This design comes from an exercise in tuning for small area, a short achievable clock period and few clock cycles on the open sky130 flow, not from production work.
Only simulation tests tie the RTL to the original design; equivalence was not proved.
The series may have gaps, and a smaller design here may also do less where the tests do not look.

<file path="design/flow/constraint.sdc">
create_clock -name core_clock -period 12.0 [get_ports {clk}]
set_input_delay 2.4000 -clock core_clock [delete_from_list [all_inputs] [get_ports {clk}]]
set_output_delay 2.4000 -clock core_clock [all_outputs]
set_load 0.01 [all_outputs]
</file>
<file path="design/flow/config.mk">
export PLATFORM = sky130hd
export DESIGN_NAME = mips_core
export DESIGN_NICKNAME = mips_core
export VERILOG_FILES = /design/flow/design.v
export SDC_FILE = /design/flow/constraint.sdc
export NUM_CORES = 4
export LEC_CHECK = 0
export CAP_MARGIN = 20
export CORE_MARGIN = 2
export CORE_UTILIZATION = 40
export SLEW_MARGIN = 20
</file>
<file path="design/flow/run.sh">
#!/bin/bash
# synth_recipe.tcl (not shown) runs the flow's synth.tcl, then flattens the netlist and writes it again
# the make line also repeats each setting of config.mk as NAME=value (left out here)
make -C /OpenROAD-flow-scripts/flow DESIGN_CONFIG=/design/flow/config.mk WORK_HOME=/design/flow/orfs CLKGATE_MAP_FILE= SYNTH_SCRIPT=/design/flow/synth_recipe.tcl finish
</file>
<file path="design/flow/design.v">
`timescale 1 ns/10 ps
module mips_core (clk, rst, iaddr, idata, daddr, dwr, ddout, ddin);
	input         clk;
	input         rst;
	output [9:0]  iaddr;
	input  [31:0] idata;
	output [7:0]  daddr;
	output [31:0] ddout;
	input  [31:0] ddin;
	output        dwr;
	localparam ALU_ADD  = 4'd0;
	localparam ALU_SUB  = 4'd1;
	localparam ALU_AND  = 4'd2;
	localparam ALU_OR   = 4'd3;
	localparam ALU_XOR  = 4'd4;
	localparam ALU_NOR  = 4'd5;
	localparam ALU_SLT  = 4'd6;
	localparam ALU_SLTU = 4'd7;
	localparam ALU_SLL  = 4'd8;
	localparam ALU_SRL  = 4'd9;
	localparam ALU_SRA  = 4'd10;
	localparam ALU_LUI  = 4'd11;
	localparam ALU_MUL  = 4'd12;
	localparam ALU_LINK = 4'd13;
	reg  [31:0] f_pc;
	wire [31:0] f_ir;
	reg  [31:0] d_pc;
	reg  [31:0] d_ir;
	reg         d_valid;
	wire [5:0]  d_op     = d_ir[31:26];
	wire [4:0]  d_rs     = d_ir[25:21];
	wire [4:0]  d_rt     = d_ir[20:16];
	wire [4:0]  d_rd     = d_ir[15:11];
	wire [4:0]  d_shamt  = d_ir[10:6];
	wire [5:0]  d_funct  = d_ir[5:0];
	wire [31:0] d_imm32  = {{16{d_ir[15]}}, d_ir[15:0]};
	reg         d_RegWrite;
	reg  [4:0]  d_regtoWrite;
	reg         d_MemRead;
	reg         d_MemWrite;
	reg  [3:0]  d_AluOp;
	reg         d_AluSrc;     
	reg         d_ShiftVar;   
	reg         d_useRs;
	reg         d_useRt;
	reg         d_Branch;
	reg  [2:0]  d_BrType;
	reg         d_jump;       
	reg         d_jumpReg;    
	reg         x_valid;
	reg  [31:0] x_pc;
	reg  [31:0] x_regA;
	reg  [31:0] x_regB;
	reg  [31:0] x_imm32;
	reg  [4:0]  x_rs;
	reg  [4:0]  x_rt;
	reg  [4:0]  x_shamt;
	reg  [3:0]  x_AluOp;
	reg         x_AluSrc;
	reg         x_ShiftVar;
	reg         x_RegWrite;
	reg  [4:0]  x_regtoWrite;
	reg         x_MemRead;
	reg         x_MemWrite;
	reg  [31:0] m_addr;
	reg  [31:0] m_din;
	reg         m_RegWrite;
	reg  [4:0]  m_regtoWrite;
	reg         m_MemRead;
	reg         m_MemWrite;
	reg  [31:0] w_mem_data;
	reg  [31:0] w_AluZ;
	reg         w_RegWrite;
	reg         w_MemtoReg;
	reg  [4:0]  w_regtoWrite;
	wire [31:0] WB = w_MemtoReg ? w_mem_data : w_AluZ;
	reg  [31:0] RegBank [1:31];
	assign iaddr = f_pc[9:0];
	assign f_ir  = idata;
	always @(*) begin
		d_RegWrite   = 1'b0;
		d_regtoWrite = d_rt;
		d_MemRead    = 1'b0;
		d_MemWrite   = 1'b0;
		d_AluOp      = ALU_ADD;
		d_AluSrc     = 1'b0;
		d_ShiftVar   = 1'b0;
		d_useRs      = 1'b0;
		d_useRt      = 1'b0;
		d_Branch     = 1'b0;
		d_BrType     = 3'd0;
		d_jump       = 1'b0;
		d_jumpReg    = 1'b0;
		case (d_op)
			6'b000000: begin  
				d_regtoWrite = d_rd;
				d_useRs = 1'b1;
				d_useRt = 1'b1;
				d_RegWrite = 1'b1;
				case (d_funct)
					6'b100000: d_AluOp = ALU_ADD;   
					6'b100001: d_AluOp = ALU_ADD;   
					6'b100010: d_AluOp = ALU_SUB;   
					6'b100011: d_AluOp = ALU_SUB;   
					6'b100100: d_AluOp = ALU_AND;   
					6'b100101: d_AluOp = ALU_OR;    
					6'b100110: d_AluOp = ALU_XOR;   
					6'b100111: d_AluOp = ALU_NOR;   
					6'b101010: d_AluOp = ALU_SLT;   
					6'b101011: d_AluOp = ALU_SLTU;  
					6'b000000: d_AluOp = ALU_SLL;   
					6'b000010: d_AluOp = ALU_SRL;   
					6'b000011: d_AluOp = ALU_SRA;   
					6'b000100: begin d_AluOp = ALU_SLL; d_ShiftVar = 1'b1; end  
					6'b000110: begin d_AluOp = ALU_SRL; d_ShiftVar = 1'b1; end  
					6'b000111: begin d_AluOp = ALU_SRA; d_ShiftVar = 1'b1; end  
					6'b001000: begin  
						d_RegWrite = 1'b0;
						d_useRt = 1'b0;
						d_jumpReg = 1'b1;
					end
					6'b001001: begin  
						d_useRt = 1'b0;
						d_jumpReg = 1'b1;
						d_AluOp = ALU_LINK;
						d_regtoWrite = 5'd31;
					end
					default: d_RegWrite = 1'b0;
				endcase
			end
			6'b011100: begin  
				d_regtoWrite = d_rd;
				d_useRs = 1'b1;
				d_useRt = 1'b1;
				d_AluOp = ALU_MUL;
				d_RegWrite = (d_funct == 6'b000010);
			end
			6'b000100, 6'b000101: begin  
				d_useRs = 1'b1;
				d_useRt = 1'b1;
				d_Branch = 1'b1;
				d_BrType = {2'b00, d_op[0]};
			end
			6'b000110, 6'b000111: begin  
				d_useRs = 1'b1;
				d_Branch = 1'b1;
				d_BrType = {2'b01, d_op[0]};
			end
			6'b000001: begin  
				d_useRs = 1'b1;
				if (d_rt[3:1] == 3'b000) begin
					d_Branch = 1'b1;
					d_BrType = {2'b10, d_rt[0]};
					d_RegWrite = d_rt[4];
					d_regtoWrite = 5'd31;
					d_AluOp = ALU_LINK;
				end
			end
			6'b000010: d_jump = 1'b1;  
			6'b000011: begin  
				d_jump = 1'b1;
				d_RegWrite = 1'b1;
				d_regtoWrite = 5'd31;
				d_AluOp = ALU_LINK;
			end
			6'b100011: begin  
				d_useRs = 1'b1;
				d_AluSrc = 1'b1;
				d_RegWrite = 1'b1;
				d_MemRead = 1'b1;
			end
			6'b101011: begin  
				d_useRs = 1'b1;
				d_useRt = 1'b1;
				d_AluSrc = 1'b1;
				d_MemWrite = 1'b1;
			end
			6'b001000, 6'b001001: begin  
				d_useRs = 1'b1;
				d_AluSrc = 1'b1;
				d_RegWrite = 1'b1;
			end
			6'b001010: begin  
				d_useRs = 1'b1;
				d_AluSrc = 1'b1;
				d_RegWrite = 1'b1;
				d_AluOp = ALU_SLT;
			end
			6'b001011: begin  
				d_useRs = 1'b1;
				d_AluSrc = 1'b1;
				d_RegWrite = 1'b1;
				d_AluOp = ALU_SLTU;
			end
			6'b001100: begin  
				d_useRs = 1'b1;
				d_AluSrc = 1'b1;
				d_RegWrite = 1'b1;
				d_AluOp = ALU_AND;
			end
			6'b001101: begin  
				d_useRs = 1'b1;
				d_AluSrc = 1'b1;
				d_RegWrite = 1'b1;
				d_AluOp = ALU_OR;
			end
			6'b001110: begin  
				d_useRs = 1'b1;
				d_AluSrc = 1'b1;
				d_RegWrite = 1'b1;
				d_AluOp = ALU_XOR;
			end
			6'b001111: begin  
				d_AluSrc = 1'b1;
				d_RegWrite = 1'b1;
				d_AluOp = ALU_LUI;
			end
			default: ;
		endcase
	end
	wire [31:0] rf_A = (d_rs == 5'd0) ? 32'd0 :
	                   (w_RegWrite && w_regtoWrite == d_rs) ? WB : RegBank[d_rs];
	wire [31:0] rf_B = (d_rt == 5'd0) ? 32'd0 :
	                   (w_RegWrite && w_regtoWrite == d_rt) ? WB : RegBank[d_rt];
	always @(posedge clk)
		if (w_RegWrite && w_regtoWrite != 5'd0)
			RegBank[w_regtoWrite] <= WB;
	wire x_hitRs = x_valid && x_RegWrite && x_regtoWrite != 5'd0 && x_regtoWrite == d_rs;
	wire x_hitRt = x_valid && x_RegWrite && x_regtoWrite != 5'd0 && x_regtoWrite == d_rt;
	wire m_hitRs = m_RegWrite && m_regtoWrite != 5'd0 && m_regtoWrite == d_rs;
	wire m_hitRt = m_RegWrite && m_regtoWrite != 5'd0 && m_regtoWrite == d_rt;
	wire d_ctrl  = d_Branch || d_jumpReg;
	wire stall_LW = d_valid && x_MemRead &&
	                ((d_useRs && x_hitRs) || (d_useRt && x_hitRt));
	wire stall_BR = d_valid && d_ctrl &&
	                ((d_useRs && (x_hitRs || (m_hitRs && m_MemRead))) ||
	                 (d_useRt && (x_hitRt || (m_hitRt && m_MemRead))));
	wire stall = stall_LW || stall_BR;
	wire [31:0] d_regA = m_hitRs ? m_addr : rf_A;
	wire [31:0] d_regB = m_hitRt ? m_addr : rf_B;
	reg equal;
	always @(*) begin
		case (d_BrType)
			3'b000: equal = (d_regA == d_regB);                           
			3'b001: equal = (d_regA != d_regB);                           
			3'b010: equal = d_regA[31] || (d_regA == 32'd0);              
			3'b011: equal = !d_regA[31] && (d_regA != 32'd0);             
			3'b100: equal = d_regA[31];                                   
			3'b101: equal = !d_regA[31];                                  
			default: equal = 1'b0;
		endcase
	end
	wire [31:0] branch_value = d_pc + d_imm32 + 32'd1;
	wire [31:0] jump_value   = {d_pc[31:26], d_ir[25:0]};
	wire PCSrc   = d_valid && !stall && d_Branch && equal;
	wire d_takeJ = d_valid && d_jump;
	wire d_takeR = d_valid && !stall && d_jumpReg;
	wire redirect = PCSrc || d_takeJ || d_takeR;
	wire [31:0] nextPC = d_takeJ ? jump_value :
	                     d_takeR ? d_regA :
	                     PCSrc   ? branch_value : f_pc + 32'd1;
	wire fwdA_m = m_RegWrite && m_regtoWrite != 5'd0 && m_regtoWrite == x_rs;
	wire fwdA_w = w_RegWrite && w_regtoWrite != 5'd0 && w_regtoWrite == x_rs;
	wire fwdB_m = m_RegWrite && m_regtoWrite != 5'd0 && m_regtoWrite == x_rt;
	wire fwdB_w = w_RegWrite && w_regtoWrite != 5'd0 && w_regtoWrite == x_rt;
	wire [31:0] x_A  = fwdA_m ? m_addr : fwdA_w ? WB : x_regA;
	wire [31:0] x_Bs = fwdB_m ? m_addr : fwdB_w ? WB : x_regB;
	wire [31:0] aluA = x_A;
	wire [31:0] aluB = x_AluSrc ? x_imm32 : x_Bs;
	wire [4:0]  shamt = x_ShiftVar ? x_A[4:0] : x_shamt;
	reg [31:0] aluZ;
	always @(*) begin
		case (x_AluOp)
			ALU_ADD:  aluZ = aluA + aluB;
			ALU_SUB:  aluZ = aluA - aluB;
			ALU_AND:  aluZ = aluA & aluB;
			ALU_OR:   aluZ = aluA | aluB;
			ALU_XOR:  aluZ = aluA ^ aluB;
			ALU_NOR:  aluZ = ~(aluA | aluB);
			ALU_SLT:  aluZ = {31'd0, $signed(aluA) < $signed(aluB)};
			ALU_SLTU: aluZ = {31'd0, aluA < aluB};
			ALU_SLL:  aluZ = aluB << shamt;
			ALU_SRL:  aluZ = aluB >> shamt;
			ALU_SRA:  aluZ = $signed(aluB) >>> shamt;
			ALU_LUI:  aluZ = {aluB[15:0], 16'h0000};
			ALU_MUL:  aluZ = aluA * aluB;
			ALU_LINK: aluZ = x_pc + 32'd1;
			default:  aluZ = 32'd0;
		endcase
	end
	always @(posedge clk) begin
		if (rst) begin
			f_pc       <= 32'd0;
			d_valid    <= 1'b0;
			x_valid    <= 1'b0;
			x_RegWrite <= 1'b0;
			x_MemRead  <= 1'b0;
			x_MemWrite <= 1'b0;
			m_RegWrite <= 1'b0;
			m_MemRead  <= 1'b0;
			m_MemWrite <= 1'b0;
			w_RegWrite <= 1'b0;
		end else begin
			if (!stall) begin
				f_pc    <= nextPC;
				d_pc    <= f_pc;
				d_ir    <= f_ir;
				d_valid <= !redirect;
			end
			x_valid      <= d_valid && !stall;
			x_RegWrite   <= d_valid && !stall && d_RegWrite;
			x_MemRead    <= d_valid && !stall && d_MemRead;
			x_MemWrite   <= d_valid && !stall && d_MemWrite;
			x_pc         <= d_pc;
			x_regA       <= rf_A;
			x_regB       <= rf_B;
			x_imm32      <= d_imm32;
			x_rs         <= d_rs;
			x_rt         <= d_rt;
			x_shamt      <= d_shamt;
			x_AluOp      <= d_AluOp;
			x_AluSrc     <= d_AluSrc;
			x_ShiftVar   <= d_ShiftVar;
			x_regtoWrite <= d_regtoWrite;
			m_RegWrite   <= x_RegWrite;
			m_MemRead    <= x_MemRead;
			m_MemWrite   <= x_MemWrite;
			m_addr       <= aluZ;
			m_din        <= x_Bs;
			m_regtoWrite <= x_regtoWrite;
			w_RegWrite   <= m_RegWrite;
			w_MemtoReg   <= m_MemRead;
			w_mem_data   <= ddin;
			w_AluZ       <= m_addr;
			w_regtoWrite <= m_regtoWrite;
		end
	end
	assign daddr = (m_MemRead || m_MemWrite) ? m_addr[7:0] : 8'd0;
	assign ddout = m_din;
	assign dwr   = m_MemWrite;
endmodule
</file>
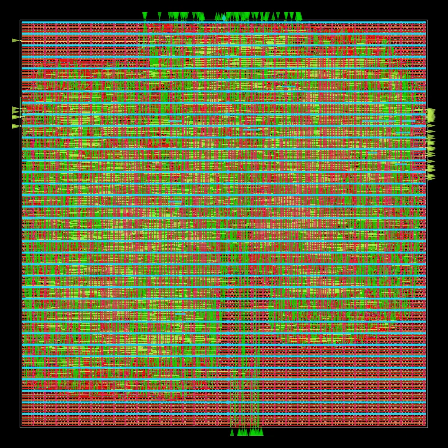
Fig. 1. Full-chip view from the flow's report step (run 1).
post-route non-filler standard cell count: 11000
cell area after layout: 0.102 mm^2

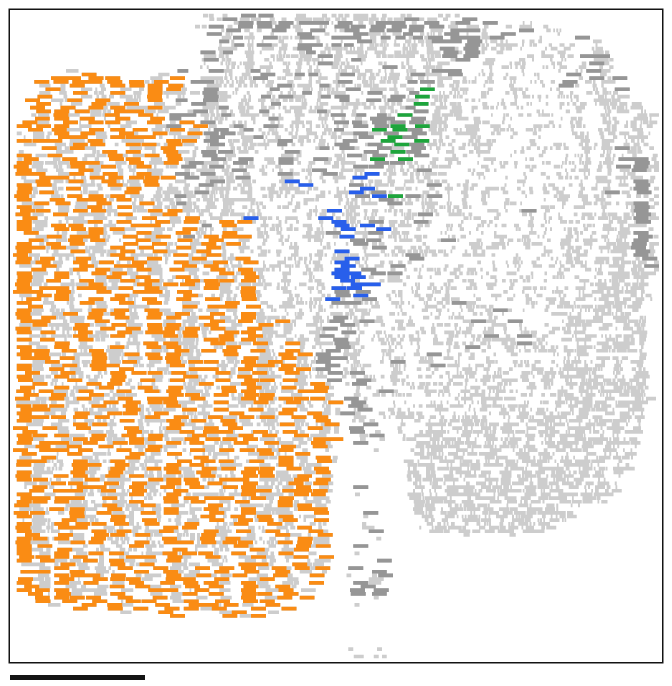
Fig. 2. Sequential cells grouped by signal name (run 1).
Scale bar: 100 um. Other sequential cells in the stronger grey, the rest of the logic in the fainter grey.
[green] x_imm32 | sequential cells: 16 | where: top middle
[blue] x_regB | sequential cells: 32
[orange] RegBank | sequential cells: 992
not coloured: 339

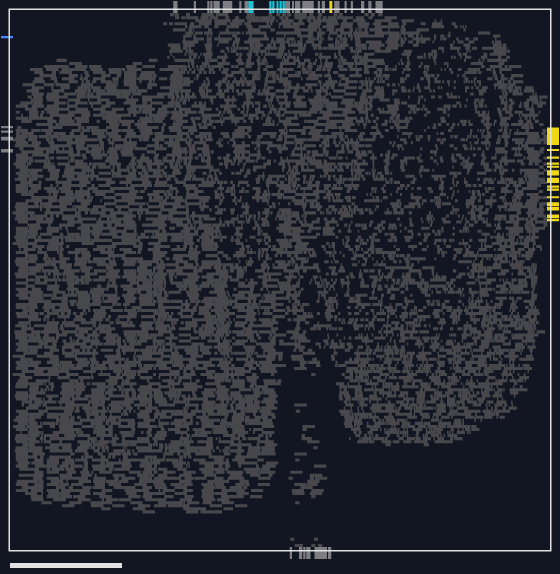
Fig. 3. Ports around the boundary (run 1).
Scale bar: 100 um. Pins as bars across the die edge, other pins in grey.
[yellow] ddout | pins: 32 | direction: output | edge: 31 right, 1 top
[blue] clk | pins: 1 | direction: input | edge: left
[cyan] daddr | pins: 8 | direction: output | edge: top
all pins by edge: 64 top, 31 right, 15 bottom, 7 left
Port-buffer cells: 116
chip width: 481 um
die height: 481 um

==> results.txt, run 1 <==
STA classifies the critical path endpoint as a flip-flop. For this design, the slowest cell found on the critical path is a221o_1. Floorplan die area: 0.232 mm^2.

The instance area at placement came out at 0.0966 mm^2. The tools report the final clock skew as 0.0614 ns. Wire segments on met3 add up to 47.1 mm in the final route.

The share of the synthesized area in compound gates (AO/OA/AOI/OAI) works out to 11.6%. The part of the Yosys area used for sequential elements is 44.9%. Cells with a size suffix above 1 make up 13.9% of the layout. In the routed layout, each cell is associated on average with a via count of 6.56. Most frequent cell after synthesis: edfxtp_1. The tightest min-delay check is of the reg2reg type.

The count of placed standard cells including taps came out at 10700. The async set-or-reset flop fraction in the synthesized netlist came out at 0%. Yosys mapped a number of flops with a built-in enable equal to 1328.

The floorplan step defined a core boundary enclosing 0.227 mm^2. The startpoint identified for the worst hold timing path is x_MemWrite$_SDFF_PP0_. For the number of synthesis warnings, the log shows 1.

TritonCTS built the clock tree. Detailed placement finished with a half-perimeter wire length of 281 mm. The clock passes through at most 3 buffers. The pin count of the biggest net entering global routing came out at 105.

Endpoint arrival time on the critical path: 12.03 ns. The relative area change from synthesis to final layout was 11.8%. The tree is rooted in a clkbuf_16.

The flow ran to the end and the layout has no timing, DRC or antenna violations.
Testbench counts for the RTL of run 1, summed over its fixed seeds: cycles 24,885.
==> run 1: worst reg2reg max path: cells and delay by family (launching register included) <==
family                   cells  cell delay (ns)
adder cells (fa/ha/maj)      9             4.30
AO/OA/AOI/OAI                9             3.69
buffers and inverters        5             1.49
AND/OR/NAND/NOR              4             1.20
flip-flops                   1             0.60
==> run 1: cell usage in the layout, fill, tap and decap left out, drive strengths merged, types with 37 or more instances in the layout <==
| cell type | synthesis | final |
|---|---|---|
| mux2i | 393 | 393 |
| mux4 | 342 | 342 |
| a22oi | 121 | 121 |
| fa | 411 | 411 |
| nor2b | 50 | 50 |
| a221oi | 62 | 62 |
| o211ai | 58 | 58 |
| edfxtp | 1328 | 1328 |
| o22ai | 99 | 99 |
| clkbuf | 290 | 186 |
| clkdlybuf4s50 | 0 | 115 |
| clkinv | 14 | 86 |
| nand3 | 127 | 127 |
| mux2 | 65 | 65 |
| a31oi | 41 | 41 |
| nand2 | 631 | 631 |
| nand4 | 79 | 79 |
| ha | 251 | 251 |
| dfxtp | 51 | 51 |
| xor2 | 104 | 104 |
| nor3 | 108 | 108 |
| o221ai | 47 | 47 |
| a21o | 46 | 46 |
| nor4 | 42 | 42 |
| a211oi | 146 | 146 |
| a21oi | 334 | 334 |
| o21ai | 317 | 317 |
| inv | 534 | 535 |
| a221o | 43 | 43 |
| and3 | 59 | 59 |
| buf | 243 | 304 |
| nor2 | 770 | 770 |
| nand2b | 37 | 37 |
| xnor2 | 159 | 159 |
==> run 1: timing repair <==
| action | 4_1_cts | 5_1_grt |
|---|---|---|
| setup buffers | 0 | 0 |
| setup endpoints to repair | 0 | 1 |
| resized for setup | 0 | 1 |
==> run 1: final cells by class <==
class	instances	area, um^2
clock inverters	94	1240
flip-flops and latches	1379	40900
diodes	9	22.5
multi-input cells	5335	46400
fillers	20700	125000
well taps	3009	3760
repair buffers	419	3530
inverters	548	2060
clock buffers	186	4000
==> run 1: cells by family after synthesis <==
group / after synthesis
and+or+nand+nor: 2044
AOI/OAI and AO/OA: 1565
DFF: 1379
buffers and inverters: 1081
muxes: 800
adders and majority gates: 662
xor gates and xnor gates: 264
==> run 1: metrics by stage <==
stage	setup WS [ns]	hold WS, ns
2_1_floorplan	2.80	0.414
6_report	0.543	0.436
5_1_grt	0.321	0.462
3_3_place_gp	-0.352	0.432
4_1_cts	0.353	0.439
3_5_place_dp	0.307	0.427
==> run 2: a larger rewrite; changed files in full <==
==> design/flow/design.v <==
`timescale 1 ns/10 ps
module mips_core (clk, rst, iaddr, idata, daddr, dwr, ddout, ddin);
	input         clk;
	input         rst;
	output [9:0]  iaddr;
	input  [31:0] idata;
	output [7:0]  daddr;
	output [31:0] ddout;
	input  [31:0] ddin;
	output        dwr;
	reg  [9:0]  f_pc;
	wire        f_isJ = (idata[31:27] == 5'b00001);  
	reg  [9:0]  d_pc;
	reg  [31:0] d_ir;
	reg         d_valid;
	wire [5:0]  d_op     = d_ir[31:26];
	wire [4:0]  d_rs     = d_ir[25:21];
	wire [4:0]  d_rt     = d_ir[20:16];
	wire [4:0]  d_rd     = d_ir[15:11];
	wire [5:0]  d_funct  = d_ir[5:0];
	wire [31:0] d_imm32  = {{16{d_ir[15]}}, d_ir[15:0]};
	wire [10:0] d_link   = {1'b0, d_pc} + 11'd1;
	reg         d_RegWrite;
	reg  [4:0]  d_regtoWrite;
	reg         d_MemRead;
	reg         d_MemWrite;
	reg         d_Mul;
	reg  [1:0]  d_Res;        
	reg         d_Sub;
	reg  [1:0]  d_Logic;      
	reg  [1:0]  d_Shift;      
	reg         d_Unsigned;
	reg         d_AluSrc;     
	reg         d_ShiftVar;   
	reg         d_Lui;
	reg         d_Link;
	reg         d_useRs;
	reg         d_useRt;
	reg         d_Branch;
	reg  [2:0]  d_BrType;
	reg         d_jumpReg;    
	reg  [31:0] x_A;          
	reg  [31:0] x_B;          
	reg  [31:0] x_sd;         
	reg  [31:0] x_mA;         
	reg  [31:0] x_mB;
	reg  [4:0]  x_sh;         
	reg  [1:0]  x_Res;
	reg         x_Sub;
	reg  [1:0]  x_Logic;
	reg  [1:0]  x_Shift;
	reg         x_Unsigned;
	reg         x_RegWrite;
	reg  [4:0]  x_regtoWrite;
	reg         x_MemRead;
	reg         x_MemWrite;
	reg         x_Mul;
	reg  [31:0] m_addr;       
	reg  [31:0] m_din;
	reg  [31:0] m_mulS;
	reg  [31:0] m_mulC;
	reg         m_RegWrite;
	reg  [4:0]  m_regtoWrite;
	reg         m_MemRead;
	reg         m_MemWrite;
	reg         m_Mul;
	reg  [31:0] w_val;
	reg         w_RegWrite;
	reg  [4:0]  w_regtoWrite;
	reg  [31:0] RegBank [1:31];
	assign iaddr = f_pc;
	always @(*) begin
		d_RegWrite   = 1'b0;
		d_regtoWrite = d_rt;
		d_MemRead    = 1'b0;
		d_MemWrite   = 1'b0;
		d_Mul        = 1'b0;
		d_Res        = 2'd0;
		d_Sub        = 1'b0;
		d_Logic      = 2'd0;
		d_Shift      = 2'd0;
		d_Unsigned   = 1'b0;
		d_AluSrc     = 1'b0;
		d_ShiftVar   = 1'b0;
		d_Lui        = 1'b0;
		d_Link       = 1'b0;
		d_useRs      = 1'b0;
		d_useRt      = 1'b0;
		d_Branch     = 1'b0;
		d_BrType     = 3'd0;
		d_jumpReg    = 1'b0;
		case (d_op)
			6'b000000: begin  
				d_regtoWrite = d_rd;
				d_useRs = 1'b1;
				d_useRt = 1'b1;
				d_RegWrite = 1'b1;
				case (d_funct)
					6'b100000, 6'b100001: ;                                   
					6'b100010, 6'b100011: d_Sub = 1'b1;                       
					6'b100100: begin d_Res = 2'd1; d_Logic = 2'd0; end        
					6'b100101: begin d_Res = 2'd1; d_Logic = 2'd1; end        
					6'b100110: begin d_Res = 2'd1; d_Logic = 2'd2; end        
					6'b100111: begin d_Res = 2'd1; d_Logic = 2'd3; end        
					6'b101010: begin d_Res = 2'd3; d_Sub = 1'b1; end          
					6'b101011: begin d_Res = 2'd3; d_Sub = 1'b1; d_Unsigned = 1'b1; end  
					6'b000000: begin d_Res = 2'd2; d_Shift = 2'd0; d_useRs = 1'b0; end  
					6'b000010: begin d_Res = 2'd2; d_Shift = 2'd2; d_useRs = 1'b0; end  
					6'b000011: begin d_Res = 2'd2; d_Shift = 2'd3; d_useRs = 1'b0; end  
					6'b000100: begin d_Res = 2'd2; d_Shift = 2'd0; d_ShiftVar = 1'b1; end  
					6'b000110: begin d_Res = 2'd2; d_Shift = 2'd2; d_ShiftVar = 1'b1; end  
					6'b000111: begin d_Res = 2'd2; d_Shift = 2'd3; d_ShiftVar = 1'b1; end  
					6'b001000: begin  
						d_RegWrite = 1'b0;
						d_useRt = 1'b0;
						d_jumpReg = 1'b1;
					end
					6'b001001: begin  
						d_useRt = 1'b0;
						d_jumpReg = 1'b1;
						d_Link = 1'b1;
						d_regtoWrite = 5'd31;
					end
					default: d_RegWrite = 1'b0;
				endcase
			end
			6'b011100: begin  
				d_regtoWrite = d_rd;
				d_useRs = 1'b1;
				d_useRt = 1'b1;
				d_Mul = 1'b1;
				d_RegWrite = (d_funct == 6'b000010);
			end
			6'b000100, 6'b000101: begin  
				d_useRs = 1'b1;
				d_useRt = 1'b1;
				d_Branch = 1'b1;
				d_BrType = {2'b00, d_op[0]};
			end
			6'b000110, 6'b000111: begin  
				d_useRs = 1'b1;
				d_Branch = 1'b1;
				d_BrType = {2'b01, d_op[0]};
			end
			6'b000001: begin  
				d_useRs = 1'b1;
				if (d_rt[3:1] == 3'b000) begin
					d_Branch = 1'b1;
					d_BrType = {2'b10, d_rt[0]};
					d_RegWrite = d_rt[4];
					d_regtoWrite = 5'd31;
					d_Link = 1'b1;
				end
			end
			6'b000010: ;  
			6'b000011: begin  
				d_RegWrite = 1'b1;
				d_regtoWrite = 5'd31;
				d_Link = 1'b1;
			end
			6'b100011: begin  
				d_useRs = 1'b1;
				d_AluSrc = 1'b1;
				d_RegWrite = 1'b1;
				d_MemRead = 1'b1;
			end
			6'b101011: begin  
				d_useRs = 1'b1;
				d_useRt = 1'b1;
				d_AluSrc = 1'b1;
				d_MemWrite = 1'b1;
			end
			6'b001000, 6'b001001: begin  
				d_useRs = 1'b1;
				d_AluSrc = 1'b1;
				d_RegWrite = 1'b1;
			end
			6'b001010: begin  
				d_useRs = 1'b1;
				d_AluSrc = 1'b1;
				d_RegWrite = 1'b1;
				d_Res = 2'd3;
				d_Sub = 1'b1;
			end
			6'b001011: begin  
				d_useRs = 1'b1;
				d_AluSrc = 1'b1;
				d_RegWrite = 1'b1;
				d_Res = 2'd3;
				d_Sub = 1'b1;
				d_Unsigned = 1'b1;
			end
			6'b001100: begin  
				d_useRs = 1'b1;
				d_AluSrc = 1'b1;
				d_RegWrite = 1'b1;
				d_Res = 2'd1;
				d_Logic = 2'd0;
			end
			6'b001101: begin  
				d_useRs = 1'b1;
				d_AluSrc = 1'b1;
				d_RegWrite = 1'b1;
				d_Res = 2'd1;
				d_Logic = 2'd1;
			end
			6'b001110: begin  
				d_useRs = 1'b1;
				d_AluSrc = 1'b1;
				d_RegWrite = 1'b1;
				d_Res = 2'd1;
				d_Logic = 2'd2;
			end
			6'b001111: begin  
				d_AluSrc = 1'b1;
				d_RegWrite = 1'b1;
				d_Lui = 1'b1;
			end
			default: ;
		endcase
	end
	wire [31:0] rf_A = (d_rs == 5'd0) ? 32'd0 :
	                   (w_RegWrite && w_regtoWrite == d_rs) ? w_val : RegBank[d_rs];
	wire [31:0] rf_B = (d_rt == 5'd0) ? 32'd0 :
	                   (w_RegWrite && w_regtoWrite == d_rt) ? w_val : RegBank[d_rt];
	always @(posedge clk)
		if (w_RegWrite && w_regtoWrite != 5'd0)
			RegBank[w_regtoWrite] <= w_val;
	wire x_late  = x_MemRead || x_Mul;    
	wire m_late  = m_MemRead || m_Mul;
	wire x_hitRs = x_RegWrite && x_regtoWrite != 5'd0 && x_regtoWrite == d_rs;
	wire x_hitRt = x_RegWrite && x_regtoWrite != 5'd0 && x_regtoWrite == d_rt;
	wire m_hitRs = m_RegWrite && m_regtoWrite != 5'd0 && m_regtoWrite == d_rs;
	wire m_hitRt = m_RegWrite && m_regtoWrite != 5'd0 && m_regtoWrite == d_rt;
	wire d_ctrl  = d_Branch || d_jumpReg;
	wire stall_LW = d_valid && x_late &&
	                ((d_useRs && x_hitRs) || (d_useRt && x_hitRt));
	wire stall_BR = d_valid && d_ctrl &&
	                ((d_useRs && (x_hitRs || (m_hitRs && m_late))) ||
	                 (d_useRt && (x_hitRt || (m_hitRt && m_late))));
	wire stall = stall_LW || stall_BR;
	wire [31:0] d_regA = m_hitRs ? m_addr : rf_A;
	wire [31:0] d_regB = m_hitRt ? m_addr : rf_B;
	reg taken;
	always @(*) begin
		case (d_BrType)
			3'b000: taken = (d_regA == d_regB);                           
			3'b001: taken = (d_regA != d_regB);                           
			3'b010: taken = d_regA[31] || (d_regA == 32'd0);              
			3'b011: taken = !d_regA[31] && (d_regA != 32'd0);             
			3'b100: taken = d_regA[31];                                   
			3'b101: taken = !d_regA[31];                                  
			default: taken = 1'b0;
		endcase
	end
	wire [9:0] branch_value = d_pc + d_ir[9:0] + 10'd1;
	wire PCSrc   = d_valid && !stall && d_Branch && taken && (d_ir[15:0] != 16'd0);
	wire d_takeR = d_valid && !stall && d_jumpReg;
	wire redirect = PCSrc || d_takeR;
	wire [9:0] nextPC = d_takeR ? d_regA[9:0] :
	                    PCSrc   ? branch_value :
	                    f_isJ   ? idata[9:0] : f_pc + 10'd1;
	wire [31:0] bx = x_B ^ {32{x_Sub}};
	wire [33:0] sum = {1'b0, x_A, 1'b1} + {1'b0, bx, x_Sub};
	wire lt = x_Unsigned ? !sum[33] :
	          (x_A[31] ^ x_B[31]) ? x_A[31] : sum[32];
	reg [31:0] logicZ;
	always @(*) begin
		case (x_Logic)
			2'd0: logicZ = x_A & x_B;
			2'd1: logicZ = x_A | x_B;
			2'd2: logicZ = x_A ^ x_B;
			default: logicZ = ~(x_A | x_B);
		endcase
	end
	wire [63:0] shext = {{32{x_Shift[0] & x_B[31]}}, x_B};
	wire [31:0] sr    = shext >> x_sh;
	wire [31:0] sl    = x_B << x_sh;
	wire [31:0] shiftZ = x_Shift[1] ? sr : sl;
	reg [31:0] aluZ;
	always @(*) begin
		case (x_Res)
			2'd0: aluZ = sum[32:1];
			2'd1: aluZ = logicZ;
			2'd2: aluZ = shiftZ;
			default: aluZ = {31'd0, lt};
		endcase
	end
	wire [31:0] m_res = m_Mul ? m_mulS + m_mulC : m_addr;
	wire [31:0] m_val = m_MemRead ? ddin : m_res;
	wire d_zeroA = d_Lui || d_Link;
	wire [31:0] fw_A = x_hitRs ? aluZ : m_hitRs ? m_val : rf_A;
	wire [31:0] fw_B = x_hitRt ? aluZ : m_hitRt ? m_val : rf_B;
	wire [31:0] op_A = d_zeroA ? 32'd0 : fw_A;
	wire [31:0] op_B = d_Lui    ? {d_ir[15:0], 16'h0000} :
	                   d_Link   ? {21'd0, d_link} :
	                   d_AluSrc ? d_imm32 : fw_B;
	wire [31:0] mt_r0 = {32{x_mB[0]}} & (x_mA << 0);
	wire [31:0] mt_r1 = {32{x_mB[1]}} & (x_mA << 1);
	wire [31:0] mt_r2 = {32{x_mB[2]}} & (x_mA << 2);
	wire [31:0] mt_r3 = {32{x_mB[3]}} & (x_mA << 3);
	wire [31:0] mt_r4 = {32{x_mB[4]}} & (x_mA << 4);
	wire [31:0] mt_r5 = {32{x_mB[5]}} & (x_mA << 5);
	wire [31:0] mt_r6 = {32{x_mB[6]}} & (x_mA << 6);
	wire [31:0] mt_r7 = {32{x_mB[7]}} & (x_mA << 7);
	wire [31:0] mt_r8 = {32{x_mB[8]}} & (x_mA << 8);
	wire [31:0] mt_r9 = {32{x_mB[9]}} & (x_mA << 9);
	wire [31:0] mt_r10 = {32{x_mB[10]}} & (x_mA << 10);
	wire [31:0] mt_r11 = {32{x_mB[11]}} & (x_mA << 11);
	wire [31:0] mt_r12 = {32{x_mB[12]}} & (x_mA << 12);
	wire [31:0] mt_r13 = {32{x_mB[13]}} & (x_mA << 13);
	wire [31:0] mt_r14 = {32{x_mB[14]}} & (x_mA << 14);
	wire [31:0] mt_r15 = {32{x_mB[15]}} & (x_mA << 15);
	wire [31:0] mt_r16 = {32{x_mB[16]}} & (x_mA << 16);
	wire [31:0] mt_r17 = {32{x_mB[17]}} & (x_mA << 17);
	wire [31:0] mt_r18 = {32{x_mB[18]}} & (x_mA << 18);
	wire [31:0] mt_r19 = {32{x_mB[19]}} & (x_mA << 19);
	wire [31:0] mt_r20 = {32{x_mB[20]}} & (x_mA << 20);
	wire [31:0] mt_r21 = {32{x_mB[21]}} & (x_mA << 21);
	wire [31:0] mt_r22 = {32{x_mB[22]}} & (x_mA << 22);
	wire [31:0] mt_r23 = {32{x_mB[23]}} & (x_mA << 23);
	wire [31:0] mt_r24 = {32{x_mB[24]}} & (x_mA << 24);
	wire [31:0] mt_r25 = {32{x_mB[25]}} & (x_mA << 25);
	wire [31:0] mt_r26 = {32{x_mB[26]}} & (x_mA << 26);
	wire [31:0] mt_r27 = {32{x_mB[27]}} & (x_mA << 27);
	wire [31:0] mt_r28 = {32{x_mB[28]}} & (x_mA << 28);
	wire [31:0] mt_r29 = {32{x_mB[29]}} & (x_mA << 29);
	wire [31:0] mt_r30 = {32{x_mB[30]}} & (x_mA << 30);
	wire [31:0] mt_r31 = {32{x_mB[31]}} & (x_mA << 31);
	wire [31:0] mt_s1_0 = mt_r0 ^ mt_r1 ^ mt_r2;
	wire [31:0] mt_c1_0 = {((mt_r0 & mt_r1) | (mt_r0 & mt_r2) | (mt_r1 & mt_r2)), 1'b0};
	wire [31:0] mt_s1_1 = mt_r3 ^ mt_r4 ^ mt_r5;
	wire [31:0] mt_c1_1 = {((mt_r3 & mt_r4) | (mt_r3 & mt_r5) | (mt_r4 & mt_r5)), 1'b0};
	wire [31:0] mt_s1_2 = mt_r6 ^ mt_r7 ^ mt_r8;
	wire [31:0] mt_c1_2 = {((mt_r6 & mt_r7) | (mt_r6 & mt_r8) | (mt_r7 & mt_r8)), 1'b0};
	wire [31:0] mt_s1_3 = mt_r9 ^ mt_r10 ^ mt_r11;
	wire [31:0] mt_c1_3 = {((mt_r9 & mt_r10) | (mt_r9 & mt_r11) | (mt_r10 & mt_r11)), 1'b0};
	wire [31:0] mt_s1_4 = mt_r12 ^ mt_r13 ^ mt_r14;
	wire [31:0] mt_c1_4 = {((mt_r12 & mt_r13) | (mt_r12 & mt_r14) | (mt_r13 & mt_r14)), 1'b0};
	wire [31:0] mt_s1_5 = mt_r15 ^ mt_r16 ^ mt_r17;
	wire [31:0] mt_c1_5 = {((mt_r15 & mt_r16) | (mt_r15 & mt_r17) | (mt_r16 & mt_r17)), 1'b0};
	wire [31:0] mt_s1_6 = mt_r18 ^ mt_r19 ^ mt_r20;
	wire [31:0] mt_c1_6 = {((mt_r18 & mt_r19) | (mt_r18 & mt_r20) | (mt_r19 & mt_r20)), 1'b0};
	wire [31:0] mt_s1_7 = mt_r21 ^ mt_r22 ^ mt_r23;
	wire [31:0] mt_c1_7 = {((mt_r21 & mt_r22) | (mt_r21 & mt_r23) | (mt_r22 & mt_r23)), 1'b0};
	wire [31:0] mt_s1_8 = mt_r24 ^ mt_r25 ^ mt_r26;
	wire [31:0] mt_c1_8 = {((mt_r24 & mt_r25) | (mt_r24 & mt_r26) | (mt_r25 & mt_r26)), 1'b0};
	wire [31:0] mt_s1_9 = mt_r27 ^ mt_r28 ^ mt_r29;
	wire [31:0] mt_c1_9 = {((mt_r27 & mt_r28) | (mt_r27 & mt_r29) | (mt_r28 & mt_r29)), 1'b0};
	wire [31:0] mt_s2_0 = mt_s1_0 ^ mt_c1_0 ^ mt_s1_1;
	wire [31:0] mt_c2_0 = {((mt_s1_0 & mt_c1_0) | (mt_s1_0 & mt_s1_1) | (mt_c1_0 & mt_s1_1)), 1'b0};
	wire [31:0] mt_s2_1 = mt_c1_1 ^ mt_s1_2 ^ mt_c1_2;
	wire [31:0] mt_c2_1 = {((mt_c1_1 & mt_s1_2) | (mt_c1_1 & mt_c1_2) | (mt_s1_2 & mt_c1_2)), 1'b0};
	wire [31:0] mt_s2_2 = mt_s1_3 ^ mt_c1_3 ^ mt_s1_4;
	wire [31:0] mt_c2_2 = {((mt_s1_3 & mt_c1_3) | (mt_s1_3 & mt_s1_4) | (mt_c1_3 & mt_s1_4)), 1'b0};
	wire [31:0] mt_s2_3 = mt_c1_4 ^ mt_s1_5 ^ mt_c1_5;
	wire [31:0] mt_c2_3 = {((mt_c1_4 & mt_s1_5) | (mt_c1_4 & mt_c1_5) | (mt_s1_5 & mt_c1_5)), 1'b0};
	wire [31:0] mt_s2_4 = mt_s1_6 ^ mt_c1_6 ^ mt_s1_7;
	wire [31:0] mt_c2_4 = {((mt_s1_6 & mt_c1_6) | (mt_s1_6 & mt_s1_7) | (mt_c1_6 & mt_s1_7)), 1'b0};
	wire [31:0] mt_s2_5 = mt_c1_7 ^ mt_s1_8 ^ mt_c1_8;
	wire [31:0] mt_c2_5 = {((mt_c1_7 & mt_s1_8) | (mt_c1_7 & mt_c1_8) | (mt_s1_8 & mt_c1_8)), 1'b0};
	wire [31:0] mt_s2_6 = mt_s1_9 ^ mt_c1_9 ^ mt_r30;
	wire [31:0] mt_c2_6 = {((mt_s1_9 & mt_c1_9) | (mt_s1_9 & mt_r30) | (mt_c1_9 & mt_r30)), 1'b0};
	wire [31:0] mt_s3_0 = mt_s2_0 ^ mt_c2_0 ^ mt_s2_1;
	wire [31:0] mt_c3_0 = {((mt_s2_0 & mt_c2_0) | (mt_s2_0 & mt_s2_1) | (mt_c2_0 & mt_s2_1)), 1'b0};
	wire [31:0] mt_s3_1 = mt_c2_1 ^ mt_s2_2 ^ mt_c2_2;
	wire [31:0] mt_c3_1 = {((mt_c2_1 & mt_s2_2) | (mt_c2_1 & mt_c2_2) | (mt_s2_2 & mt_c2_2)), 1'b0};
	wire [31:0] mt_s3_2 = mt_s2_3 ^ mt_c2_3 ^ mt_s2_4;
	wire [31:0] mt_c3_2 = {((mt_s2_3 & mt_c2_3) | (mt_s2_3 & mt_s2_4) | (mt_c2_3 & mt_s2_4)), 1'b0};
	wire [31:0] mt_s3_3 = mt_c2_4 ^ mt_s2_5 ^ mt_c2_5;
	wire [31:0] mt_c3_3 = {((mt_c2_4 & mt_s2_5) | (mt_c2_4 & mt_c2_5) | (mt_s2_5 & mt_c2_5)), 1'b0};
	wire [31:0] mt_s3_4 = mt_s2_6 ^ mt_c2_6 ^ mt_r31;
	wire [31:0] mt_c3_4 = {((mt_s2_6 & mt_c2_6) | (mt_s2_6 & mt_r31) | (mt_c2_6 & mt_r31)), 1'b0};
	wire [31:0] mt_s4_0 = mt_s3_0 ^ mt_c3_0 ^ mt_s3_1;
	wire [31:0] mt_c4_0 = {((mt_s3_0 & mt_c3_0) | (mt_s3_0 & mt_s3_1) | (mt_c3_0 & mt_s3_1)), 1'b0};
	wire [31:0] mt_s4_1 = mt_c3_1 ^ mt_s3_2 ^ mt_c3_2;
	wire [31:0] mt_c4_1 = {((mt_c3_1 & mt_s3_2) | (mt_c3_1 & mt_c3_2) | (mt_s3_2 & mt_c3_2)), 1'b0};
	wire [31:0] mt_s4_2 = mt_s3_3 ^ mt_c3_3 ^ mt_s3_4;
	wire [31:0] mt_c4_2 = {((mt_s3_3 & mt_c3_3) | (mt_s3_3 & mt_s3_4) | (mt_c3_3 & mt_s3_4)), 1'b0};
	wire [31:0] mt_s5_0 = mt_s4_0 ^ mt_c4_0 ^ mt_s4_1;
	wire [31:0] mt_c5_0 = {((mt_s4_0 & mt_c4_0) | (mt_s4_0 & mt_s4_1) | (mt_c4_0 & mt_s4_1)), 1'b0};
	wire [31:0] mt_s5_1 = mt_c4_1 ^ mt_s4_2 ^ mt_c4_2;
	wire [31:0] mt_c5_1 = {((mt_c4_1 & mt_s4_2) | (mt_c4_1 & mt_c4_2) | (mt_s4_2 & mt_c4_2)), 1'b0};
	wire [31:0] mt_s6_0 = mt_s5_0 ^ mt_c5_0 ^ mt_s5_1;
	wire [31:0] mt_c6_0 = {((mt_s5_0 & mt_c5_0) | (mt_s5_0 & mt_s5_1) | (mt_c5_0 & mt_s5_1)), 1'b0};
	wire [31:0] mt_s7_0 = mt_s6_0 ^ mt_c6_0 ^ mt_c5_1;
	wire [31:0] mt_c7_0 = {((mt_s6_0 & mt_c6_0) | (mt_s6_0 & mt_c5_1) | (mt_c6_0 & mt_c5_1)), 1'b0};
	wire [31:0] mt_s8_0 = mt_s7_0 ^ mt_c7_0 ^ mt_c3_4;
	wire [31:0] mt_c8_0 = {((mt_s7_0 & mt_c7_0) | (mt_s7_0 & mt_c3_4) | (mt_c7_0 & mt_c3_4)), 1'b0};
	wire [31:0] mt_sum = mt_s8_0;
	wire [31:0] mt_car = mt_c8_0;
	always @(posedge clk) begin
		if (rst) begin
			f_pc       <= 10'd0;
			d_valid    <= 1'b0;
			x_RegWrite <= 1'b0;
			x_MemRead  <= 1'b0;
			x_MemWrite <= 1'b0;
			x_Mul      <= 1'b0;
			m_RegWrite <= 1'b0;
			m_MemRead  <= 1'b0;
			m_MemWrite <= 1'b0;
			m_Mul      <= 1'b0;
			w_RegWrite <= 1'b0;
		end else begin
			if (!stall) begin
				f_pc    <= nextPC;
				d_valid <= !redirect;
			end
			x_RegWrite   <= d_valid && !stall && d_RegWrite;
			x_MemRead    <= d_valid && !stall && d_MemRead;
			x_MemWrite   <= d_valid && !stall && d_MemWrite;
			x_Mul        <= d_valid && !stall && d_Mul;
			m_RegWrite   <= x_RegWrite;
			m_MemRead    <= x_MemRead;
			m_MemWrite   <= x_MemWrite;
			m_Mul        <= x_Mul;
			w_RegWrite   <= m_RegWrite;
		end
	end
	always @(posedge clk) begin
		if (!stall) begin
			d_pc <= f_pc;
			d_ir <= idata;
		end
		x_A          <= op_A;
		x_B          <= op_B;
		x_sd         <= fw_B;
		x_mA         <= fw_A;
		x_mB         <= fw_B;
		x_sh         <= d_ShiftVar ? fw_A[4:0] : d_ir[10:6];
		x_Res        <= d_Res;
		x_Sub        <= d_Sub;
		x_Logic      <= d_Logic;
		x_Shift      <= d_Shift;
		x_Unsigned   <= d_Unsigned;
		x_regtoWrite <= d_regtoWrite;
		m_addr       <= aluZ;
		m_din        <= x_sd;
		m_mulS       <= mt_sum;
		m_mulC       <= mt_car;
		m_regtoWrite <= x_regtoWrite;
		w_val        <= m_val;
		w_regtoWrite <= m_regtoWrite;
	end
	assign daddr = m_addr[7:0];
	assign ddout = m_din;
	assign dwr   = m_MemWrite;
endmodule
==> design/flow/config.mk <==
export PLATFORM = sky130hd
export DESIGN_NAME = mips_core
export DESIGN_NICKNAME = mips_core
export VERILOG_FILES = /design/flow/design.v
export SDC_FILE = /design/flow/constraint.sdc
export NUM_CORES = 4
export LEC_CHECK = 0
export ABC_CLOCK_PERIOD_IN_PS = 4500
export CAP_MARGIN = 20
export CORE_MARGIN = 2
export CORE_UTILIZATION = 40
export SLEW_MARGIN = 20
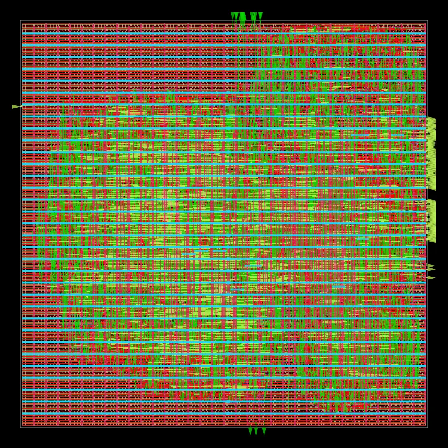
Fig. 4. Full-chip view from the flow's report step (run 2).
I/O pin count: 117
total routed wirelength: 331 mm

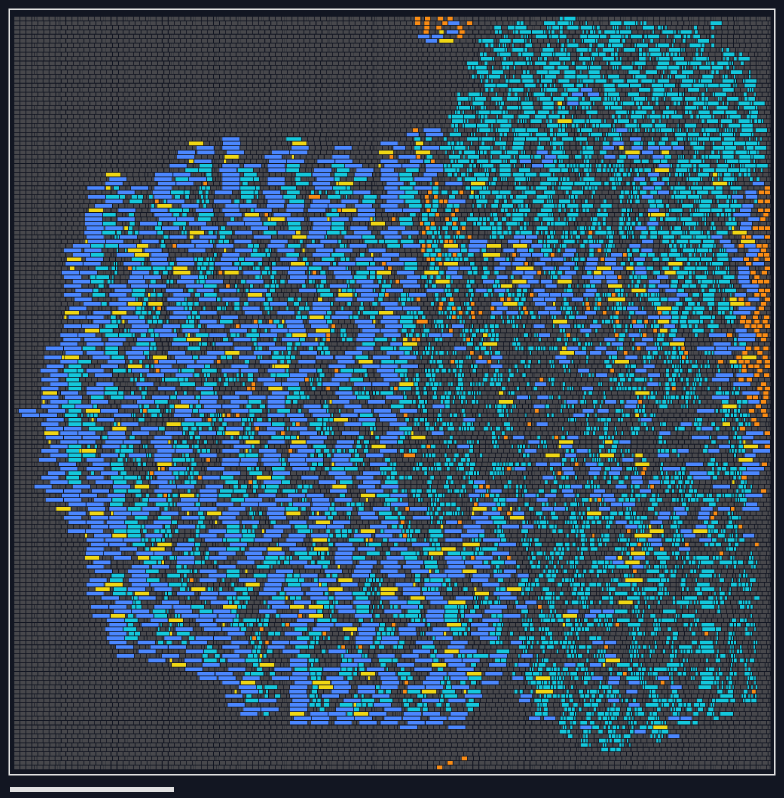
Fig. 5. Cell classes on the final placement (run 2).
Scale bar: 100 um. Fill, decap, tap and diode cells in grey.
[yellow] clock drivers and dummy loads | cells: 277 | share of their area: 5.5%
[orange] remaining buffers and delay cells | cells: 315 | share of their area: 3.0%
[blue] registers | cells: 1371 | share of their area: 42%
[cyan] remaining logic cells | cells: 5235 | share of their area: 50%
Rows: 169
Util after Layout: 44.6%

==> run 2 against run 1 <==
  * Worst hold slack worse by 0.0087 ns
  * Die area fell by 6.2%
  * Flip-flop and latch count fell by 8
  * Area after synthesis is 6.2% lower
  * Highest routed layer unchanged
  * Routed wire length down 18%
  * Non-clock buffer count down 104
  * Clock skew shrank 0.0025 ns
  * Sequential share of layout area down 0.16 points
  * Final cell count fell by 8.7%
  * Largest cell class unchanged
  * Critical path depth shrank 13
  * Via count is 12% lower
==> results.txt, run 2 <==
For the floorplan die area, the log shows 0.217 mm^2 (-6.2%). The library cell appearing most often on the critical path is nor2_1. Quantity of hold-fixing buffers added after cts: 0. The min-delay analysis places its worst path in the category reg2reg. The startpoint of the tightest hold check path was m_regtoWrite[3]$_DFF_P_. The final max-slew violation count was 0. Compared with the post-synthesis result, the final layout area differs by 10.7%. Setup repair after global routing left no endpoint under its margin.

The worst hold slack across all endpoints came out at 0.427 ns (-0.00874 ns). Fraction of layout instances using a drive strength above 1: 13.2% (-0.68 points). The endpoint arrival time on the critical path was 7.71 ns (-4.32 ns). The count of placed standard cells including taps is 9740 (-8.9%). The top cell types in the final layout, fill and taps aside, are edfxtp_1, nand2_1, inv_1. The tools report the placeable core region as 0.212 mm^2 (-6.5%).

The count of buffers from port buffering is 116 (unchanged), and the worst relative slew slack is 14.6%. The run gives 107 (+1.9%) as the pin count of the biggest net entering global routing. The proportion of netlist area held by the largest area contributor was 36.3%; the buffer levels on the longest clock path was 3 (unchanged). CTS placed an instance of clkbuf_16 at the clock tree root. Of all nets on the critical path, the largest fanout is 37. The instance area at placement is 0.0896 mm^2 (-7.2%). Counting cells, the worst reg-to-reg path comes to 14. The most frequent cell after synthesis is edfxtp_1. The floorplan die width came out at 466 um (-3.1%). The critical path class is reg2reg. Top cell type by total area after synthesis: edfxtp_1.

The final clock skew was 0.0589 ns (-0.00249 ns). For this design, the slowest cell found on the critical path is mux2i_1. The async set-or-reset flop fraction in the synthesized netlist is 0% (unchanged). The net count of the mapped netlist was 7803. TritonCTS built the clock tree. The number of enable-type register cells in the synthesized netlist was 1034 (-22%); the post-route worst setup slack was 5.01 ns (+4.47 ns).

At the end of routability-driven placement, the weighted congestion stood at 1.02. The number of max-cap violations was 0; the number of non-filler instances in the completed layout was 10000 (-8.7%). The via count of the first global-routing pass is 61700. The tools report the number of detailed-route iterations in the first pass as 6. The mean number of vias per cell was 6.31 (-3.9%). The final design instance area without fill is 0.0947 mm^2 (-7.1%), and the post-CTS setup-driven buffer insertion count is 0 (unchanged). Number of synthesis warnings: 1 (unchanged). The count of instances resized after the clock tree is built was 0 (unchanged); the die height was 466 um (-3.1%). The flow ran to the end and the layout has no timing, DRC or antenna violations. The tools report the placement-stage worst setup slack as 5.22 ns (+4.91 ns).

The tools report the HPWL reported at the end of detailed placement as 223 mm (-21%). For the part of the Yosys area used for sequential elements, the log shows 44.2% (-0.64 points). Leaving out fill and tap cells, the most frequent cell in the layout is edfxtp_1. The worst setup path is captured at a flip-flop. For this design, the sink count on the clock tree is 1371.
Testbench counts for the RTL of run 2, summed over its fixed seeds: cycles 24,336.
==> run 2: worst max-delay path by stage <==
stage / from / end / slack (ns) / cells after the start
3_3_place_gp: flip-flop / f_pc[7]$_SDFFE_PP0N_ / 5.21 / 14
3_5_place_dp: flip-flop / f_pc[2]$_SDFFE_PP0N_ / 5.22 / 14
4_1_cts: flip-flop / f_pc[2]$_SDFFE_PP0N_ / 5.19 / 14
6_report: flip-flop / f_pc[2]$_SDFFE_PP0N_ / 5.01 / 14
5_1_grt: flip-flop / f_pc[2]$_SDFFE_PP0N_ / 4.92 / 15
2_1_floorplan: x_mA[12]$_DFF_P_ / m_mulS[31]$_DFF_P_ / 6.77 / 20
==> run 2: area by class of cell <==
class	count	area (um^2)
timing repair buffer	315	2690
fill	19300	118000
sequential	1371	37900
clock inverter	74	777
multi-input combinational	4792	43900
clock buffer	203	4220
inverter	443	1660
tap	2821	3530
antenna	7	17.5
==> run 2: kinds of logic after synthesis <==
logic type	synth area share [%]
compound gates	10.0
xor+xnor	2.12
fa+ha+maj	13.0
buf+inv	4.80
flops	44.2
mux	15.7
simple gates	10.2
==> run 2: layer usage <==
layer / part of all wire (%) / global-route usage, % / up-vias
met5: 0.039 / 0 / -
met4: 6.4 / 16.1 / 18
met3: 11 / 7.30 / 849
met2: 43 / 44.8 / 4052
li1: - / - / 26000
met1: 39 / 40.2 / 32300
==> run 2: worst max-delay path, delay by kind of cell, from the launching register on <==
family / cells / cell delay (ns)
compound gates: 6 / 3.23
buf+inv: 1 / 0.67
flops: 1 / 0.73
mux: 1 / 0.86
simple gates: 6 / 1.32
## Run 3: files that changed since run 2, shown whole
removed: design/flow/run.sh
==> design/flow/design.v <==
`timescale 1 ns/10 ps
module mips_core (clk, rst, iaddr, idata, daddr, dwr, ddout, ddin);
	input         clk;
	input         rst;
	output [9:0]  iaddr;
	input  [31:0] idata;
	output [7:0]  daddr;
	output [31:0] ddout;
	input  [31:0] ddin;
	output        dwr;
	reg  [9:0]  f_pc;
	wire        f_isJ = (idata[31:27] == 5'b00001);  
	reg  [9:0]  d_pc;
	reg  [31:0] d_ir;
	reg         d_valid;
	wire [5:0]  d_op     = d_ir[31:26];
	wire [4:0]  d_rs     = d_ir[25:21];
	wire [4:0]  d_rt     = d_ir[20:16];
	wire [4:0]  d_rd     = d_ir[15:11];
	wire [5:0]  d_funct  = d_ir[5:0];
	wire [31:0] d_imm32  = {{16{d_ir[15]}}, d_ir[15:0]};
	wire [10:0] d_link   = {1'b0, d_pc} + 11'd1;
	reg         d_RegWrite;
	reg  [4:0]  d_regtoWrite;
	reg         d_MemRead;
	reg         d_MemWrite;
	reg         d_Mul;
	reg  [1:0]  d_Res;        
	reg         d_Sub;
	reg  [1:0]  d_Logic;      
	reg  [1:0]  d_Shift;      
	reg         d_Unsigned;
	reg         d_AluSrc;     
	reg         d_ShiftVar;   
	reg         d_Lui;
	reg         d_Link;
	reg         d_useRs;
	reg         d_useRt;
	reg         d_Branch;
	reg  [2:0]  d_BrType;
	reg         d_jumpReg;    
	reg  [31:0] x_A;          
	reg  [31:0] x_B;          
	reg  [31:0] x_sd;         
	reg  [4:0]  x_sh;         
	reg  [1:0]  x_Res;
	reg         x_Sub;
	reg  [1:0]  x_Logic;
	reg  [1:0]  x_Shift;
	reg         x_Unsigned;
	reg         x_RegWrite;
	reg  [4:0]  x_regtoWrite;
	reg         x_MemRead;
	reg         x_MemWrite;
	reg         x_Mul;
	reg         x_BrE;        
	reg         x_jumpReg;
	reg  [2:0]  x_BrType;
	reg         x_pred;       
	reg  [9:0]  x_alt;        
	reg  [31:0] m_addr;       
	reg  [31:0] m_din;
	reg  [31:0] m_mul0;       
	reg  [31:0] m_mul1;
	reg  [31:0] m_mul2;
	reg         m_RegWrite;
	reg  [4:0]  m_regtoWrite;
	reg         m_MemRead;
	reg         m_MemWrite;
	reg         m_Mul;
	reg  [31:0] w_val;
	reg         w_RegWrite;
	reg  [4:0]  w_regtoWrite;
	reg  [31:0] RegBank [1:31];
	assign iaddr = f_pc;
	always @(*) begin
		d_RegWrite   = 1'b0;
		d_regtoWrite = d_rt;
		d_MemRead    = 1'b0;
		d_MemWrite   = 1'b0;
		d_Mul        = 1'b0;
		d_Res        = 2'd0;
		d_Sub        = 1'b0;
		d_Logic      = 2'd0;
		d_Shift      = 2'd0;
		d_Unsigned   = 1'b0;
		d_AluSrc     = 1'b0;
		d_ShiftVar   = 1'b0;
		d_Lui        = 1'b0;
		d_Link       = 1'b0;
		d_useRs      = 1'b0;
		d_useRt      = 1'b0;
		d_Branch     = 1'b0;
		d_BrType     = 3'd0;
		d_jumpReg    = 1'b0;
		case (d_op)
			6'b000000: begin  
				d_regtoWrite = d_rd;
				d_useRs = 1'b1;
				d_useRt = 1'b1;
				d_RegWrite = 1'b1;
				case (d_funct)
					6'b100000, 6'b100001: ;                                   
					6'b100010, 6'b100011: d_Sub = 1'b1;                       
					6'b100100: begin d_Res = 2'd1; d_Logic = 2'd0; end        
					6'b100101: begin d_Res = 2'd1; d_Logic = 2'd1; end        
					6'b100110: begin d_Res = 2'd1; d_Logic = 2'd2; end        
					6'b100111: begin d_Res = 2'd1; d_Logic = 2'd3; end        
					6'b101010: begin d_Res = 2'd3; d_Sub = 1'b1; end          
					6'b101011: begin d_Res = 2'd3; d_Sub = 1'b1; d_Unsigned = 1'b1; end  
					6'b000000: begin d_Res = 2'd2; d_Shift = 2'd0; d_useRs = 1'b0; end  
					6'b000010: begin d_Res = 2'd2; d_Shift = 2'd2; d_useRs = 1'b0; end  
					6'b000011: begin d_Res = 2'd2; d_Shift = 2'd3; d_useRs = 1'b0; end  
					6'b000100: begin d_Res = 2'd2; d_Shift = 2'd0; d_ShiftVar = 1'b1; end  
					6'b000110: begin d_Res = 2'd2; d_Shift = 2'd2; d_ShiftVar = 1'b1; end  
					6'b000111: begin d_Res = 2'd2; d_Shift = 2'd3; d_ShiftVar = 1'b1; end  
					6'b001000: begin  
						d_RegWrite = 1'b0;
						d_useRt = 1'b0;
						d_jumpReg = 1'b1;
					end
					6'b001001: begin  
						d_useRt = 1'b0;
						d_jumpReg = 1'b1;
						d_Link = 1'b1;
						d_Res = 2'd2;
						d_regtoWrite = 5'd31;
					end
					default: d_RegWrite = 1'b0;
				endcase
			end
			6'b011100: begin  
				d_regtoWrite = d_rd;
				d_useRs = 1'b1;
				d_useRt = 1'b1;
				d_Mul = 1'b1;
				d_RegWrite = (d_funct == 6'b000010);
			end
			6'b000100, 6'b000101: begin  
				d_useRs = 1'b1;
				d_useRt = 1'b1;
				d_Branch = 1'b1;
				d_BrType = {2'b00, d_op[0]};
			end
			6'b000110, 6'b000111: begin  
				d_useRs = 1'b1;
				d_Branch = 1'b1;
				d_BrType = {2'b01, d_op[0]};
			end
			6'b000001: begin  
				d_useRs = 1'b1;
				if (d_rt[3:1] == 3'b000) begin
					d_Branch = 1'b1;
					d_BrType = {2'b10, d_rt[0]};
					d_RegWrite = d_rt[4];
					d_regtoWrite = 5'd31;
					d_Link = 1'b1;
					d_Res = 2'd2;
				end
			end
			6'b000010: ;  
			6'b000011: begin  
				d_RegWrite = 1'b1;
				d_regtoWrite = 5'd31;
				d_Link = 1'b1;
				d_Res = 2'd2;
			end
			6'b100011: begin  
				d_useRs = 1'b1;
				d_AluSrc = 1'b1;
				d_RegWrite = 1'b1;
				d_MemRead = 1'b1;
			end
			6'b101011: begin  
				d_useRs = 1'b1;
				d_useRt = 1'b1;
				d_AluSrc = 1'b1;
				d_MemWrite = 1'b1;
			end
			6'b001000, 6'b001001: begin  
				d_useRs = 1'b1;
				d_AluSrc = 1'b1;
				d_RegWrite = 1'b1;
			end
			6'b001010: begin  
				d_useRs = 1'b1;
				d_AluSrc = 1'b1;
				d_RegWrite = 1'b1;
				d_Res = 2'd3;
				d_Sub = 1'b1;
			end
			6'b001011: begin  
				d_useRs = 1'b1;
				d_AluSrc = 1'b1;
				d_RegWrite = 1'b1;
				d_Res = 2'd3;
				d_Sub = 1'b1;
				d_Unsigned = 1'b1;
			end
			6'b001100: begin  
				d_useRs = 1'b1;
				d_AluSrc = 1'b1;
				d_RegWrite = 1'b1;
				d_Res = 2'd1;
				d_Logic = 2'd0;
			end
			6'b001101: begin  
				d_useRs = 1'b1;
				d_AluSrc = 1'b1;
				d_RegWrite = 1'b1;
				d_Res = 2'd1;
				d_Logic = 2'd1;
			end
			6'b001110: begin  
				d_useRs = 1'b1;
				d_AluSrc = 1'b1;
				d_RegWrite = 1'b1;
				d_Res = 2'd1;
				d_Logic = 2'd2;
			end
			6'b001111: begin  
				d_AluSrc = 1'b1;
				d_RegWrite = 1'b1;
				d_Lui = 1'b1;
				d_Res = 2'd2;
			end
			default: ;
		endcase
	end
	wire [31:0] rf_A = (d_rs == 5'd0) ? 32'd0 :
	                   (w_RegWrite && w_regtoWrite == d_rs) ? w_val : RegBank[d_rs];
	wire [31:0] rf_B = (d_rt == 5'd0) ? 32'd0 :
	                   (w_RegWrite && w_regtoWrite == d_rt) ? w_val : RegBank[d_rt];
	always @(posedge clk)
		if (w_RegWrite && w_regtoWrite != 5'd0)
			RegBank[w_regtoWrite] <= w_val;
	wire x_late  = x_MemRead || x_Mul;    
	wire m_late  = m_MemRead || m_Mul;
	wire x_hitRs = x_RegWrite && x_regtoWrite != 5'd0 && x_regtoWrite == d_rs;
	wire x_hitRt = x_RegWrite && x_regtoWrite != 5'd0 && x_regtoWrite == d_rt;
	wire m_hitRs = m_RegWrite && m_regtoWrite != 5'd0 && m_regtoWrite == d_rs;
	wire m_hitRt = m_RegWrite && m_regtoWrite != 5'd0 && m_regtoWrite == d_rt;
	wire stall = d_valid &&
	             ((d_useRs && ((x_late && x_hitRs) || (m_Mul && m_hitRs))) ||
	              (d_useRt && ((x_late && x_hitRt) || (m_Mul && m_hitRt))));
	wire d_cond  = d_Branch && (d_ir[15:0] != 16'd0);
	wire d_ctrl  = d_cond || d_jumpReg;
	wire d_defer = (d_useRs && (x_hitRs || (m_hitRs && m_late))) ||
	               (d_useRt && (x_hitRt || (m_hitRt && m_late)));
	wire [31:0] d_regA = m_hitRs ? m_addr : rf_A;
	wire [31:0] d_regB = m_hitRt ? m_addr : rf_B;
	reg taken;
	always @(*) begin
		case (d_BrType)
			3'b000: taken = (d_regA == d_regB);                           
			3'b001: taken = (d_regA != d_regB);                           
			3'b010: taken = d_regA[31] || (d_regA == 32'd0);              
			3'b011: taken = !d_regA[31] && (d_regA != 32'd0);             
			3'b100: taken = d_regA[31];                                   
			3'b101: taken = !d_regA[31];                                  
			default: taken = 1'b0;
		endcase
	end
	wire [9:0] d_pc1        = d_pc + 10'd1;
	wire [9:0] branch_value = d_pc1 + d_ir[9:0];
	wire d_go     = d_valid && !stall;
	wire d_pred   = d_ir[15];                  
	wire d_takeB  = d_go && d_cond && (d_defer ? d_pred : taken);
	wire d_takeR  = d_go && d_jumpReg && !d_defer;
	wire [31:0] bx = x_B ^ {32{x_Sub}};
	wire [33:0] sum = {1'b0, x_A, 1'b1} + {1'b0, bx, x_Sub};
	wire lt = x_Unsigned ? !sum[33] :
	          (x_A[31] ^ x_B[31]) ? x_A[31] : sum[32];
	reg [31:0] logicZ;
	always @(*) begin
		case (x_Logic)
			2'd0: logicZ = x_A & x_B;
			2'd1: logicZ = x_A | x_B;
			2'd2: logicZ = x_A ^ x_B;
			default: logicZ = ~(x_A | x_B);
		endcase
	end
	wire [63:0] shext = {{32{x_Shift[0] & x_B[31]}}, x_B};
	wire [31:0] sr    = shext >> x_sh;
	wire [31:0] sl    = x_B << x_sh;
	wire [31:0] shiftZ = x_Shift[1] ? sr : sl;
	reg [31:0] aluZ;
	always @(*) begin
		case (x_Res)
			2'd0: aluZ = sum[32:1];
			2'd1: aluZ = logicZ;
			2'd2: aluZ = shiftZ;
			default: aluZ = {31'd0, lt};
		endcase
	end
	reg x_taken;
	always @(*) begin
		case (x_BrType)
			3'b000: x_taken = (x_A == x_B);
			3'b001: x_taken = (x_A != x_B);
			3'b010: x_taken = x_A[31] || (x_A == 32'd0);
			3'b011: x_taken = !x_A[31] && (x_A != 32'd0);
			3'b100: x_taken = x_A[31];
			3'b101: x_taken = !x_A[31];
			default: x_taken = 1'b0;
		endcase
	end
	wire x_redirect = x_BrE && (x_jumpReg || (x_taken != x_pred));
	wire [9:0] x_target = x_jumpReg ? x_A[9:0] : x_alt;
	wire redirect = d_takeB || d_takeR;
	wire [9:0] nextPC = x_redirect ? x_target :
	                    d_takeR    ? d_regA[9:0] :
	                    d_takeB    ? branch_value :
	                    f_isJ      ? idata[9:0] : f_pc + 10'd1;
	wire [31:0] m_ms  = m_mul0 ^ m_mul1 ^ m_mul2;
	wire [31:0] m_mc  = {((m_mul0 & m_mul1) | (m_mul0 & m_mul2) | (m_mul1 & m_mul2)), 1'b0};
	wire [31:0] m_res = m_Mul ? m_ms + m_mc : m_addr;
	wire [31:0] m_val = m_MemRead ? ddin : m_res;
	wire sA_x  = x_hitRs;
	wire sA_m  = !x_hitRs && m_hitRs && !m_MemRead;
	wire sA_l  = !x_hitRs && m_hitRs && m_MemRead;
	wire sA_r  = !x_hitRs && !m_hitRs;
	wire sB_x  = x_hitRt;
	wire sB_m  = !x_hitRt && m_hitRt && !m_MemRead;
	wire sB_l  = !x_hitRt && m_hitRt && m_MemRead;
	wire sB_r  = !x_hitRt && !m_hitRt;
	wire [31:0] fw_A = ({32{sA_x}} & aluZ) | ({32{sA_m}} & m_addr) |
	                   ({32{sA_r}} & rf_A) | ({32{sA_l}} & ddin);
	wire [31:0] fw_B = ({32{sB_x}} & aluZ) | ({32{sB_m}} & m_addr) |
	                   ({32{sB_r}} & rf_B) | ({32{sB_l}} & ddin);
	wire d_immB = d_Lui || d_Link || d_AluSrc;
	wire [31:0] d_kB  = d_Lui  ? {d_ir[15:0], 16'h0000} :
	                    d_Link ? {21'd0, d_link} : d_imm32;
	wire [31:0] op_B = ({32{d_immB}} & d_kB) |
	                   ({32{!d_immB && sB_x}} & aluZ) | ({32{!d_immB && sB_m}} & m_addr) |
	                   ({32{!d_immB && sB_r}} & rf_B) | ({32{!d_immB && sB_l}} & ddin);
	wire [32:0] mt_b = {x_sd, 1'b0};
	wire [32:0] mt_a = {x_A, 1'b0};    
	wire mt_one0 = mt_b[1] ^ mt_b[0];
	wire mt_two0 = (mt_b[2] & ~mt_b[1] & ~mt_b[0]) | (~mt_b[2] & mt_b[1] & mt_b[0]);
	wire mt_neg0 = mt_b[2];
	wire [31:0] mt_p0 = (({32{mt_one0}} & mt_a[32:1]) | ({32{mt_two0}} & mt_a[31:0])) ^ {32{mt_neg0}};
	wire [31:0] mt_r0 = mt_p0;
	wire mt_one1 = mt_b[3] ^ mt_b[2];
	wire mt_two1 = (mt_b[4] & ~mt_b[3] & ~mt_b[2]) | (~mt_b[4] & mt_b[3] & mt_b[2]);
	wire mt_neg1 = mt_b[4];
	wire [29:0] mt_p1 = (({30{mt_one1}} & mt_a[30:1]) | ({30{mt_two1}} & mt_a[29:0])) ^ {30{mt_neg1}};
	wire [31:0] mt_r1 = {mt_p1, 1'b0, mt_neg0};
	wire mt_one2 = mt_b[5] ^ mt_b[4];
	wire mt_two2 = (mt_b[6] & ~mt_b[5] & ~mt_b[4]) | (~mt_b[6] & mt_b[5] & mt_b[4]);
	wire mt_neg2 = mt_b[6];
	wire [27:0] mt_p2 = (({28{mt_one2}} & mt_a[28:1]) | ({28{mt_two2}} & mt_a[27:0])) ^ {28{mt_neg2}};
	wire [31:0] mt_r2 = {mt_p2, 1'b0, mt_neg1, 2'd0};
	wire mt_one3 = mt_b[7] ^ mt_b[6];
	wire mt_two3 = (mt_b[8] & ~mt_b[7] & ~mt_b[6]) | (~mt_b[8] & mt_b[7] & mt_b[6]);
	wire mt_neg3 = mt_b[8];
	wire [25:0] mt_p3 = (({26{mt_one3}} & mt_a[26:1]) | ({26{mt_two3}} & mt_a[25:0])) ^ {26{mt_neg3}};
	wire [31:0] mt_r3 = {mt_p3, 1'b0, mt_neg2, 4'd0};
	wire mt_one4 = mt_b[9] ^ mt_b[8];
	wire mt_two4 = (mt_b[10] & ~mt_b[9] & ~mt_b[8]) | (~mt_b[10] & mt_b[9] & mt_b[8]);
	wire mt_neg4 = mt_b[10];
	wire [23:0] mt_p4 = (({24{mt_one4}} & mt_a[24:1]) | ({24{mt_two4}} & mt_a[23:0])) ^ {24{mt_neg4}};
	wire [31:0] mt_r4 = {mt_p4, 1'b0, mt_neg3, 6'd0};
	wire mt_one5 = mt_b[11] ^ mt_b[10];
	wire mt_two5 = (mt_b[12] & ~mt_b[11] & ~mt_b[10]) | (~mt_b[12] & mt_b[11] & mt_b[10]);
	wire mt_neg5 = mt_b[12];
	wire [21:0] mt_p5 = (({22{mt_one5}} & mt_a[22:1]) | ({22{mt_two5}} & mt_a[21:0])) ^ {22{mt_neg5}};
	wire [31:0] mt_r5 = {mt_p5, 1'b0, mt_neg4, 8'd0};
	wire mt_one6 = mt_b[13] ^ mt_b[12];
	wire mt_two6 = (mt_b[14] & ~mt_b[13] & ~mt_b[12]) | (~mt_b[14] & mt_b[13] & mt_b[12]);
	wire mt_neg6 = mt_b[14];
	wire [19:0] mt_p6 = (({20{mt_one6}} & mt_a[20:1]) | ({20{mt_two6}} & mt_a[19:0])) ^ {20{mt_neg6}};
	wire [31:0] mt_r6 = {mt_p6, 1'b0, mt_neg5, 10'd0};
	wire mt_one7 = mt_b[15] ^ mt_b[14];
	wire mt_two7 = (mt_b[16] & ~mt_b[15] & ~mt_b[14]) | (~mt_b[16] & mt_b[15] & mt_b[14]);
	wire mt_neg7 = mt_b[16];
	wire [17:0] mt_p7 = (({18{mt_one7}} & mt_a[18:1]) | ({18{mt_two7}} & mt_a[17:0])) ^ {18{mt_neg7}};
	wire [31:0] mt_r7 = {mt_p7, 1'b0, mt_neg6, 12'd0};
	wire mt_one8 = mt_b[17] ^ mt_b[16];
	wire mt_two8 = (mt_b[18] & ~mt_b[17] & ~mt_b[16]) | (~mt_b[18] & mt_b[17] & mt_b[16]);
	wire mt_neg8 = mt_b[18];
	wire [15:0] mt_p8 = (({16{mt_one8}} & mt_a[16:1]) | ({16{mt_two8}} & mt_a[15:0])) ^ {16{mt_neg8}};
	wire [31:0] mt_r8 = {mt_p8, 1'b0, mt_neg7, 14'd0};
	wire mt_one9 = mt_b[19] ^ mt_b[18];
	wire mt_two9 = (mt_b[20] & ~mt_b[19] & ~mt_b[18]) | (~mt_b[20] & mt_b[19] & mt_b[18]);
	wire mt_neg9 = mt_b[20];
	wire [13:0] mt_p9 = (({14{mt_one9}} & mt_a[14:1]) | ({14{mt_two9}} & mt_a[13:0])) ^ {14{mt_neg9}};
	wire [31:0] mt_r9 = {mt_p9, 1'b0, mt_neg8, 16'd0};
	wire mt_one10 = mt_b[21] ^ mt_b[20];
	wire mt_two10 = (mt_b[22] & ~mt_b[21] & ~mt_b[20]) | (~mt_b[22] & mt_b[21] & mt_b[20]);
	wire mt_neg10 = mt_b[22];
	wire [11:0] mt_p10 = (({12{mt_one10}} & mt_a[12:1]) | ({12{mt_two10}} & mt_a[11:0])) ^ {12{mt_neg10}};
	wire [31:0] mt_r10 = {mt_p10, 1'b0, mt_neg9, 18'd0};
	wire mt_one11 = mt_b[23] ^ mt_b[22];
	wire mt_two11 = (mt_b[24] & ~mt_b[23] & ~mt_b[22]) | (~mt_b[24] & mt_b[23] & mt_b[22]);
	wire mt_neg11 = mt_b[24];
	wire [9:0] mt_p11 = (({10{mt_one11}} & mt_a[10:1]) | ({10{mt_two11}} & mt_a[9:0])) ^ {10{mt_neg11}};
	wire [31:0] mt_r11 = {mt_p11, 1'b0, mt_neg10, 20'd0};
	wire mt_one12 = mt_b[25] ^ mt_b[24];
	wire mt_two12 = (mt_b[26] & ~mt_b[25] & ~mt_b[24]) | (~mt_b[26] & mt_b[25] & mt_b[24]);
	wire mt_neg12 = mt_b[26];
	wire [7:0] mt_p12 = (({8{mt_one12}} & mt_a[8:1]) | ({8{mt_two12}} & mt_a[7:0])) ^ {8{mt_neg12}};
	wire [31:0] mt_r12 = {mt_p12, 1'b0, mt_neg11, 22'd0};
	wire mt_one13 = mt_b[27] ^ mt_b[26];
	wire mt_two13 = (mt_b[28] & ~mt_b[27] & ~mt_b[26]) | (~mt_b[28] & mt_b[27] & mt_b[26]);
	wire mt_neg13 = mt_b[28];
	wire [5:0] mt_p13 = (({6{mt_one13}} & mt_a[6:1]) | ({6{mt_two13}} & mt_a[5:0])) ^ {6{mt_neg13}};
	wire [31:0] mt_r13 = {mt_p13, 1'b0, mt_neg12, 24'd0};
	wire mt_one14 = mt_b[29] ^ mt_b[28];
	wire mt_two14 = (mt_b[30] & ~mt_b[29] & ~mt_b[28]) | (~mt_b[30] & mt_b[29] & mt_b[28]);
	wire mt_neg14 = mt_b[30];
	wire [3:0] mt_p14 = (({4{mt_one14}} & mt_a[4:1]) | ({4{mt_two14}} & mt_a[3:0])) ^ {4{mt_neg14}};
	wire [31:0] mt_r14 = {mt_p14, 1'b0, mt_neg13, 26'd0};
	wire mt_one15 = mt_b[31] ^ mt_b[30];
	wire mt_two15 = (mt_b[32] & ~mt_b[31] & ~mt_b[30]) | (~mt_b[32] & mt_b[31] & mt_b[30]);
	wire mt_neg15 = mt_b[32];
	wire [1:0] mt_p15 = (({2{mt_one15}} & mt_a[2:1]) | ({2{mt_two15}} & mt_a[1:0])) ^ {2{mt_neg15}};
	wire [31:0] mt_r15 = {mt_p15, 1'b0, mt_neg14, 28'd0};
	wire [31:0] mt_r16 = {1'b0, mt_neg15, 30'd0};
	wire [31:0] mt_s1_0 = mt_r0 ^ mt_r1 ^ mt_r2;
	wire [31:0] mt_c1_0 = {((mt_r0 & mt_r1) | (mt_r0 & mt_r2) | (mt_r1 & mt_r2)), 1'b0};
	wire [31:0] mt_s1_1 = mt_r3 ^ mt_r4 ^ mt_r5;
	wire [31:0] mt_c1_1 = {((mt_r3 & mt_r4) | (mt_r3 & mt_r5) | (mt_r4 & mt_r5)), 1'b0};
	wire [31:0] mt_s1_2 = mt_r6 ^ mt_r7 ^ mt_r8;
	wire [31:0] mt_c1_2 = {((mt_r6 & mt_r7) | (mt_r6 & mt_r8) | (mt_r7 & mt_r8)), 1'b0};
	wire [31:0] mt_s1_3 = mt_r9 ^ mt_r10 ^ mt_r11;
	wire [31:0] mt_c1_3 = {((mt_r9 & mt_r10) | (mt_r9 & mt_r11) | (mt_r10 & mt_r11)), 1'b0};
	wire [31:0] mt_s1_4 = mt_r12 ^ mt_r13 ^ mt_r14;
	wire [31:0] mt_c1_4 = {((mt_r12 & mt_r13) | (mt_r12 & mt_r14) | (mt_r13 & mt_r14)), 1'b0};
	wire [31:0] mt_s2_0 = mt_s1_0 ^ mt_c1_0 ^ mt_s1_1;
	wire [31:0] mt_c2_0 = {((mt_s1_0 & mt_c1_0) | (mt_s1_0 & mt_s1_1) | (mt_c1_0 & mt_s1_1)), 1'b0};
	wire [31:0] mt_s2_1 = mt_c1_1 ^ mt_s1_2 ^ mt_c1_2;
	wire [31:0] mt_c2_1 = {((mt_c1_1 & mt_s1_2) | (mt_c1_1 & mt_c1_2) | (mt_s1_2 & mt_c1_2)), 1'b0};
	wire [31:0] mt_s2_2 = mt_s1_3 ^ mt_c1_3 ^ mt_s1_4;
	wire [31:0] mt_c2_2 = {((mt_s1_3 & mt_c1_3) | (mt_s1_3 & mt_s1_4) | (mt_c1_3 & mt_s1_4)), 1'b0};
	wire [31:0] mt_s2_3 = mt_c1_4 ^ mt_r15 ^ mt_r16;
	wire [31:0] mt_c2_3 = {((mt_c1_4 & mt_r15) | (mt_c1_4 & mt_r16) | (mt_r15 & mt_r16)), 1'b0};
	wire [31:0] mt_s3_0 = mt_s2_0 ^ mt_c2_0 ^ mt_s2_1;
	wire [31:0] mt_c3_0 = {((mt_s2_0 & mt_c2_0) | (mt_s2_0 & mt_s2_1) | (mt_c2_0 & mt_s2_1)), 1'b0};
	wire [31:0] mt_s3_1 = mt_c2_1 ^ mt_s2_2 ^ mt_c2_2;
	wire [31:0] mt_c3_1 = {((mt_c2_1 & mt_s2_2) | (mt_c2_1 & mt_c2_2) | (mt_s2_2 & mt_c2_2)), 1'b0};
	wire [31:0] mt_s4_0 = mt_s3_0 ^ mt_c3_0 ^ mt_s3_1;
	wire [31:0] mt_c4_0 = {((mt_s3_0 & mt_c3_0) | (mt_s3_0 & mt_s3_1) | (mt_c3_0 & mt_s3_1)), 1'b0};
	wire [31:0] mt_s4_1 = mt_c3_1 ^ mt_s2_3 ^ mt_c2_3;
	wire [31:0] mt_c4_1 = {((mt_c3_1 & mt_s2_3) | (mt_c3_1 & mt_c2_3) | (mt_s2_3 & mt_c2_3)), 1'b0};
	wire [31:0] mt_s5_0 = mt_s4_0 ^ mt_c4_0 ^ mt_s4_1;
	wire [31:0] mt_c5_0 = {((mt_s4_0 & mt_c4_0) | (mt_s4_0 & mt_s4_1) | (mt_c4_0 & mt_s4_1)), 1'b0};
	wire [31:0] mt_o0 = mt_s5_0;
	wire [31:0] mt_o1 = mt_c5_0;
	wire [31:0] mt_o2 = mt_c4_1;
	wire d_issue = d_go && !x_redirect;
	always @(posedge clk) begin
		if (rst) begin
			f_pc       <= 10'd0;
			d_valid    <= 1'b0;
			x_RegWrite <= 1'b0;
			x_MemRead  <= 1'b0;
			x_MemWrite <= 1'b0;
			x_Mul      <= 1'b0;
			x_BrE      <= 1'b0;
			m_RegWrite <= 1'b0;
			m_MemRead  <= 1'b0;
			m_MemWrite <= 1'b0;
			m_Mul      <= 1'b0;
			w_RegWrite <= 1'b0;
		end else begin
			if (x_redirect || !stall) begin
				f_pc    <= nextPC;
				d_valid <= !x_redirect && !redirect;
			end
			x_RegWrite   <= d_issue && d_RegWrite;
			x_MemRead    <= d_issue && d_MemRead;
			x_MemWrite   <= d_issue && d_MemWrite;
			x_Mul        <= d_issue && d_Mul;
			x_BrE        <= d_issue && d_ctrl && d_defer;
			m_RegWrite   <= x_RegWrite;
			m_MemRead    <= x_MemRead;
			m_MemWrite   <= x_MemWrite;
			m_Mul        <= x_Mul;
			w_RegWrite   <= m_RegWrite;
		end
	end
	always @(posedge clk) begin
		if (!stall) begin
			d_pc <= f_pc;
			d_ir <= idata;
		end
		x_A          <= fw_A;
		x_B          <= op_B;
		x_sd         <= fw_B;
		x_sh         <= d_ShiftVar ? fw_A[4:0] : (d_Lui || d_Link) ? 5'd0 : d_ir[10:6];
		x_Res        <= d_Res;
		x_Sub        <= d_Sub;
		x_Logic      <= d_Logic;
		x_Shift      <= d_Shift;
		x_Unsigned   <= d_Unsigned;
		x_regtoWrite <= d_regtoWrite;
		x_jumpReg    <= d_jumpReg;
		x_BrType     <= d_BrType;
		x_pred       <= d_pred;
		x_alt        <= d_pred ? d_pc1 : branch_value;
		m_addr       <= aluZ;
		m_din        <= x_sd;
		m_mul0       <= mt_o0;
		m_mul1       <= mt_o1;
		m_mul2       <= mt_o2;
		m_regtoWrite <= x_regtoWrite;
		w_val        <= m_val;
		w_regtoWrite <= m_regtoWrite;
	end
	assign daddr = m_addr[7:0];
	assign ddout = m_din;
	assign dwr   = m_MemWrite;
endmodule
==> design/flow/flow/run.sh <==
#!/bin/bash
export SETUP_SLACK_MARGIN=7.5
bash standard.sh > standard.log 2>&1
==> design/flow/standard.sh <==
#!/bin/bash
# synth_recipe.tcl (not shown) runs the flow's synth.tcl, then flattens the netlist and writes it again
# the make line also repeats each setting of config.mk as NAME=value (left out here)
make -C /OpenROAD-flow-scripts/flow DESIGN_CONFIG=/design/flow/config.mk WORK_HOME=/design/flow/orfs CLKGATE_MAP_FILE= SYNTH_SCRIPT=/design/flow/synth_recipe.tcl "${@:-finish}"
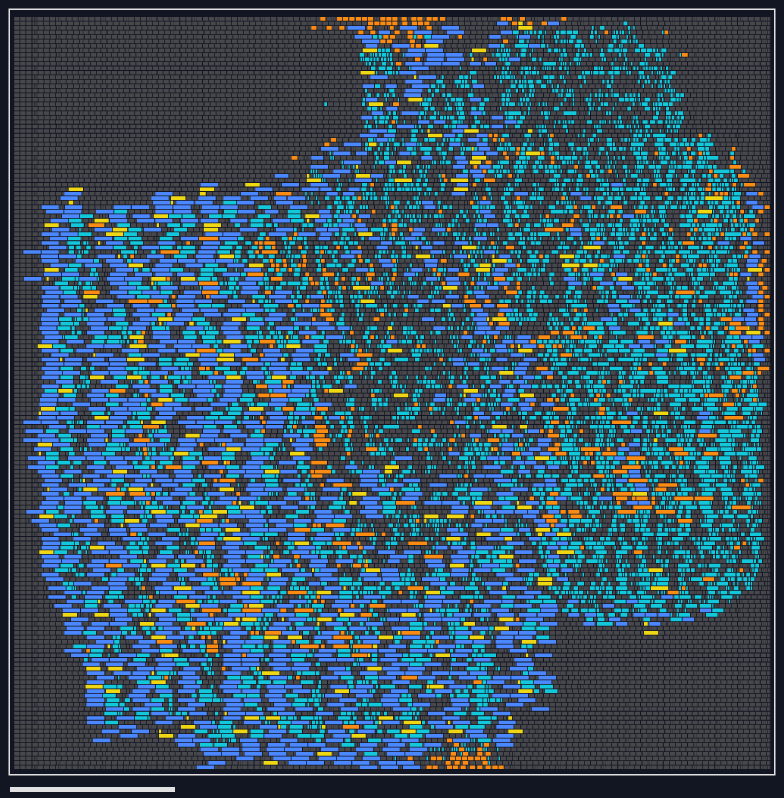
Fig. 6. Cell classes on the final placement (run 3).
Scale bar: 100 um. Fill, decap, tap and diode cells in grey.
[orange] remaining buffers and delay cells | cells: 655 | share of their area: 8.4%
[yellow] clock drivers and dummy loads | cells: 275 | share of their area: 5.3%
[blue] registers | cells: 1363 | share of their area: 39%
[cyan] remaining logic cells | cells: 5424 | share of their area: 47%
Util after Layout: 48.0%
Rows: 168
flip-flop and latch share of the layout cell area: 37.6%

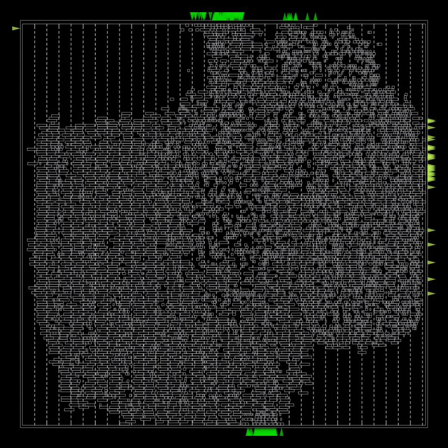
Fig. 7. Placed standard cells (run 3).
n_taps: 2805
post-route non-filler standard cell count: 10500
# fillers: 18700
core area: 0.210 mm^2

==> run 3 against run 2 <==
  * Final cell count rose by 5.1%
  * Register-to-register slack improved by 2.0 ns
  * Utilization rose by 3.4 points
  * Setup slack improved by 2.0 ns
  * Flip-flop and latch count fell by 8
  * Highest routed layer unchanged
==> results.txt, run 3 <==
The share of the synthesized area in compound gates (AO/OA/AOI/OAI) is 15.8% (+5.8 points), and the mean number of vias per cell is 6.77 (+7.4%). The proportion of netlist area held by the largest area contributor is 36.7% (+0.41 points), and the global placement routability congestion is 1.00 (-1.5%). The post-synthesis mux area share came out at 15.8% (+0.17 points). The worst setup path is of the reg2reg kind. The final max-slew violation count came out at 0 (unchanged). The library cells used most frequently in the layout, excluding fill and tap cells, are edfxtp_1, nor2_1, nand2_1.

Leaving out fill and tap cells, the most frequent cell in the layout is edfxtp_1. The top cell type by total area after synthesis is edfxtp_1. Number of enable-type register cells in the synthesized netlist: 1034 (unchanged). The pin count of the biggest net entering global routing was 99 (-7.5%). The fraction of layout instances using a drive strength above 1 came out at 21.5% (+8.4 points).

The startpoint identified for the worst hold timing path is x_regtoWrite[0]$_DFF_P_. The async set-or-reset flop fraction in the synthesized netlist is 0% (unchanged). For the instance area at placement, the log shows 0.0884 mm^2 (-1.4%). The number of top-level design ports was 117 (unchanged). The highest net fanout along the worst path was 40 (+8.1%); the number of detailed-route iterations in the first pass was 7 (+1).

The worst hold slack across all endpoints came out at 0.410 ns (-0.0169 ns). Clock net sink count: 1363 (-0.58%). The floorplan die area is 0.215 mm^2 (-1.1%), and the placement-stage worst setup slack is 5.23 ns (+0.00955 ns).

The endpoint arrival time on the critical path is 5.67 ns (-2.04 ns). The logs give 387 mm (+17%) for the wire length reported by the detailed router and 7.05 ns (+2.03 ns) for the post-route worst setup slack. The run finished with no timing, DRC or antenna violations.

The tools report the endpoint type of the worst setup path as a flip-flop. The die height came out at 464 um (-0.55%). Cell chosen for the clock root: clkbuf_16.

The final clock skew is 0.0607 ns (+0.00180 ns). TritonCTS built the clock tree. Simple-gate share of the synthesized area: 8.58% (-1.6 points).

The relative area change from synthesis to final layout is 19.1%. The most frequent cell after synthesis was edfxtp_1. Part of the Yosys area used for sequential elements: 44.5% (+0.30 points). By area, the combinational part of the netlist is dominated by compound AO/OA/AOI/OAI gates. The HPWL reported at the end of detailed placement is 239 mm (+7.5%), and the buffer levels on the longest clock path is 3 (unchanged). The floorplan die width works out to 464 um (-0.55%). The via count of the first global-routing pass is 67000 (+8.6%), and the post-synthesis xor/xnor area fraction is 2.34% (+0.22 points).
Testbench counts for the RTL of run 3, summed over its fixed seeds: cycles 23,936.
## run 3: cell types whose count changed after synthesis, moves of 93 or more
cell and change:
clkbuf_1 +129, and2_1 -303, fa_1 -218, a221oi_1 +93, o21ai_0 +191, nor2_1 +299, a22oi_1 +106, inv_1 -105
a211oi_1 +198, nand2_1 -93
## run 3: layer usage
layer	track usage [%]	up-vias	routed length (um)
met4	24.9	12	35300
li1	-	28600	-
met2	52.0	6000	166000
met5	0.111	-	84
met1	43.2	35200	133000
met3	9.65	1492	51700
## run 3: worst max-delay path: stages (launching register included)
cell and delay [ns]:
dfxtp_4 0.42, buf_16 0.22, nand2_2 0.32, buf_4 0.42, nor2_1 0.10, a2111o_1 0.38
nand3_1 0.27, o211ai_1 0.31, xnor2_1 0.27, nand2_1 0.07, a32oi_1 0.31, o2111ai_2 0.22
nor4b_4 0.37, xor2_1 0.22, o211a_4 0.24, mux2_4 0.31, o211ai_1 0.17, a21oi_1 0.08
## run 3: cell type report
class | instances | area [um^2] | area share, %
clock buffers | 196 | 4120 | 4.09
clock inverters | 79 | 1070 | 1.07
inverters | 349 | 1390 | 1.38
flip-flops and latches | 1363 | 37800 | 37.6
multi-input cells | 5075 | 44600 | 44.3
repair buffers | 655 | 8160 | 8.10
diodes | 11 | 27.5 | 0.0273
well taps | 2805 | 3510 | 3.48
## run 3: path summary, 6_finish.rpt
kind         slack [ns]  depth (start not counted)                       to
max                7.05                         17     f_pc[2]$_SDFFE_PP0P_
min                0.41                          0  m_regtoWrite[0]$_DFF_P_
max reg2reg        7.05                         17     f_pc[2]$_SDFFE_PP0P_
min reg2reg        0.41                          0  m_regtoWrite[0]$_DFF_P_
## run 3: kinds of logic (layout without fill, tap and decap cells)
group / after synthesis / in the layout
AO/OA/AOI/OAI: 1968 / 1968
XOR/XNOR: 226 / 226
adder cells (fa/ha/maj): 404 / 404
buffers and inverters: 993 / 1279
flip-flops: 1363 / 1363
multiplexers: 825 / 825
other: 0 / 11
AND/OR/NAND/NOR: 1651 / 1652
## run 3: repair_timing
item                       in CTS  in global routing
gates cloned                   53                  9
gates resized for setup       623                168
setup endpoints to repair     149                125
buffers inserted              176                 67
pin swaps                      84                 68
hold endpoints to repair        0                  0
==> run 4: changes to the inputs <==
==> design/flow/flow/run.sh (replaced) <==
#!/bin/bash
export SETUP_SLACK_MARGIN=7.5
export TNS_END_PERCENT=10
bash standard.sh > standard.log 2>&1
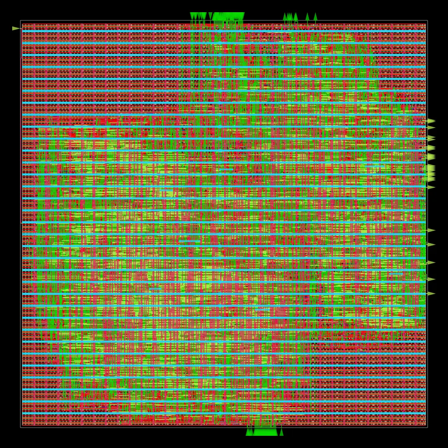
Fig. 8. Full-chip view from the flow's report step (run 4).
Die Outline Area: 0.215 mm^2
chip width: 464 um

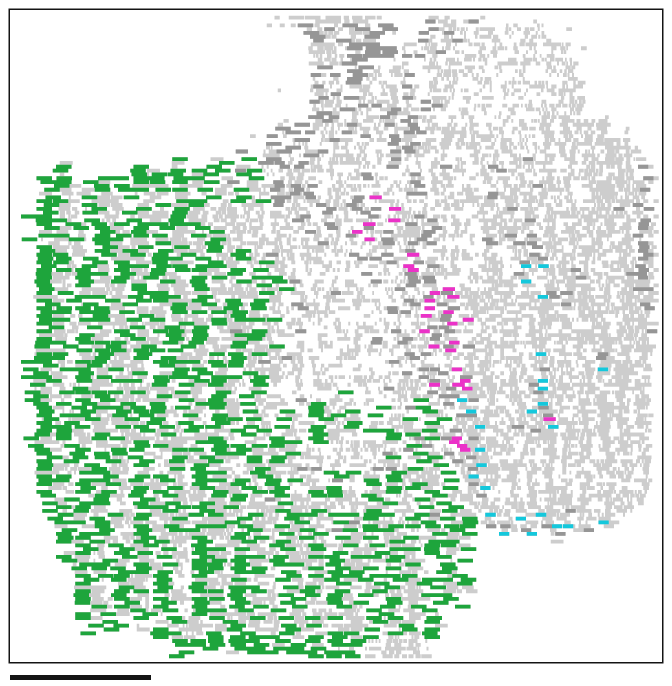
Fig. 9. Sequential cells grouped by signal name (run 4).
Scale bar: 100 um. Other sequential cells in the stronger grey, the rest of the logic in the fainter grey.
[magenta] x_A | sequential cells: 32
[green] RegBank | sequential cells: 992
[cyan] m_mul1 | sequential cells: 26
not coloured: 313
Util after Layout: 47.8%
flip-flop and latch share of the layout cell area: 37.7%
area of all sequential standard cells: 0.0378 mm^2

==> run 4 against run 3 <==
  * Final cell count is 0.13% lower
  * Flip-flop and latch count stayed put
  * Cell area is 0.48% lower
  * Global-route usage is 0.58 points lower
  * Synthesized cell count stayed put
  * Clock-buffer cell count stayed put
  * Critical path depth stayed put
  * Register-to-register slack worse by 0.02 ns
  * Clock skew is 0.0049 ns lower
  * Setup slack worse by 0.017 ns
==> results.txt, run 4 <==
The final-layout clock buffer total is 196 (unchanged). In the layout the commonest cells are edfxtp_1, nor2_1, nand2_1. The share of the final layout cell area in multi-input gates is 44.3% (about the same). Async set-or-reset flop fraction in the synthesized netlist: 0% (unchanged).

By instance count, the leading cell after synthesis is edfxtp_1. The flow ran to the end and the layout has no timing, DRC or antenna violations. STA classifies the critical path endpoint as a flip-flop.

The final-layout fill cell count was 18700 (+0.11%). By area, the class that comes first in the final layout consists of multi-input gates. The number of diodes added for antenna fixing was 9 (-2). The instance area at placement came out at 0.0884 mm^2 (unchanged). For the via count of the first global-routing pass, the log shows 66300 (-0.92%).

TritonCTS built the clock tree. The non-clock buffering overhead in the final layout was 7.87% (-0.22 points). The wire length reported by the detailed router was 385 mm (-0.55%). The final clock skew is 0.0558 ns (-0.00490 ns). The buffer levels on the longest clock path came out at 3 (unchanged).

The number of enable-type register cells in the synthesized netlist came out at 1034 (unchanged). Relative to the synthesized area, the layout overhead comes to 18.6%. Cell chosen for the clock root: clkbuf_16. The proportion of netlist area held by the largest area contributor works out to 36.7% (unchanged). The tools report the part of the Yosys area used for sequential elements as 44.5% (unchanged).

The final-layout clock-cell area share is 5.18% (+0.025 points), and the global placement routability congestion is 1.00 (unchanged). On the critical path, the stage with the largest delay is an instance of dfxtp_2. For the clock net sink count, the log shows 1363 (unchanged).

Summed over all instances, the cell type with the most area after synthesis is edfxtp_1.
==> run 4: cell counts after synthesis <==
Identical to the previous run, type by type.
==> run 4: critical path: cells and delay by family (launching register included) <==
family	cells	cell delay (ns)
XOR/XNOR	1	0.22
multiplexers	1	0.34
AO/OA/AOI/OAI	10	2.35
flip-flops	1	0.44
AND/OR/NAND/NOR	1	0.37
buffers and inverters	4	0.95
==> run 4: worst paths after layout <==
kind                           start                       to  slack (ns)  depth (start not counted)
min reg2reg  x_regtoWrite[0]$_DFF_P_  m_regtoWrite[0]$_DFF_P_        0.41                          0
max                        flip-flop     f_pc[0]$_SDFFE_PP0P_        7.03                         17
min          x_regtoWrite[0]$_DFF_P_  m_regtoWrite[0]$_DFF_P_        0.41                          0
max reg2reg                flip-flop     f_pc[0]$_SDFFE_PP0P_        7.03                         17
==> run 4: what timing repair did <==
action / 4_1_cts / 5_1_grt
pin swaps: 54 / 68
cloned: 40 / 20
buffers inserted: 118 / 115
gates resized for setup: 454 / 276
endpoints found under the setup margin: 149 / 147
==> run 4: per-stage QoR <==
stage	hold slack [ns]	setup WS, ns	cells
final	0.414	7.03	10500
after global routing	0.411	6.97	10500
after CTS	0.410	7.23	10400
after detailed placement	0.404	5.23	9942
after global placement	0.397	5.35	9940
after floorplan	0.329	7.50	7430
==> run 4: metal layers <==
metal  vias up  global-route usage, %  wire length [um]
li1      28600                      -                 -
met1     35200                   42.7            134000
met2      5928                   51.2            165000
met3      1456                   9.30             51500
met4        14                   24.0             34400
met5         -                      0               109
==> run 4: logic make-up (layout without fill, tap and decap cells) <==
logic type / after synthesis / in the layout / share of synthesized area (%)
other: 0 / 9 / 0
XOR/XNOR: 226 / 226 / 2.34
AO/OA/AOI/OAI: 1968 / 1968 / 15.8
AND/OR/NAND/NOR: 1651 / 1652 / 8.58
adder cells (fa/ha/maj): 404 / 404 / 7.73
multiplexers: 825 / 825 / 15.8
buffers and inverters: 993 / 1267 / 5.16
flip-flops: 1363 / 1363 / 44.5
==> run 5: changes to the inputs <==
--- a/design/flow/design.v
+++ b/design/flow/design.v
@@ -228,8 +228,16 @@
 		endcase
 	end
-	wire [31:0] rf_A = (d_rs == 5'd0) ? 32'd0 :
-	                   (w_RegWrite && w_regtoWrite == d_rs) ? w_val : RegBank[d_rs];
-	wire [31:0] rf_B = (d_rt == 5'd0) ? 32'd0 :
-	                   (w_RegWrite && w_regtoWrite == d_rt) ? w_val : RegBank[d_rt];
+	reg [31:0] rb_A, rb_B;
+	integer k;
+	always @(*) begin
+		rb_A = 32'd0;
+		rb_B = 32'd0;
+		for (k = 1; k < 32; k = k + 1) begin
+			rb_A = rb_A | ({32{d_rs == k}} & RegBank[k]);
+			rb_B = rb_B | ({32{d_rt == k}} & RegBank[k]);
+		end
+	end
+	wire [31:0] rf_A = (w_RegWrite && w_regtoWrite != 5'd0 && w_regtoWrite == d_rs) ? w_val : rb_A;
+	wire [31:0] rf_B = (w_RegWrite && w_regtoWrite != 5'd0 && w_regtoWrite == d_rt) ? w_val : rb_B;
 	always @(posedge clk)
 		if (w_RegWrite && w_regtoWrite != 5'd0)
@@ -246,8 +254,8 @@
 	wire d_cond  = d_Branch && (d_ir[15:0] != 16'd0);
 	wire d_ctrl  = d_cond || d_jumpReg;
-	wire d_defer = (d_useRs && (x_hitRs || (m_hitRs && m_late))) ||
-	               (d_useRt && (x_hitRt || (m_hitRt && m_late)));
-	wire [31:0] d_regA = m_hitRs ? m_addr : rf_A;
-	wire [31:0] d_regB = m_hitRt ? m_addr : rf_B;
+	wire d_defer = (d_useRs && (x_hitRs || m_hitRs)) ||
+	               (d_useRt && (x_hitRt || m_hitRt));
+	wire [31:0] d_regA = rf_A;
+	wire [31:0] d_regB = rf_B;
 	reg taken;
 	always @(*) begin
@@ -309,8 +317,8 @@
 	wire [9:0] x_target = x_jumpReg ? x_A[9:0] : x_alt;
 	wire redirect = d_takeB || d_takeR;
-	wire [9:0] nextPC = x_redirect ? x_target :
-	                    d_takeR    ? d_regA[9:0] :
-	                    d_takeB    ? branch_value :
-	                    f_isJ      ? idata[9:0] : f_pc + 10'd1;
+	wire [9:0] nextPC0 = x_redirect ? x_target :
+	                     d_takeR    ? d_regA[9:0] :
+	                     f_isJ      ? idata[9:0] : f_pc + 10'd1;
+	wire [9:0] nextPC  = (d_takeB && !x_redirect) ? branch_value : nextPC0;
 	wire [31:0] m_ms  = m_mul0 ^ m_mul1 ^ m_mul2;
 	wire [31:0] m_mc  = {((m_mul0 & m_mul1) | (m_mul0 & m_mul2) | (m_mul1 & m_mul2)), 1'b0};
==> design/flow/flow/run.sh (replaced) <==
#!/bin/bash
export SETUP_SLACK_MARGIN=7.5
bash standard.sh > standard.log 2>&1
--- a/design/flow/config.mk
+++ b/design/flow/config.mk
@@ -6,7 +6,6 @@
 export NUM_CORES = 4
 export LEC_CHECK = 0
-export ABC_CLOCK_PERIOD_IN_PS = 4500
 export CAP_MARGIN = 20
 export CORE_MARGIN = 2
-export CORE_UTILIZATION = 40
+export CORE_UTILIZATION = 65
 export SLEW_MARGIN = 20
==> run 5 against run 4 <==
  * Area after synthesis fell by 1.0%
  * The run now fails in global routing
  * Synthesized cell count up 9.8%
==> results.txt, run 5 <==
The run stopped with a tool error. The stage at which the flow ended is global routing. The tool reported: "[ERROR GRT-0232] Routing congestion too high. Check the congestion heatmap in the GUI".

The logs give 1353 (-0.73%) for the clock net sink count and 1 for the number of synthesis warnings. After the last repair the worst path ends at a register input. Entering global routing, the biggest net connects 77 pins. The tools report the TritonCTS buffer count as 142. The floorplan die width was 363 um (-22%). The cell sitting at the root of the clock tree is a clkbuf_16.

Global-route usage over all layers: 80.9%. Counting every net in the synthesized netlist gives 8626. The largest total area in the synthesized netlist belongs to edfxtp_1. The commonest cells after synthesis are and3_1, edfxtp_1, nor2_1, clkbuf_1, o21ai_0.

Row generation in the floorplan step produced 131 rows. Summed over all nets, the half-perimeter wirelength after detailed placement is 238 mm. During placement, the flow inserted port buffers numbering 116. The dominant register cell in the synthesized netlist is edfxtp_1. The die height is 363 um, and the H-tree depth is 4. Pin placement for this block handled 117 I/O pins. Each instance of the synthesized netlist takes up on average 10.3 um^2. The number of enable-type register cells in the synthesized netlist is 1034 (unchanged).

For the part of the Yosys area used for sequential elements, the log shows 44.7% (+0.21 points). The effective utilization at floorplan is 65.6%. Sorting the synthesized cells by area gives the leading types as edfxtp_1, and3_1, dfxtp_1.

The async set-or-reset flop fraction in the synthesized netlist was 0% (unchanged). The buffer levels on the longest clock path came out at 3 (unchanged). Once global-route timing repair stopped, the endpoint with the least setup slack was f_pc[0]$_SDFFE_PP0P_/D. The global placement routability congestion was 1.06 (+5.9%); the number of cells produced by synthesis was 8156. The tools report the placement-stage worst setup slack as 4.99 ns (-0.236 ns). For this run the aggregate overflow at the end of global routing stands at 55. The synthesized design contains 1353 register bits. Proportion of netlist area held by the largest area contributor: 37.1% (+0.37 points). Synthesis instantiated 104 different standard cells from the library. Summing every instance area after synthesis gives 0.0837 mm^2.

Most frequent cell after synthesis: and3_1.
Testbench counts for the RTL of run 5, summed over its fixed seeds: cycles 23,973.
==> run 5: cell types whose count changed after synthesis, sizes merged, moves of 82 or more <==
cell	before	now
clkbuf	423	566
a2111oi	13	332
mux4	404	51
and4	8	91
mux2i	383	221
and3	31	1131
a21oi	292	210
nand2	472	314
==> run 5: layer usage <==
layer  GRT overflow  track usage [%]
met5              0             52.9
met4             29             77.1
met3              3             72.2
met2             17             91.9
met1              6             81.0
==> run 5: how the worst max path moves through the flow <==
stage | end | depth (start not counted) | slack, ns | start
CTS | f_pc[1]$_SDFFE_PP0P_ | 20 | 7.30 | d_ir[24]$_DFFE_PN_
detailed placement | f_pc[1]$_SDFFE_PP0P_ | 16 | 4.99 | d_ir[24]$_DFFE_PN_
global placement | f_pc[1]$_SDFFE_PP0P_ | 16 | 5.06 | d_ir[24]$_DFFE_PN_
floorplan | m_mul0[31]$_DFF_P_ | 20 | 7.50 | x_sd[5]$_DFF_P_
==> run 5: stage by stage <==
step / area [um^2] / std cells / utilization [%]
2_1_floorplan: 83700 / 8156 / -
3_3_place_gp: 86100 / 9393 / 67.4
3_5_place_dp: 86100 / 9393 / 67.5
4_1_cts: 100000 / 10000 / 78.5
==> run 5: what timing repair did <==
action | CTS
gates resized for setup | 981
buffers inserted | 279
hold buffers | 0
cloned | 101
endpoints found under the setup margin | 114
pin swaps | 158
==> run 5: cells by family after synthesis <==
group	share of synthesized area, %
xor gates and xnor gates	2.55
AOI/OAI and AO/OA	16.6
muxes	4.42
DFF	44.7
and+or+nand+nor	18.5
buffers and inverters	5.43
adders and majority gates	7.81
==> run 6: changes to the inputs <==
--- a/design/flow/design.v
+++ b/design/flow/design.v
@@ -10,8 +10,16 @@
 	output        dwr;
 	reg  [9:0]  f_pc;
-	wire        f_isJ = (idata[31:27] == 5'b00001);  
+	reg  [9:0]  ras;          
+	reg         ras_v;
+	wire [9:0]  f_pc1 = f_pc + 10'd1;
+	wire        f_isJ  = (idata[31:27] == 5'b00001);  
+	wire        f_isRet = ras_v && idata[31:26] == 6'b000000 &&
+	                      idata[25:21] == 5'd31 && idata[5:0] == 6'b001000;  
+	wire        f_pred = f_isJ || f_isRet;
+	wire [9:0]  f_target = f_isJ ? idata[9:0] : ras;
 	reg  [9:0]  d_pc;
 	reg  [31:0] d_ir;
 	reg         d_valid;
+	reg         d_fp;         
 	wire [5:0]  d_op     = d_ir[31:26];
 	wire [4:0]  d_rs     = d_ir[25:21];
@@ -275,5 +283,6 @@
 	wire d_pred   = d_ir[15];                  
 	wire d_takeB  = d_go && d_cond && (d_defer ? d_pred : taken);
-	wire d_takeR  = d_go && d_jumpReg && !d_defer;
+	wire d_takeR  = d_go && d_jumpReg && !d_defer &&
+	                (!d_fp || d_regA[9:0] != f_pc);
 	wire [31:0] bx = x_B ^ {32{x_Sub}};
 	wire [33:0] sum = {1'b0, x_A, 1'b1} + {1'b0, bx, x_Sub};
@@ -314,11 +323,12 @@
 		endcase
 	end
-	wire x_redirect = x_BrE && (x_jumpReg || (x_taken != x_pred));
+	wire x_redirect = x_BrE && (x_jumpReg ? (!x_pred || x_A[9:0] != x_alt) :
+	                                        (x_taken != x_pred));
 	wire [9:0] x_target = x_jumpReg ? x_A[9:0] : x_alt;
 	wire redirect = d_takeB || d_takeR;
 	wire [9:0] nextPC0 = x_redirect ? x_target :
-	                     d_takeR    ? d_regA[9:0] :
-	                     f_isJ      ? idata[9:0] : f_pc + 10'd1;
-	wire [9:0] nextPC  = (d_takeB && !x_redirect) ? branch_value : nextPC0;
+	                     f_pred     ? f_target : f_pc1;
+	wire [9:0] nextPC  = ((d_takeB || d_takeR) && !x_redirect) ?
+	                     (d_takeR ? d_regA[9:0] : branch_value) : nextPC0;
 	wire [31:0] m_ms  = m_mul0 ^ m_mul1 ^ m_mul2;
 	wire [31:0] m_mc  = {((m_mul0 & m_mul1) | (m_mul0 & m_mul2) | (m_mul1 & m_mul2)), 1'b0};
@@ -461,4 +471,5 @@
 		if (rst) begin
 			f_pc       <= 10'd0;
+			ras_v      <= 1'b0;
 			d_valid    <= 1'b0;
 			x_RegWrite <= 1'b0;
@@ -477,4 +488,6 @@
 				d_valid <= !x_redirect && !redirect;
 			end
+			if (d_issue && d_Link && (d_op == 6'b000011 || d_jumpReg))
+				ras_v    <= 1'b1;
 			x_RegWrite   <= d_issue && d_RegWrite;
 			x_MemRead    <= d_issue && d_MemRead;
@@ -493,5 +506,8 @@
 			d_pc <= f_pc;
 			d_ir <= idata;
+			d_fp <= f_pred;
 		end
+		if (d_issue && d_Link && (d_op == 6'b000011 || d_jumpReg))
+			ras <= d_pc1;
 		x_A          <= fw_A;
 		x_B          <= op_B;
@@ -506,6 +522,6 @@
 		x_jumpReg    <= d_jumpReg;
 		x_BrType     <= d_BrType;
-		x_pred       <= d_pred;
-		x_alt        <= d_pred ? d_pc1 : branch_value;
+		x_pred       <= d_jumpReg ? d_fp : d_pred;
+		x_alt        <= d_jumpReg ? f_pc : d_pred ? d_pc1 : branch_value;
 		m_addr       <= aluZ;
 		m_din        <= x_sd;
==> design/flow/flow/run.sh (replaced) <==
#!/bin/bash
export SETUP_SLACK_MARGIN=7.5
export TNS_END_PERCENT=10
bash standard.sh > standard.log 2>&1
--- a/design/flow/config.mk
+++ b/design/flow/config.mk
@@ -8,4 +8,4 @@
 export CAP_MARGIN = 20
 export CORE_MARGIN = 2
-export CORE_UTILIZATION = 65
+export CORE_UTILIZATION = 40
 export SLEW_MARGIN = 20
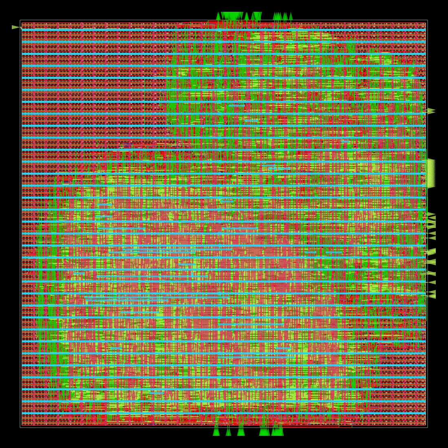
Fig. 10. Full-chip view from the flow's report step (run 6).
chip width: 463 um
total routed wirelength: 474 mm
Util after Layout: 48.1%
cell area after layout: 0.101 mm^2
die height: 463 um

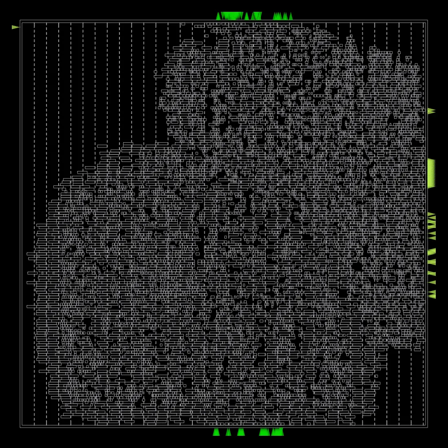
Fig. 11. Placed standard cells (run 6).
post-route non-filler standard cell count: 11300
seq_cells: 1365

==> run 6 against run 5 <==
  * Synthesized cell count up 0.60%
  * Area after synthesis up 0.59%
  * The run now finishes clean
==> results.txt, run 6 <==
The run finished with no timing, DRC or antenna violations. The number of placement rows came out at 168 (+28%). The share of the synthesized area in compound gates (AO/OA/AOI/OAI) is 16.9% (+0.30 points), and the TritonCTS buffer count is 155 (+9.2%). The run gives 8205 (+0.60%) as the number of cells produced by synthesis. The logs give 3 (unchanged) for the buffer levels on the longest clock path and 1365 (+0.89%) for the clock net sink count.

The post-synthesis xor/xnor area fraction works out to 2.73% (+0.17 points). The async set-or-reset flop fraction in the synthesized netlist was 0% (unchanged). For the total congestion overflow after global routing, the log shows 0. The HPWL reported at the end of detailed placement came out at 284 mm (+19%). The unique cell type count in the Yosys netlist is 100 (-3.8%). The mean area per synthesized cell came out at 10.3 um^2 (about the same). The adder-cell share of the synthesized area is 7.76% (-0.046 points), and the global placement routability congestion is 1.08 (+1.2%). TritonCTS built the clock tree.

The tools report the number of synthesis warnings as 1 (unchanged). Cell area after technology mapping: 0.0842 mm^2 (+0.59%). Of all cell types, the one taking the most synthesized area is edfxtp_1. The proportion of netlist area held by the largest area contributor was 37.3% (+0.17 points). The H-tree depth is 4 (unchanged), and the number of enable-type register cells in the synthesized netlist is 1045 (+1.1%). Dominant register cell in the synthesized netlist: edfxtp_1.

The placement-stage worst setup slack was 5.17 ns (+0.181 ns); the global-route usage over all layers was 41.0%. The count of buffers from port buffering came out at 116 (unchanged). Ranked by total cell area, the synthesized netlist is headed by edfxtp_1, and3_1, dfxtp_1. The post-synthesis mux area share came out at 4.29% (-0.13 points). The tools report the net count of the mapped netlist as 8675 (+0.57%). The run gives 0 (unchanged) as the quantity of hold-fixing buffers added after cts.

The commonest cells after synthesis are edfxtp_1, and3_1, nor2_1, clkbuf_1, o21ai_0. The simple-gate share of the synthesized area works out to 18.2% (-0.34 points). The total of flip-flops plus latches after synthesis is 1365 (+0.89%).
Testbench counts for the RTL of run 6, summed over its fixed seeds: cycles 23,332.
## run 6: cell families (layout without fill, tap and decap cells)
logic type,Yosys count,count (layout)
DFF,1365,1365
buffers and inverters,1111,1283
adders and majority gates,404,404
muxes,297,297
xor gates and xnor gates,262,262
AOI/OAI and AO/OA,1960,1960
other,0,90
and+or+nand+nor,2806,2816
## run 6: repair_timing
| action | CTS | global route |
|---|---|---|
| cloned | 23 | 35 |
| setup buffers | 95 | 90 |
| resized for setup | 348 | 507 |
| endpoints found under the setup margin | 149 | 131 |
| pin swaps | 47 | 80 |
## run 6: final cells by class
cell class | count | share of cell area, %
Timing Repair Buffer | 669 | 7.65
Tap cell | 2805 | 3.49
Clock inverter | 98 | 1.19
Multi-Input combinational cell | 5739 | 44.4
Sequential cell | 1365 | 37.7
Clock buffer | 190 | 4.12
Antenna cell | 90 | 0.224
Inverter | 326 | 1.27
## run 6: metal layers
metal / share of wire [%] / vias to the layer above / global-route usage [%]
met2: 39 / 9162 / 56.2
met3: 17 / 2847 / 18.9
li1: - / 31400 / -
met1: 33 / 40400 / 49.2
met4: 11 / 54 / 32.3
met5: 0.23 / - / 0.847
## run 6: critical path, stage by stage, from the launching register on
cell and delay (ns):
edfxtp_1 0.41, buf_12 0.20, nor3b_2 0.22, buf_6 0.22, buf_8 0.25, a32o_1 0.32, a221oi_2 0.31, and4_2 0.35
a31oi_4 0.16, nor4_4 0.66, nand4_1 0.17, buf_4 0.20, o21a_1 0.20, nor3_2 0.26, a31oi_4 0.18, o21bai_4 0.22
clkbuf_16 0.19, mux2i_1 0.18, o21ai_1 0.08
## run 6: through the flow
stage / cell area, um^2
3_5_place_dp: 88600
6_report: 101000
4_1_cts: 97000
3_3_place_gp: 88600
2_1_floorplan: 84200
5_1_grt: 100000
## run 6: final timing paths
check	startpoint	end	slack, ns	cells after the start
setup / recovery	d_ir[23]$_DFFE_PN_	f_pc[3]$_SDFFE_PP0P_	6.89	18
hold / removal	m_regtoWrite[1]$_DFF_P_	w_regtoWrite[1]$_DFF_P_	0.42	0
setup reg to reg	d_ir[23]$_DFFE_PN_	f_pc[3]$_SDFFE_PP0P_	6.89	18
hold reg to reg	m_regtoWrite[1]$_DFF_P_	w_regtoWrite[1]$_DFF_P_	0.42	0
==> run 7: changes to the inputs <==
--- a/design/flow/design.v
+++ b/design/flow/design.v
@@ -16,10 +16,19 @@
 	wire        f_isRet = ras_v && idata[31:26] == 6'b000000 &&
 	                      idata[25:21] == 5'd31 && idata[5:0] == 6'b001000;  
-	wire        f_pred = f_isJ || f_isRet;
-	wire [9:0]  f_target = f_isJ ? idata[9:0] : ras;
+	reg  [9:0]  btb_pc;       
+	reg  [9:0]  btb_tgt;
+	reg         btb_v;
+	wire        f_btb  = btb_v && f_pc == btb_pc;
+	wire        f_pred = f_btb || f_isJ || f_isRet;
+	wire [9:0]  f_target = f_btb ? btb_tgt : f_isJ ? idata[9:0] : ras;
 	reg  [9:0]  d_pc;
 	reg  [31:0] d_ir;
 	reg         d_valid;
+	reg  [31:1] d_selA;       
+	reg  [31:1] d_selB;
+	reg         d_wA;         
+	reg         d_wB;
 	reg         d_fp;         
+	reg         d_fb;         
 	wire [5:0]  d_op     = d_ir[31:26];
 	wire [4:0]  d_rs     = d_ir[25:21];
@@ -236,16 +245,4 @@
 		endcase
 	end
-	reg [31:0] rb_A, rb_B;
-	integer k;
-	always @(*) begin
-		rb_A = 32'd0;
-		rb_B = 32'd0;
-		for (k = 1; k < 32; k = k + 1) begin
-			rb_A = rb_A | ({32{d_rs == k}} & RegBank[k]);
-			rb_B = rb_B | ({32{d_rt == k}} & RegBank[k]);
-		end
-	end
-	wire [31:0] rf_A = (w_RegWrite && w_regtoWrite != 5'd0 && w_regtoWrite == d_rs) ? w_val : rb_A;
-	wire [31:0] rf_B = (w_RegWrite && w_regtoWrite != 5'd0 && w_regtoWrite == d_rt) ? w_val : rb_B;
 	always @(posedge clk)
 		if (w_RegWrite && w_regtoWrite != 5'd0)
@@ -260,4 +257,21 @@
 	             ((d_useRs && ((x_late && x_hitRs) || (m_Mul && m_hitRs))) ||
 	              (d_useRt && ((x_late && x_hitRt) || (m_Mul && m_hitRt))));
+	wire [4:0] n_rs = stall ? d_rs : idata[25:21];    
+	wire [4:0] n_rt = stall ? d_rt : idata[20:16];
+	wire n_wA = m_RegWrite && m_regtoWrite != 5'd0 && m_regtoWrite == n_rs;
+	wire n_wB = m_RegWrite && m_regtoWrite != 5'd0 && m_regtoWrite == n_rt;
+	reg [31:0] rf_A, rf_B;
+	reg [31:1] n_selA, n_selB;
+	integer k;
+	always @(*) begin
+		rf_A = {32{d_wA}} & w_val;
+		rf_B = {32{d_wB}} & w_val;
+		for (k = 1; k < 32; k = k + 1) begin
+			n_selA[k] = (n_rs == k) && !n_wA;
+			n_selB[k] = (n_rt == k) && !n_wB;
+			rf_A = rf_A | ({32{d_selA[k]}} & RegBank[k]);
+			rf_B = rf_B | ({32{d_selB[k]}} & RegBank[k]);
+		end
+	end
 	wire d_cond  = d_Branch && (d_ir[15:0] != 16'd0);
 	wire d_ctrl  = d_cond || d_jumpReg;
@@ -282,7 +296,4 @@
 	wire d_go     = d_valid && !stall;
 	wire d_pred   = d_ir[15];                  
-	wire d_takeB  = d_go && d_cond && (d_defer ? d_pred : taken);
-	wire d_takeR  = d_go && d_jumpReg && !d_defer &&
-	                (!d_fp || d_regA[9:0] != f_pc);
 	wire [31:0] bx = x_B ^ {32{x_Sub}};
 	wire [33:0] sum = {1'b0, x_A, 1'b1} + {1'b0, bx, x_Sub};
@@ -326,9 +337,19 @@
 	                                        (x_taken != x_pred));
 	wire [9:0] x_target = x_jumpReg ? x_A[9:0] : x_alt;
-	wire redirect = d_takeB || d_takeR;
-	wire [9:0] nextPC0 = x_redirect ? x_target :
-	                     f_pred     ? f_target : f_pc1;
-	wire [9:0] nextPC  = ((d_takeB || d_takeR) && !x_redirect) ?
-	                     (d_takeR ? d_regA[9:0] : branch_value) : nextPC0;
+	wire [9:0] nextF  = f_pred ? f_target : f_pc1;   
+	wire d_early  = !rst && !x_redirect && d_go;
+	wire mBR      = d_early && d_cond && !d_defer;   
+	wire mJR      = d_early && d_jumpReg && !d_defer;  
+	wire jr_go    = !d_fp || d_regA[9:0] != f_pc;
+	wire e_take   = d_go && d_cond && d_defer && !d_fb && d_pred;
+	wire e_untake = d_go && d_fb && !d_cond;       
+	wire [9:0] pcE = rst ? 10'd0 : x_redirect ? x_target : stall ? f_pc :
+	                 e_take ? branch_value : e_untake ? d_pc1 : nextF;
+	wire vE       = !rst && !x_redirect && (stall ? d_valid : !(e_take || e_untake));
+	wire [9:0] pcT = d_fb ? nextF : branch_value;   
+	wire [9:0] pcN = d_fb ? d_pc1 : nextF;          
+	wire [9:0] f_pc_next = mBR ? (taken ? pcT : pcN) :
+	                       mJR ? (jr_go ? d_regA[9:0] : nextF) : pcE;
+	wire d_valid_next = mBR ? (taken == d_fb) : mJR ? !jr_go : vE;
 	wire [31:0] m_ms  = m_mul0 ^ m_mul1 ^ m_mul2;
 	wire [31:0] m_mc  = {((m_mul0 & m_mul1) | (m_mul0 & m_mul2) | (m_mul1 & m_mul2)), 1'b0};
@@ -469,8 +490,11 @@
 	wire d_issue = d_go && !x_redirect;
 	always @(posedge clk) begin
+		f_pc    <= f_pc_next;     
+		d_valid <= d_valid_next;
+	end
+	always @(posedge clk) begin
 		if (rst) begin
-			f_pc       <= 10'd0;
 			ras_v      <= 1'b0;
-			d_valid    <= 1'b0;
+			btb_v      <= 1'b0;
 			x_RegWrite <= 1'b0;
 			x_MemRead  <= 1'b0;
@@ -484,10 +508,8 @@
 			w_RegWrite <= 1'b0;
 		end else begin
-			if (x_redirect || !stall) begin
-				f_pc    <= nextPC;
-				d_valid <= !x_redirect && !redirect;
-			end
 			if (d_issue && d_Link && (d_op == 6'b000011 || d_jumpReg))
 				ras_v    <= 1'b1;
+			if (d_issue && d_cond && d_pred)
+				btb_v    <= 1'b1;
 			x_RegWrite   <= d_issue && d_RegWrite;
 			x_MemRead    <= d_issue && d_MemRead;
@@ -507,7 +529,16 @@
 			d_ir <= idata;
 			d_fp <= f_pred;
+			d_fb <= f_btb;
 		end
 		if (d_issue && d_Link && (d_op == 6'b000011 || d_jumpReg))
 			ras <= d_pc1;
+		if (d_issue && d_cond && d_pred) begin
+			btb_pc  <= d_pc;
+			btb_tgt <= branch_value;
+		end
+		d_selA <= n_selA;
+		d_selB <= n_selB;
+		d_wA   <= n_wA;
+		d_wB   <= n_wB;
 		x_A          <= fw_A;
 		x_B          <= op_B;
==> design/flow/flow/run.sh (replaced) <==
#!/bin/bash
export SETUP_SLACK_MARGIN=8
export TNS_END_PERCENT=10
bash standard.sh > standard.log 2>&1
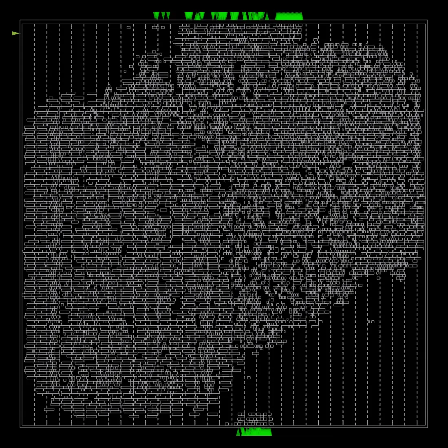
Fig. 12. Placed standard cells (run 7).
core area: 0.203 mm^2
# fillers: 17900
Rows: 165

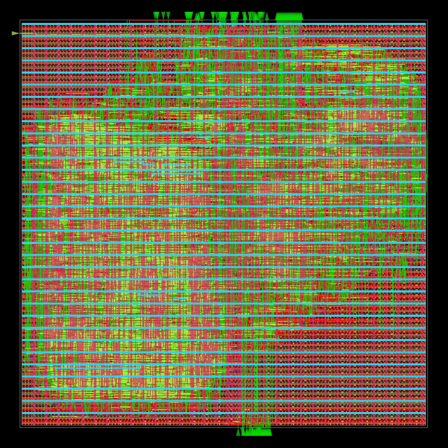
Fig. 13. Full-chip view from the flow's report step (run 7).
cell area after layout: 0.0974 mm^2
chip width: 456 um

==> run 7 against run 6 <==
  * Critical path depth fell by 5
  * Largest cell class is now sequential cells
  * Synthesized cell count decreased by 9.0%
  * Critical path type unchanged
  * Area after synthesis is 3.0% lower
  * Global-route usage shrank 2.5 points
  * Non-clock buffer count down 47
  * Still clean
  * Utilization about the same
==> results.txt, run 7 <==
The flow ran to the end and the layout has no timing, DRC or antenna violations. The top cell type by total area after synthesis is edfxtp_1. The net count of the mapped netlist was 7936 (-8.5%); the relative area change from synthesis to final layout was 19.2%. The mean area per synthesized cell works out to 10.9 um^2 (+6.6%). The number of placed instances, taps included, is 9847.

Global-route usage over all layers: 38.5% (-2.5 points). The number of enable-type register cells in the synthesized netlist was 1076 (+3.0%); the cell area after technology mapping was 0.0817 mm^2 (-3.0%). Transition time at the pin with the least slew margin: 1.31 ns. The total of flip-flops plus latches after synthesis was 1451 (+6.3%). The critical path goes through xor2_1, ha_1, o21ai_0, a21oi_1, a31oi_2, o21ai_2, a31o_2, xnor2_1, nor2_1, a21oi_1, o21ai_0, mux2_2, a221o_1. At the worst endpoint, the required time is 12.73 ns. The final max-slew violation count was 0; the clock net sink count was 1451 (+6.3%). HPWL reported at the end of detailed placement: 239 mm (-16%). Utilization after layout: 48.1% (about the same). Yosys attributes the largest share of cell area to edfxtp_1, a22oi_1, dfxtp_1. The unique cell type count in the Yosys netlist is 90 (-10%).

Wire length reported by the detailed router: 418 mm (-12%). The async set-or-reset flop fraction in the synthesized netlist came out at 0% (unchanged). TritonCTS buffer count: 156 (+0.65%). The run gives 3 (unchanged) as the buffer levels on the longest clock path. In the final timing run, aggregate negative setup slack is 0 ns. After detailed routing, the number of vias per cell comes to 7.23. The initial utilization of the core area, before any placement, comes to 40.3%. The H-tree depth is 4 (unchanged).

TritonCTS built the clock tree. The critical path buffer and inverter count was 0 (-5); the number of synthesis warnings was 1 (unchanged). The count of buffers from port buffering was 116 (unchanged). The global placement routability congestion was 1.01 (-6.3%); the instance area at placement was 0.0859 mm^2 (-3.1%).

The slowest stage cell on the critical path was dfxtp_1. STA puts the critical path data arrival time at 5.23 ns. The total congestion overflow after global routing is 0 (unchanged). The most frequent cell after synthesis was a22oi_1. The top cell family by delay on the critical path is compound AO/OA/AOI/OAI gates. During I/O placement, the number of pins put on the boundary was 117. The run gives 7466 (-9.0%) as the number of cells produced by synthesis. The tools report the number of non-filler instances in the completed layout as 10400 (-7.7%). The longest individual stage delay on the worst path was 0.80 ns (+0.14 ns); the proportion of netlist area held by the largest area contributor was 39.6% (+2.3 points). The dominant register cell in the synthesized netlist is edfxtp_1. The remaining routing DRC violations is 0.

Placement-stage worst setup slack: 6.41 ns (+1.24 ns). The commonest cells after synthesis are a22oi_1, edfxtp_1, nor2_1, clkbuf_1, dfxtp_1.
Testbench counts for the RTL of run 7, summed over its fixed seeds: cycles 22,972.
run 7: changes by cell type after synthesis, moves of 33 or more:
cell	delta
and3_1	-1015
a22oi_1	+863
a2111oi_0	-299
nand4_1	+186
clkbuf_1	-132
nand3_1	-82
and4_1	-68
nor2_1	-68
a221oi_1	-55
dfxtp_1	+55
buf_2	+44
nand3b_1	-42
nand2_1	-35
o21ai_0	-33
run 7: area by class of cell:
| cell class | instances | area (um^2) | share of cell area [%] |
|---|---|---|---|
| flip-flops and latches | 1451 | 40100 | 41.2 |
| well taps | 2672 | 3340 | 3.43 |
| multi-input cells | 5020 | 39800 | 40.9 |
| diodes | 16 | 40.0 | 0.0411 |
| clock buffers | 209 | 4330 | 4.45 |
| clock inverters | 81 | 1200 | 1.24 |
| inverters | 339 | 1310 | 1.34 |
| repair buffers | 622 | 7230 | 7.42 |
run 7: what timing repair did:
action / 4_1_cts / 5_1_grt
resized for setup: 718 / 38
cloned: 42 / 6
setup endpoints to repair: 341 / 326
pin swaps: 93 / 17
hold buffers: 0 / 0
buffers inserted: 197 / 10
run 7: path summary, 6_finish.rpt:
path                           start                       to  slack (ns)  cells after the start
min          x_regtoWrite[1]$_DFF_P_  m_regtoWrite[1]$_DFF_P_        0.41                      0
max reg2reg           x_B[3]$_DFF_P_          x_B[24]$_DFF_P_        7.49                     13
min reg2reg  x_regtoWrite[1]$_DFF_P_  m_regtoWrite[1]$_DFF_P_        0.41                      0
max                   x_B[3]$_DFF_P_          x_B[24]$_DFF_P_        7.49                     13
run 7: cells by family after synthesis:
group / synth area share, %
mux: 5.02
flops: 48.7
compound gates: 20.5
simple gates: 9.90
buf+inv: 4.83
fa+ha+maj: 8.00
xor+xnor: 2.96
run 7: per-layer routing:
layer	GRT usage, %	wire (um)	vias to the layer above
met3	15.7	64600	2546
li1	-	-	29000
met4	32.0	46400	16
met2	55.8	171000	7578
met5	0.482	286	-
met1	44.4	135000	36100
==> run 8: changes to the inputs <==
==> design/flow/flow/run.sh (replaced) <==
#!/bin/bash
export SETUP_SLACK_MARGIN=8
export TNS_END_PERCENT=10
export CTS_CLUSTER_SIZE=22
export CTS_CLUSTER_DIAMETER=80
export CTS_BUF_LIST="sky130_fd_sc_hd__clkbuf_8 sky130_fd_sc_hd__clkbuf_16"
bash standard.sh > standard.log 2>&1
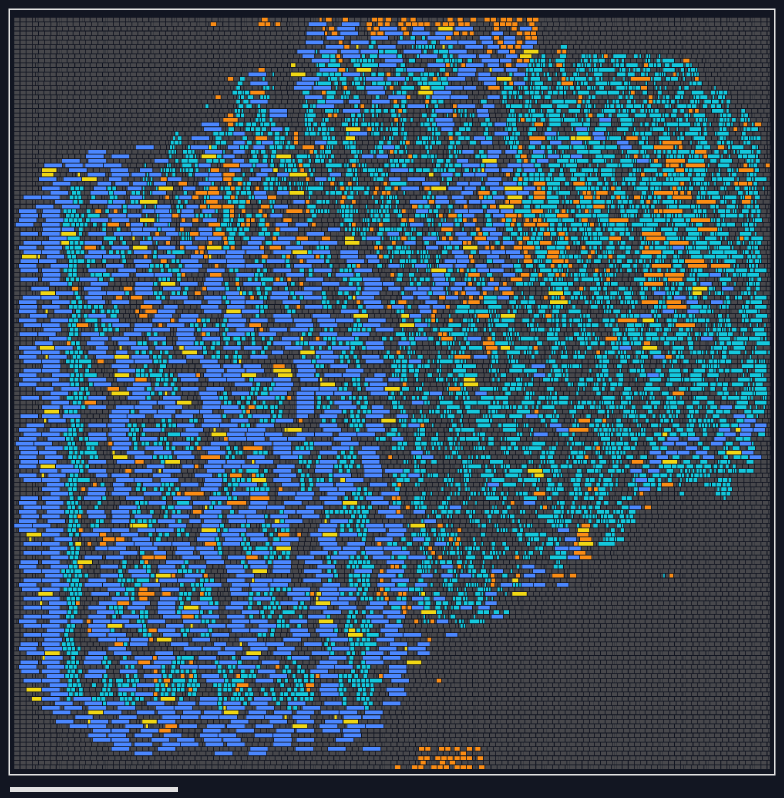
Fig. 14. Cell classes on the final placement (run 8).
Scale bar: 100 um. Fill, decap, tap and diode cells in grey.
[orange] remaining buffers and delay cells | cells: 642 | share of their area: 8.2%
[yellow] clock drivers and dummy loads | cells: 165 | share of their area: 3.2%
[cyan] remaining logic cells | cells: 5358 | share of their area: 45%
[blue] registers | cells: 1451 | share of their area: 44%

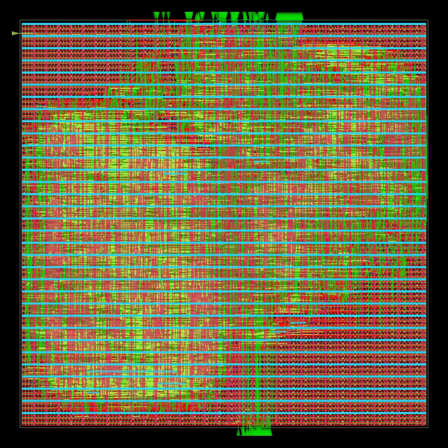
Fig. 15. Full-chip view from the flow's report step (run 8).
cell area after layout: 0.0953 mm^2
post-route non-filler standard cell count: 10300
total routed wirelength: 414 mm
die height: 456 um

==> run 8 against run 7 <==
  * Worst hold slack gained 0.0056 ns
  * Clock skew grew 0.035 ns
  * Flip-flop and latch count is the same
  * Final cell count shrank 1.0%
  * Routed wire length shrank 0.89%
  * Register-to-register slack gained 0.06 ns
  * Fmax grew 1.4%
  * Global-route usage shrank 0.32 points
  * Setup slack gained 0.062 ns
  * Area after synthesis is the same
==> results.txt, run 8 <==
The run finished with no timing, DRC or antenna violations. The number of top-level design ports came out at 117 (unchanged). The proportion of netlist area held by the largest area contributor works out to 39.6% (unchanged). For the number of antenna violations at the first check in global routing, the log shows 24. The number of cells traversed by the worst register-to-register path came out at 12 (-1). The cell count of the worst hold path came out at 0 (unchanged).

Of all cell types, the one taking the most synthesized area is edfxtp_1. Setup repair after global routing could not meet its margin everywhere. The logs give 69500 for the via count of the first global-routing pass and 0 (unchanged) for the quantity of hold-fixing buffers added after cts. The most common cell in the synthesized netlist is a22oi_1. The number of placement rows is 165 (unchanged), and the number of cells produced by synthesis is 7466 (unchanged). By count the netlist is led by a22oi_1, edfxtp_1, nor2_1, clkbuf_1, dfxtp_1. The count of buffers from port buffering is 116 (unchanged), and the number of cells on the critical path is 12 (-1).

The relative area change from synthesis to final layout works out to 16.6%. TritonCTS built the clock tree. The net count of the mapped netlist is 7936 (unchanged). The total of flip-flops plus latches after synthesis works out to 1451 (unchanged). The most frequent standard cell in the layout excluding fill and tap cells was a22oi_1.

For the effective utilization at floorplan, the log shows 40.3% (unchanged). The dominant register cell in the synthesized netlist was edfxtp_1. The async set-or-reset flop fraction in the synthesized netlist was 0% (unchanged).

The placeable core region is 0.203 mm^2 (unchanged), and the longest individual stage delay on the worst path is 0.72 ns (-0.08 ns). The mean area per synthesized cell was 10.9 um^2 (unchanged). The final max-slew violation count was 0 (unchanged). The critical path buffer and inverter count is 1 (+1). The clock net sink count is 1451 (unchanged), and the endpoint arrival time on the critical path is 5.08 ns (-0.15 ns).

The floorplan die width was 456 um (unchanged). For this design, the slowest cell found on the critical path is o21ai_0. Traced cell by cell, the critical path runs through xor2_1, ha_1, o21ai_0, o211ai_1, buf_4, nand2_1, xor2_1, o21ai_1, a22oi_1, o21ai_0, nor2_1, o32ai_1. The unique cell type count in the Yosys netlist was 90 (unchanged); the transition time at the pin with the least slew margin was 1.27 ns (-0.0384 ns). The tools report the instance area at placement as 0.0859 mm^2 (unchanged).

The highest net fanout along the worst path is 8, and the number of synthesis warnings is 1 (unchanged). Remaining routing DRC violations: 0 (unchanged). The HPWL reported at the end of detailed placement was 239 mm (unchanged); the mean number of vias per cell was 7.23 (about the same).

In the post-synthesis netlist, the biggest area contributors are edfxtp_1, a22oi_1, dfxtp_1. Total congestion overflow after global routing: 0 (unchanged). The run gives 12.63 ns (-0.10 ns) as the data required time of the critical path.
run 8: worst register-to-register path, cell delays in order (launching register included):
cell	delay (ns)
dfxtp_1	0.67
xor2_1	0.14
ha_1	0.36
o21ai_0	0.15
o211ai_1	0.41
buf_4	0.20
nand2_1	0.05
xor2_1	0.15
o21ai_1	0.56
a22oi_1	0.39
o21ai_0	0.72
nor2_1	0.08
o32ai_1	0.42
run 8: cell type report:
class	instances	area [um^2]	area share (%)
Antenna cell	13	32.5	0.0341
Clock buffer	90	2230	2.34
Clock inverter	75	686	0.720
Inverter	339	1310	1.38
Multi-Input combinational cell	5019	40000	42.0
Sequential cell	1451	40200	42.1
Tap cell	2672	3340	3.51
Timing Repair Buffer	642	7520	7.89
run 8: final timing paths:
check	start	to	slack (ns)
worst max-delay path	x_B[1]$_DFF_P_	x_B[6]$_DFF_P_	7.56
worst min-delay path	x_regtoWrite[1]$_DFF_P_	m_regtoWrite[1]$_DFF_P_	0.42
worst max register to register	x_B[1]$_DFF_P_	x_B[6]$_DFF_P_	7.56
worst min register to register	x_regtoWrite[1]$_DFF_P_	m_regtoWrite[1]$_DFF_P_	0.42
run 8: routing by layer:
layer	vias up	global-route usage, %	part of all wire (%)
met5	-	0	0.049
met4	14	31.7	11
met3	2471	15.2	16
met2	7421	55.7	41
met1	35600	44.1	32
li1	28900	-	-
run 8: kinds of logic after synthesis:
group | share of synthesized area, %
adders and majority gates | 8.00
and+or+nand+nor | 9.90
muxes | 5.02
DFF | 48.7
xor gates and xnor gates | 2.96
buffers and inverters | 4.83
AOI/OAI and AO/OA | 20.5
run 8: metrics by stage:
step	util [%]	setup WS (ns)	std cells
floorplan	-	7.44	7466
global placement	42.4	6.36	9847
detailed placement	42.4	6.41	9847
CTS	46.7	7.66	10300
global route	47.0	7.51	10300
finish	47.0	7.56	10300
run 8: what timing repair did:
action | 4_1_cts | 5_1_grt
setup endpoints to repair | 344 | 318
pin swaps | 105 | 39
gates resized for setup | 744 | 103
gates cloned | 41 | 5
buffers inserted | 210 | 20

-- re-timing with driven ports --
The results above use ideal ports. As a check the final layouts listed here were re-extracted and re-timed, cells and wires unchanged. Step 1, drivers: a clkbuf_16 drives clk and a buf_2 each remaining input, both assumed. Step 2, shift: input delay + t, output delay - t, t = (earliest + latest rising clock arrival at the registers) / 2. This alone moves slack from input paths to output paths. Slacks: no drivers / after step 1 / after step 2; pairs: no drivers / after step 1.
run | t, ns | slack for setup (ns) | worst hold slack (ns) | worst setup path at the end | worst data-port slew with drivers (ns)
run 1 | 0.918 | 0.543 / 0.543 / 0.543 | 0.436 / 0.436 / 0.436 | register to register | 0.14
run 2 | 0.905 | 5.013 / 5.013 / 5.013 | 0.427 / 0.427 / 0.427 | register to register | 0.11
run 3 | 0.935 | 7.045 / 7.045 / 6.780 | 0.410 / 0.410 / 0.410 | input to register | 0.07
run 4 | 0.932 | 7.028 / 7.028 / 6.830 | 0.414 / 0.414 / 0.414 | input to register | 0.07
run 6 | 0.933 | 6.891 / 6.891 / 6.433 | 0.417 / 0.417 / 0.417 | input to register | 0.11
run 7 | 0.913 | 7.493 / 7.493 / 7.027 | 0.411 / 0.411 / 0.411 | input to register | 0.13
run 8 | 0.873 | 7.555 / 7.555 / 7.051 | 0.417 / 0.417 / 0.417 | input to register | 0.12
After both steps every run listed still meets setup and hold. The setup slack of run 8, which loses most, moves by 0.000 ns with the drivers and by -0.504 ns with both steps.
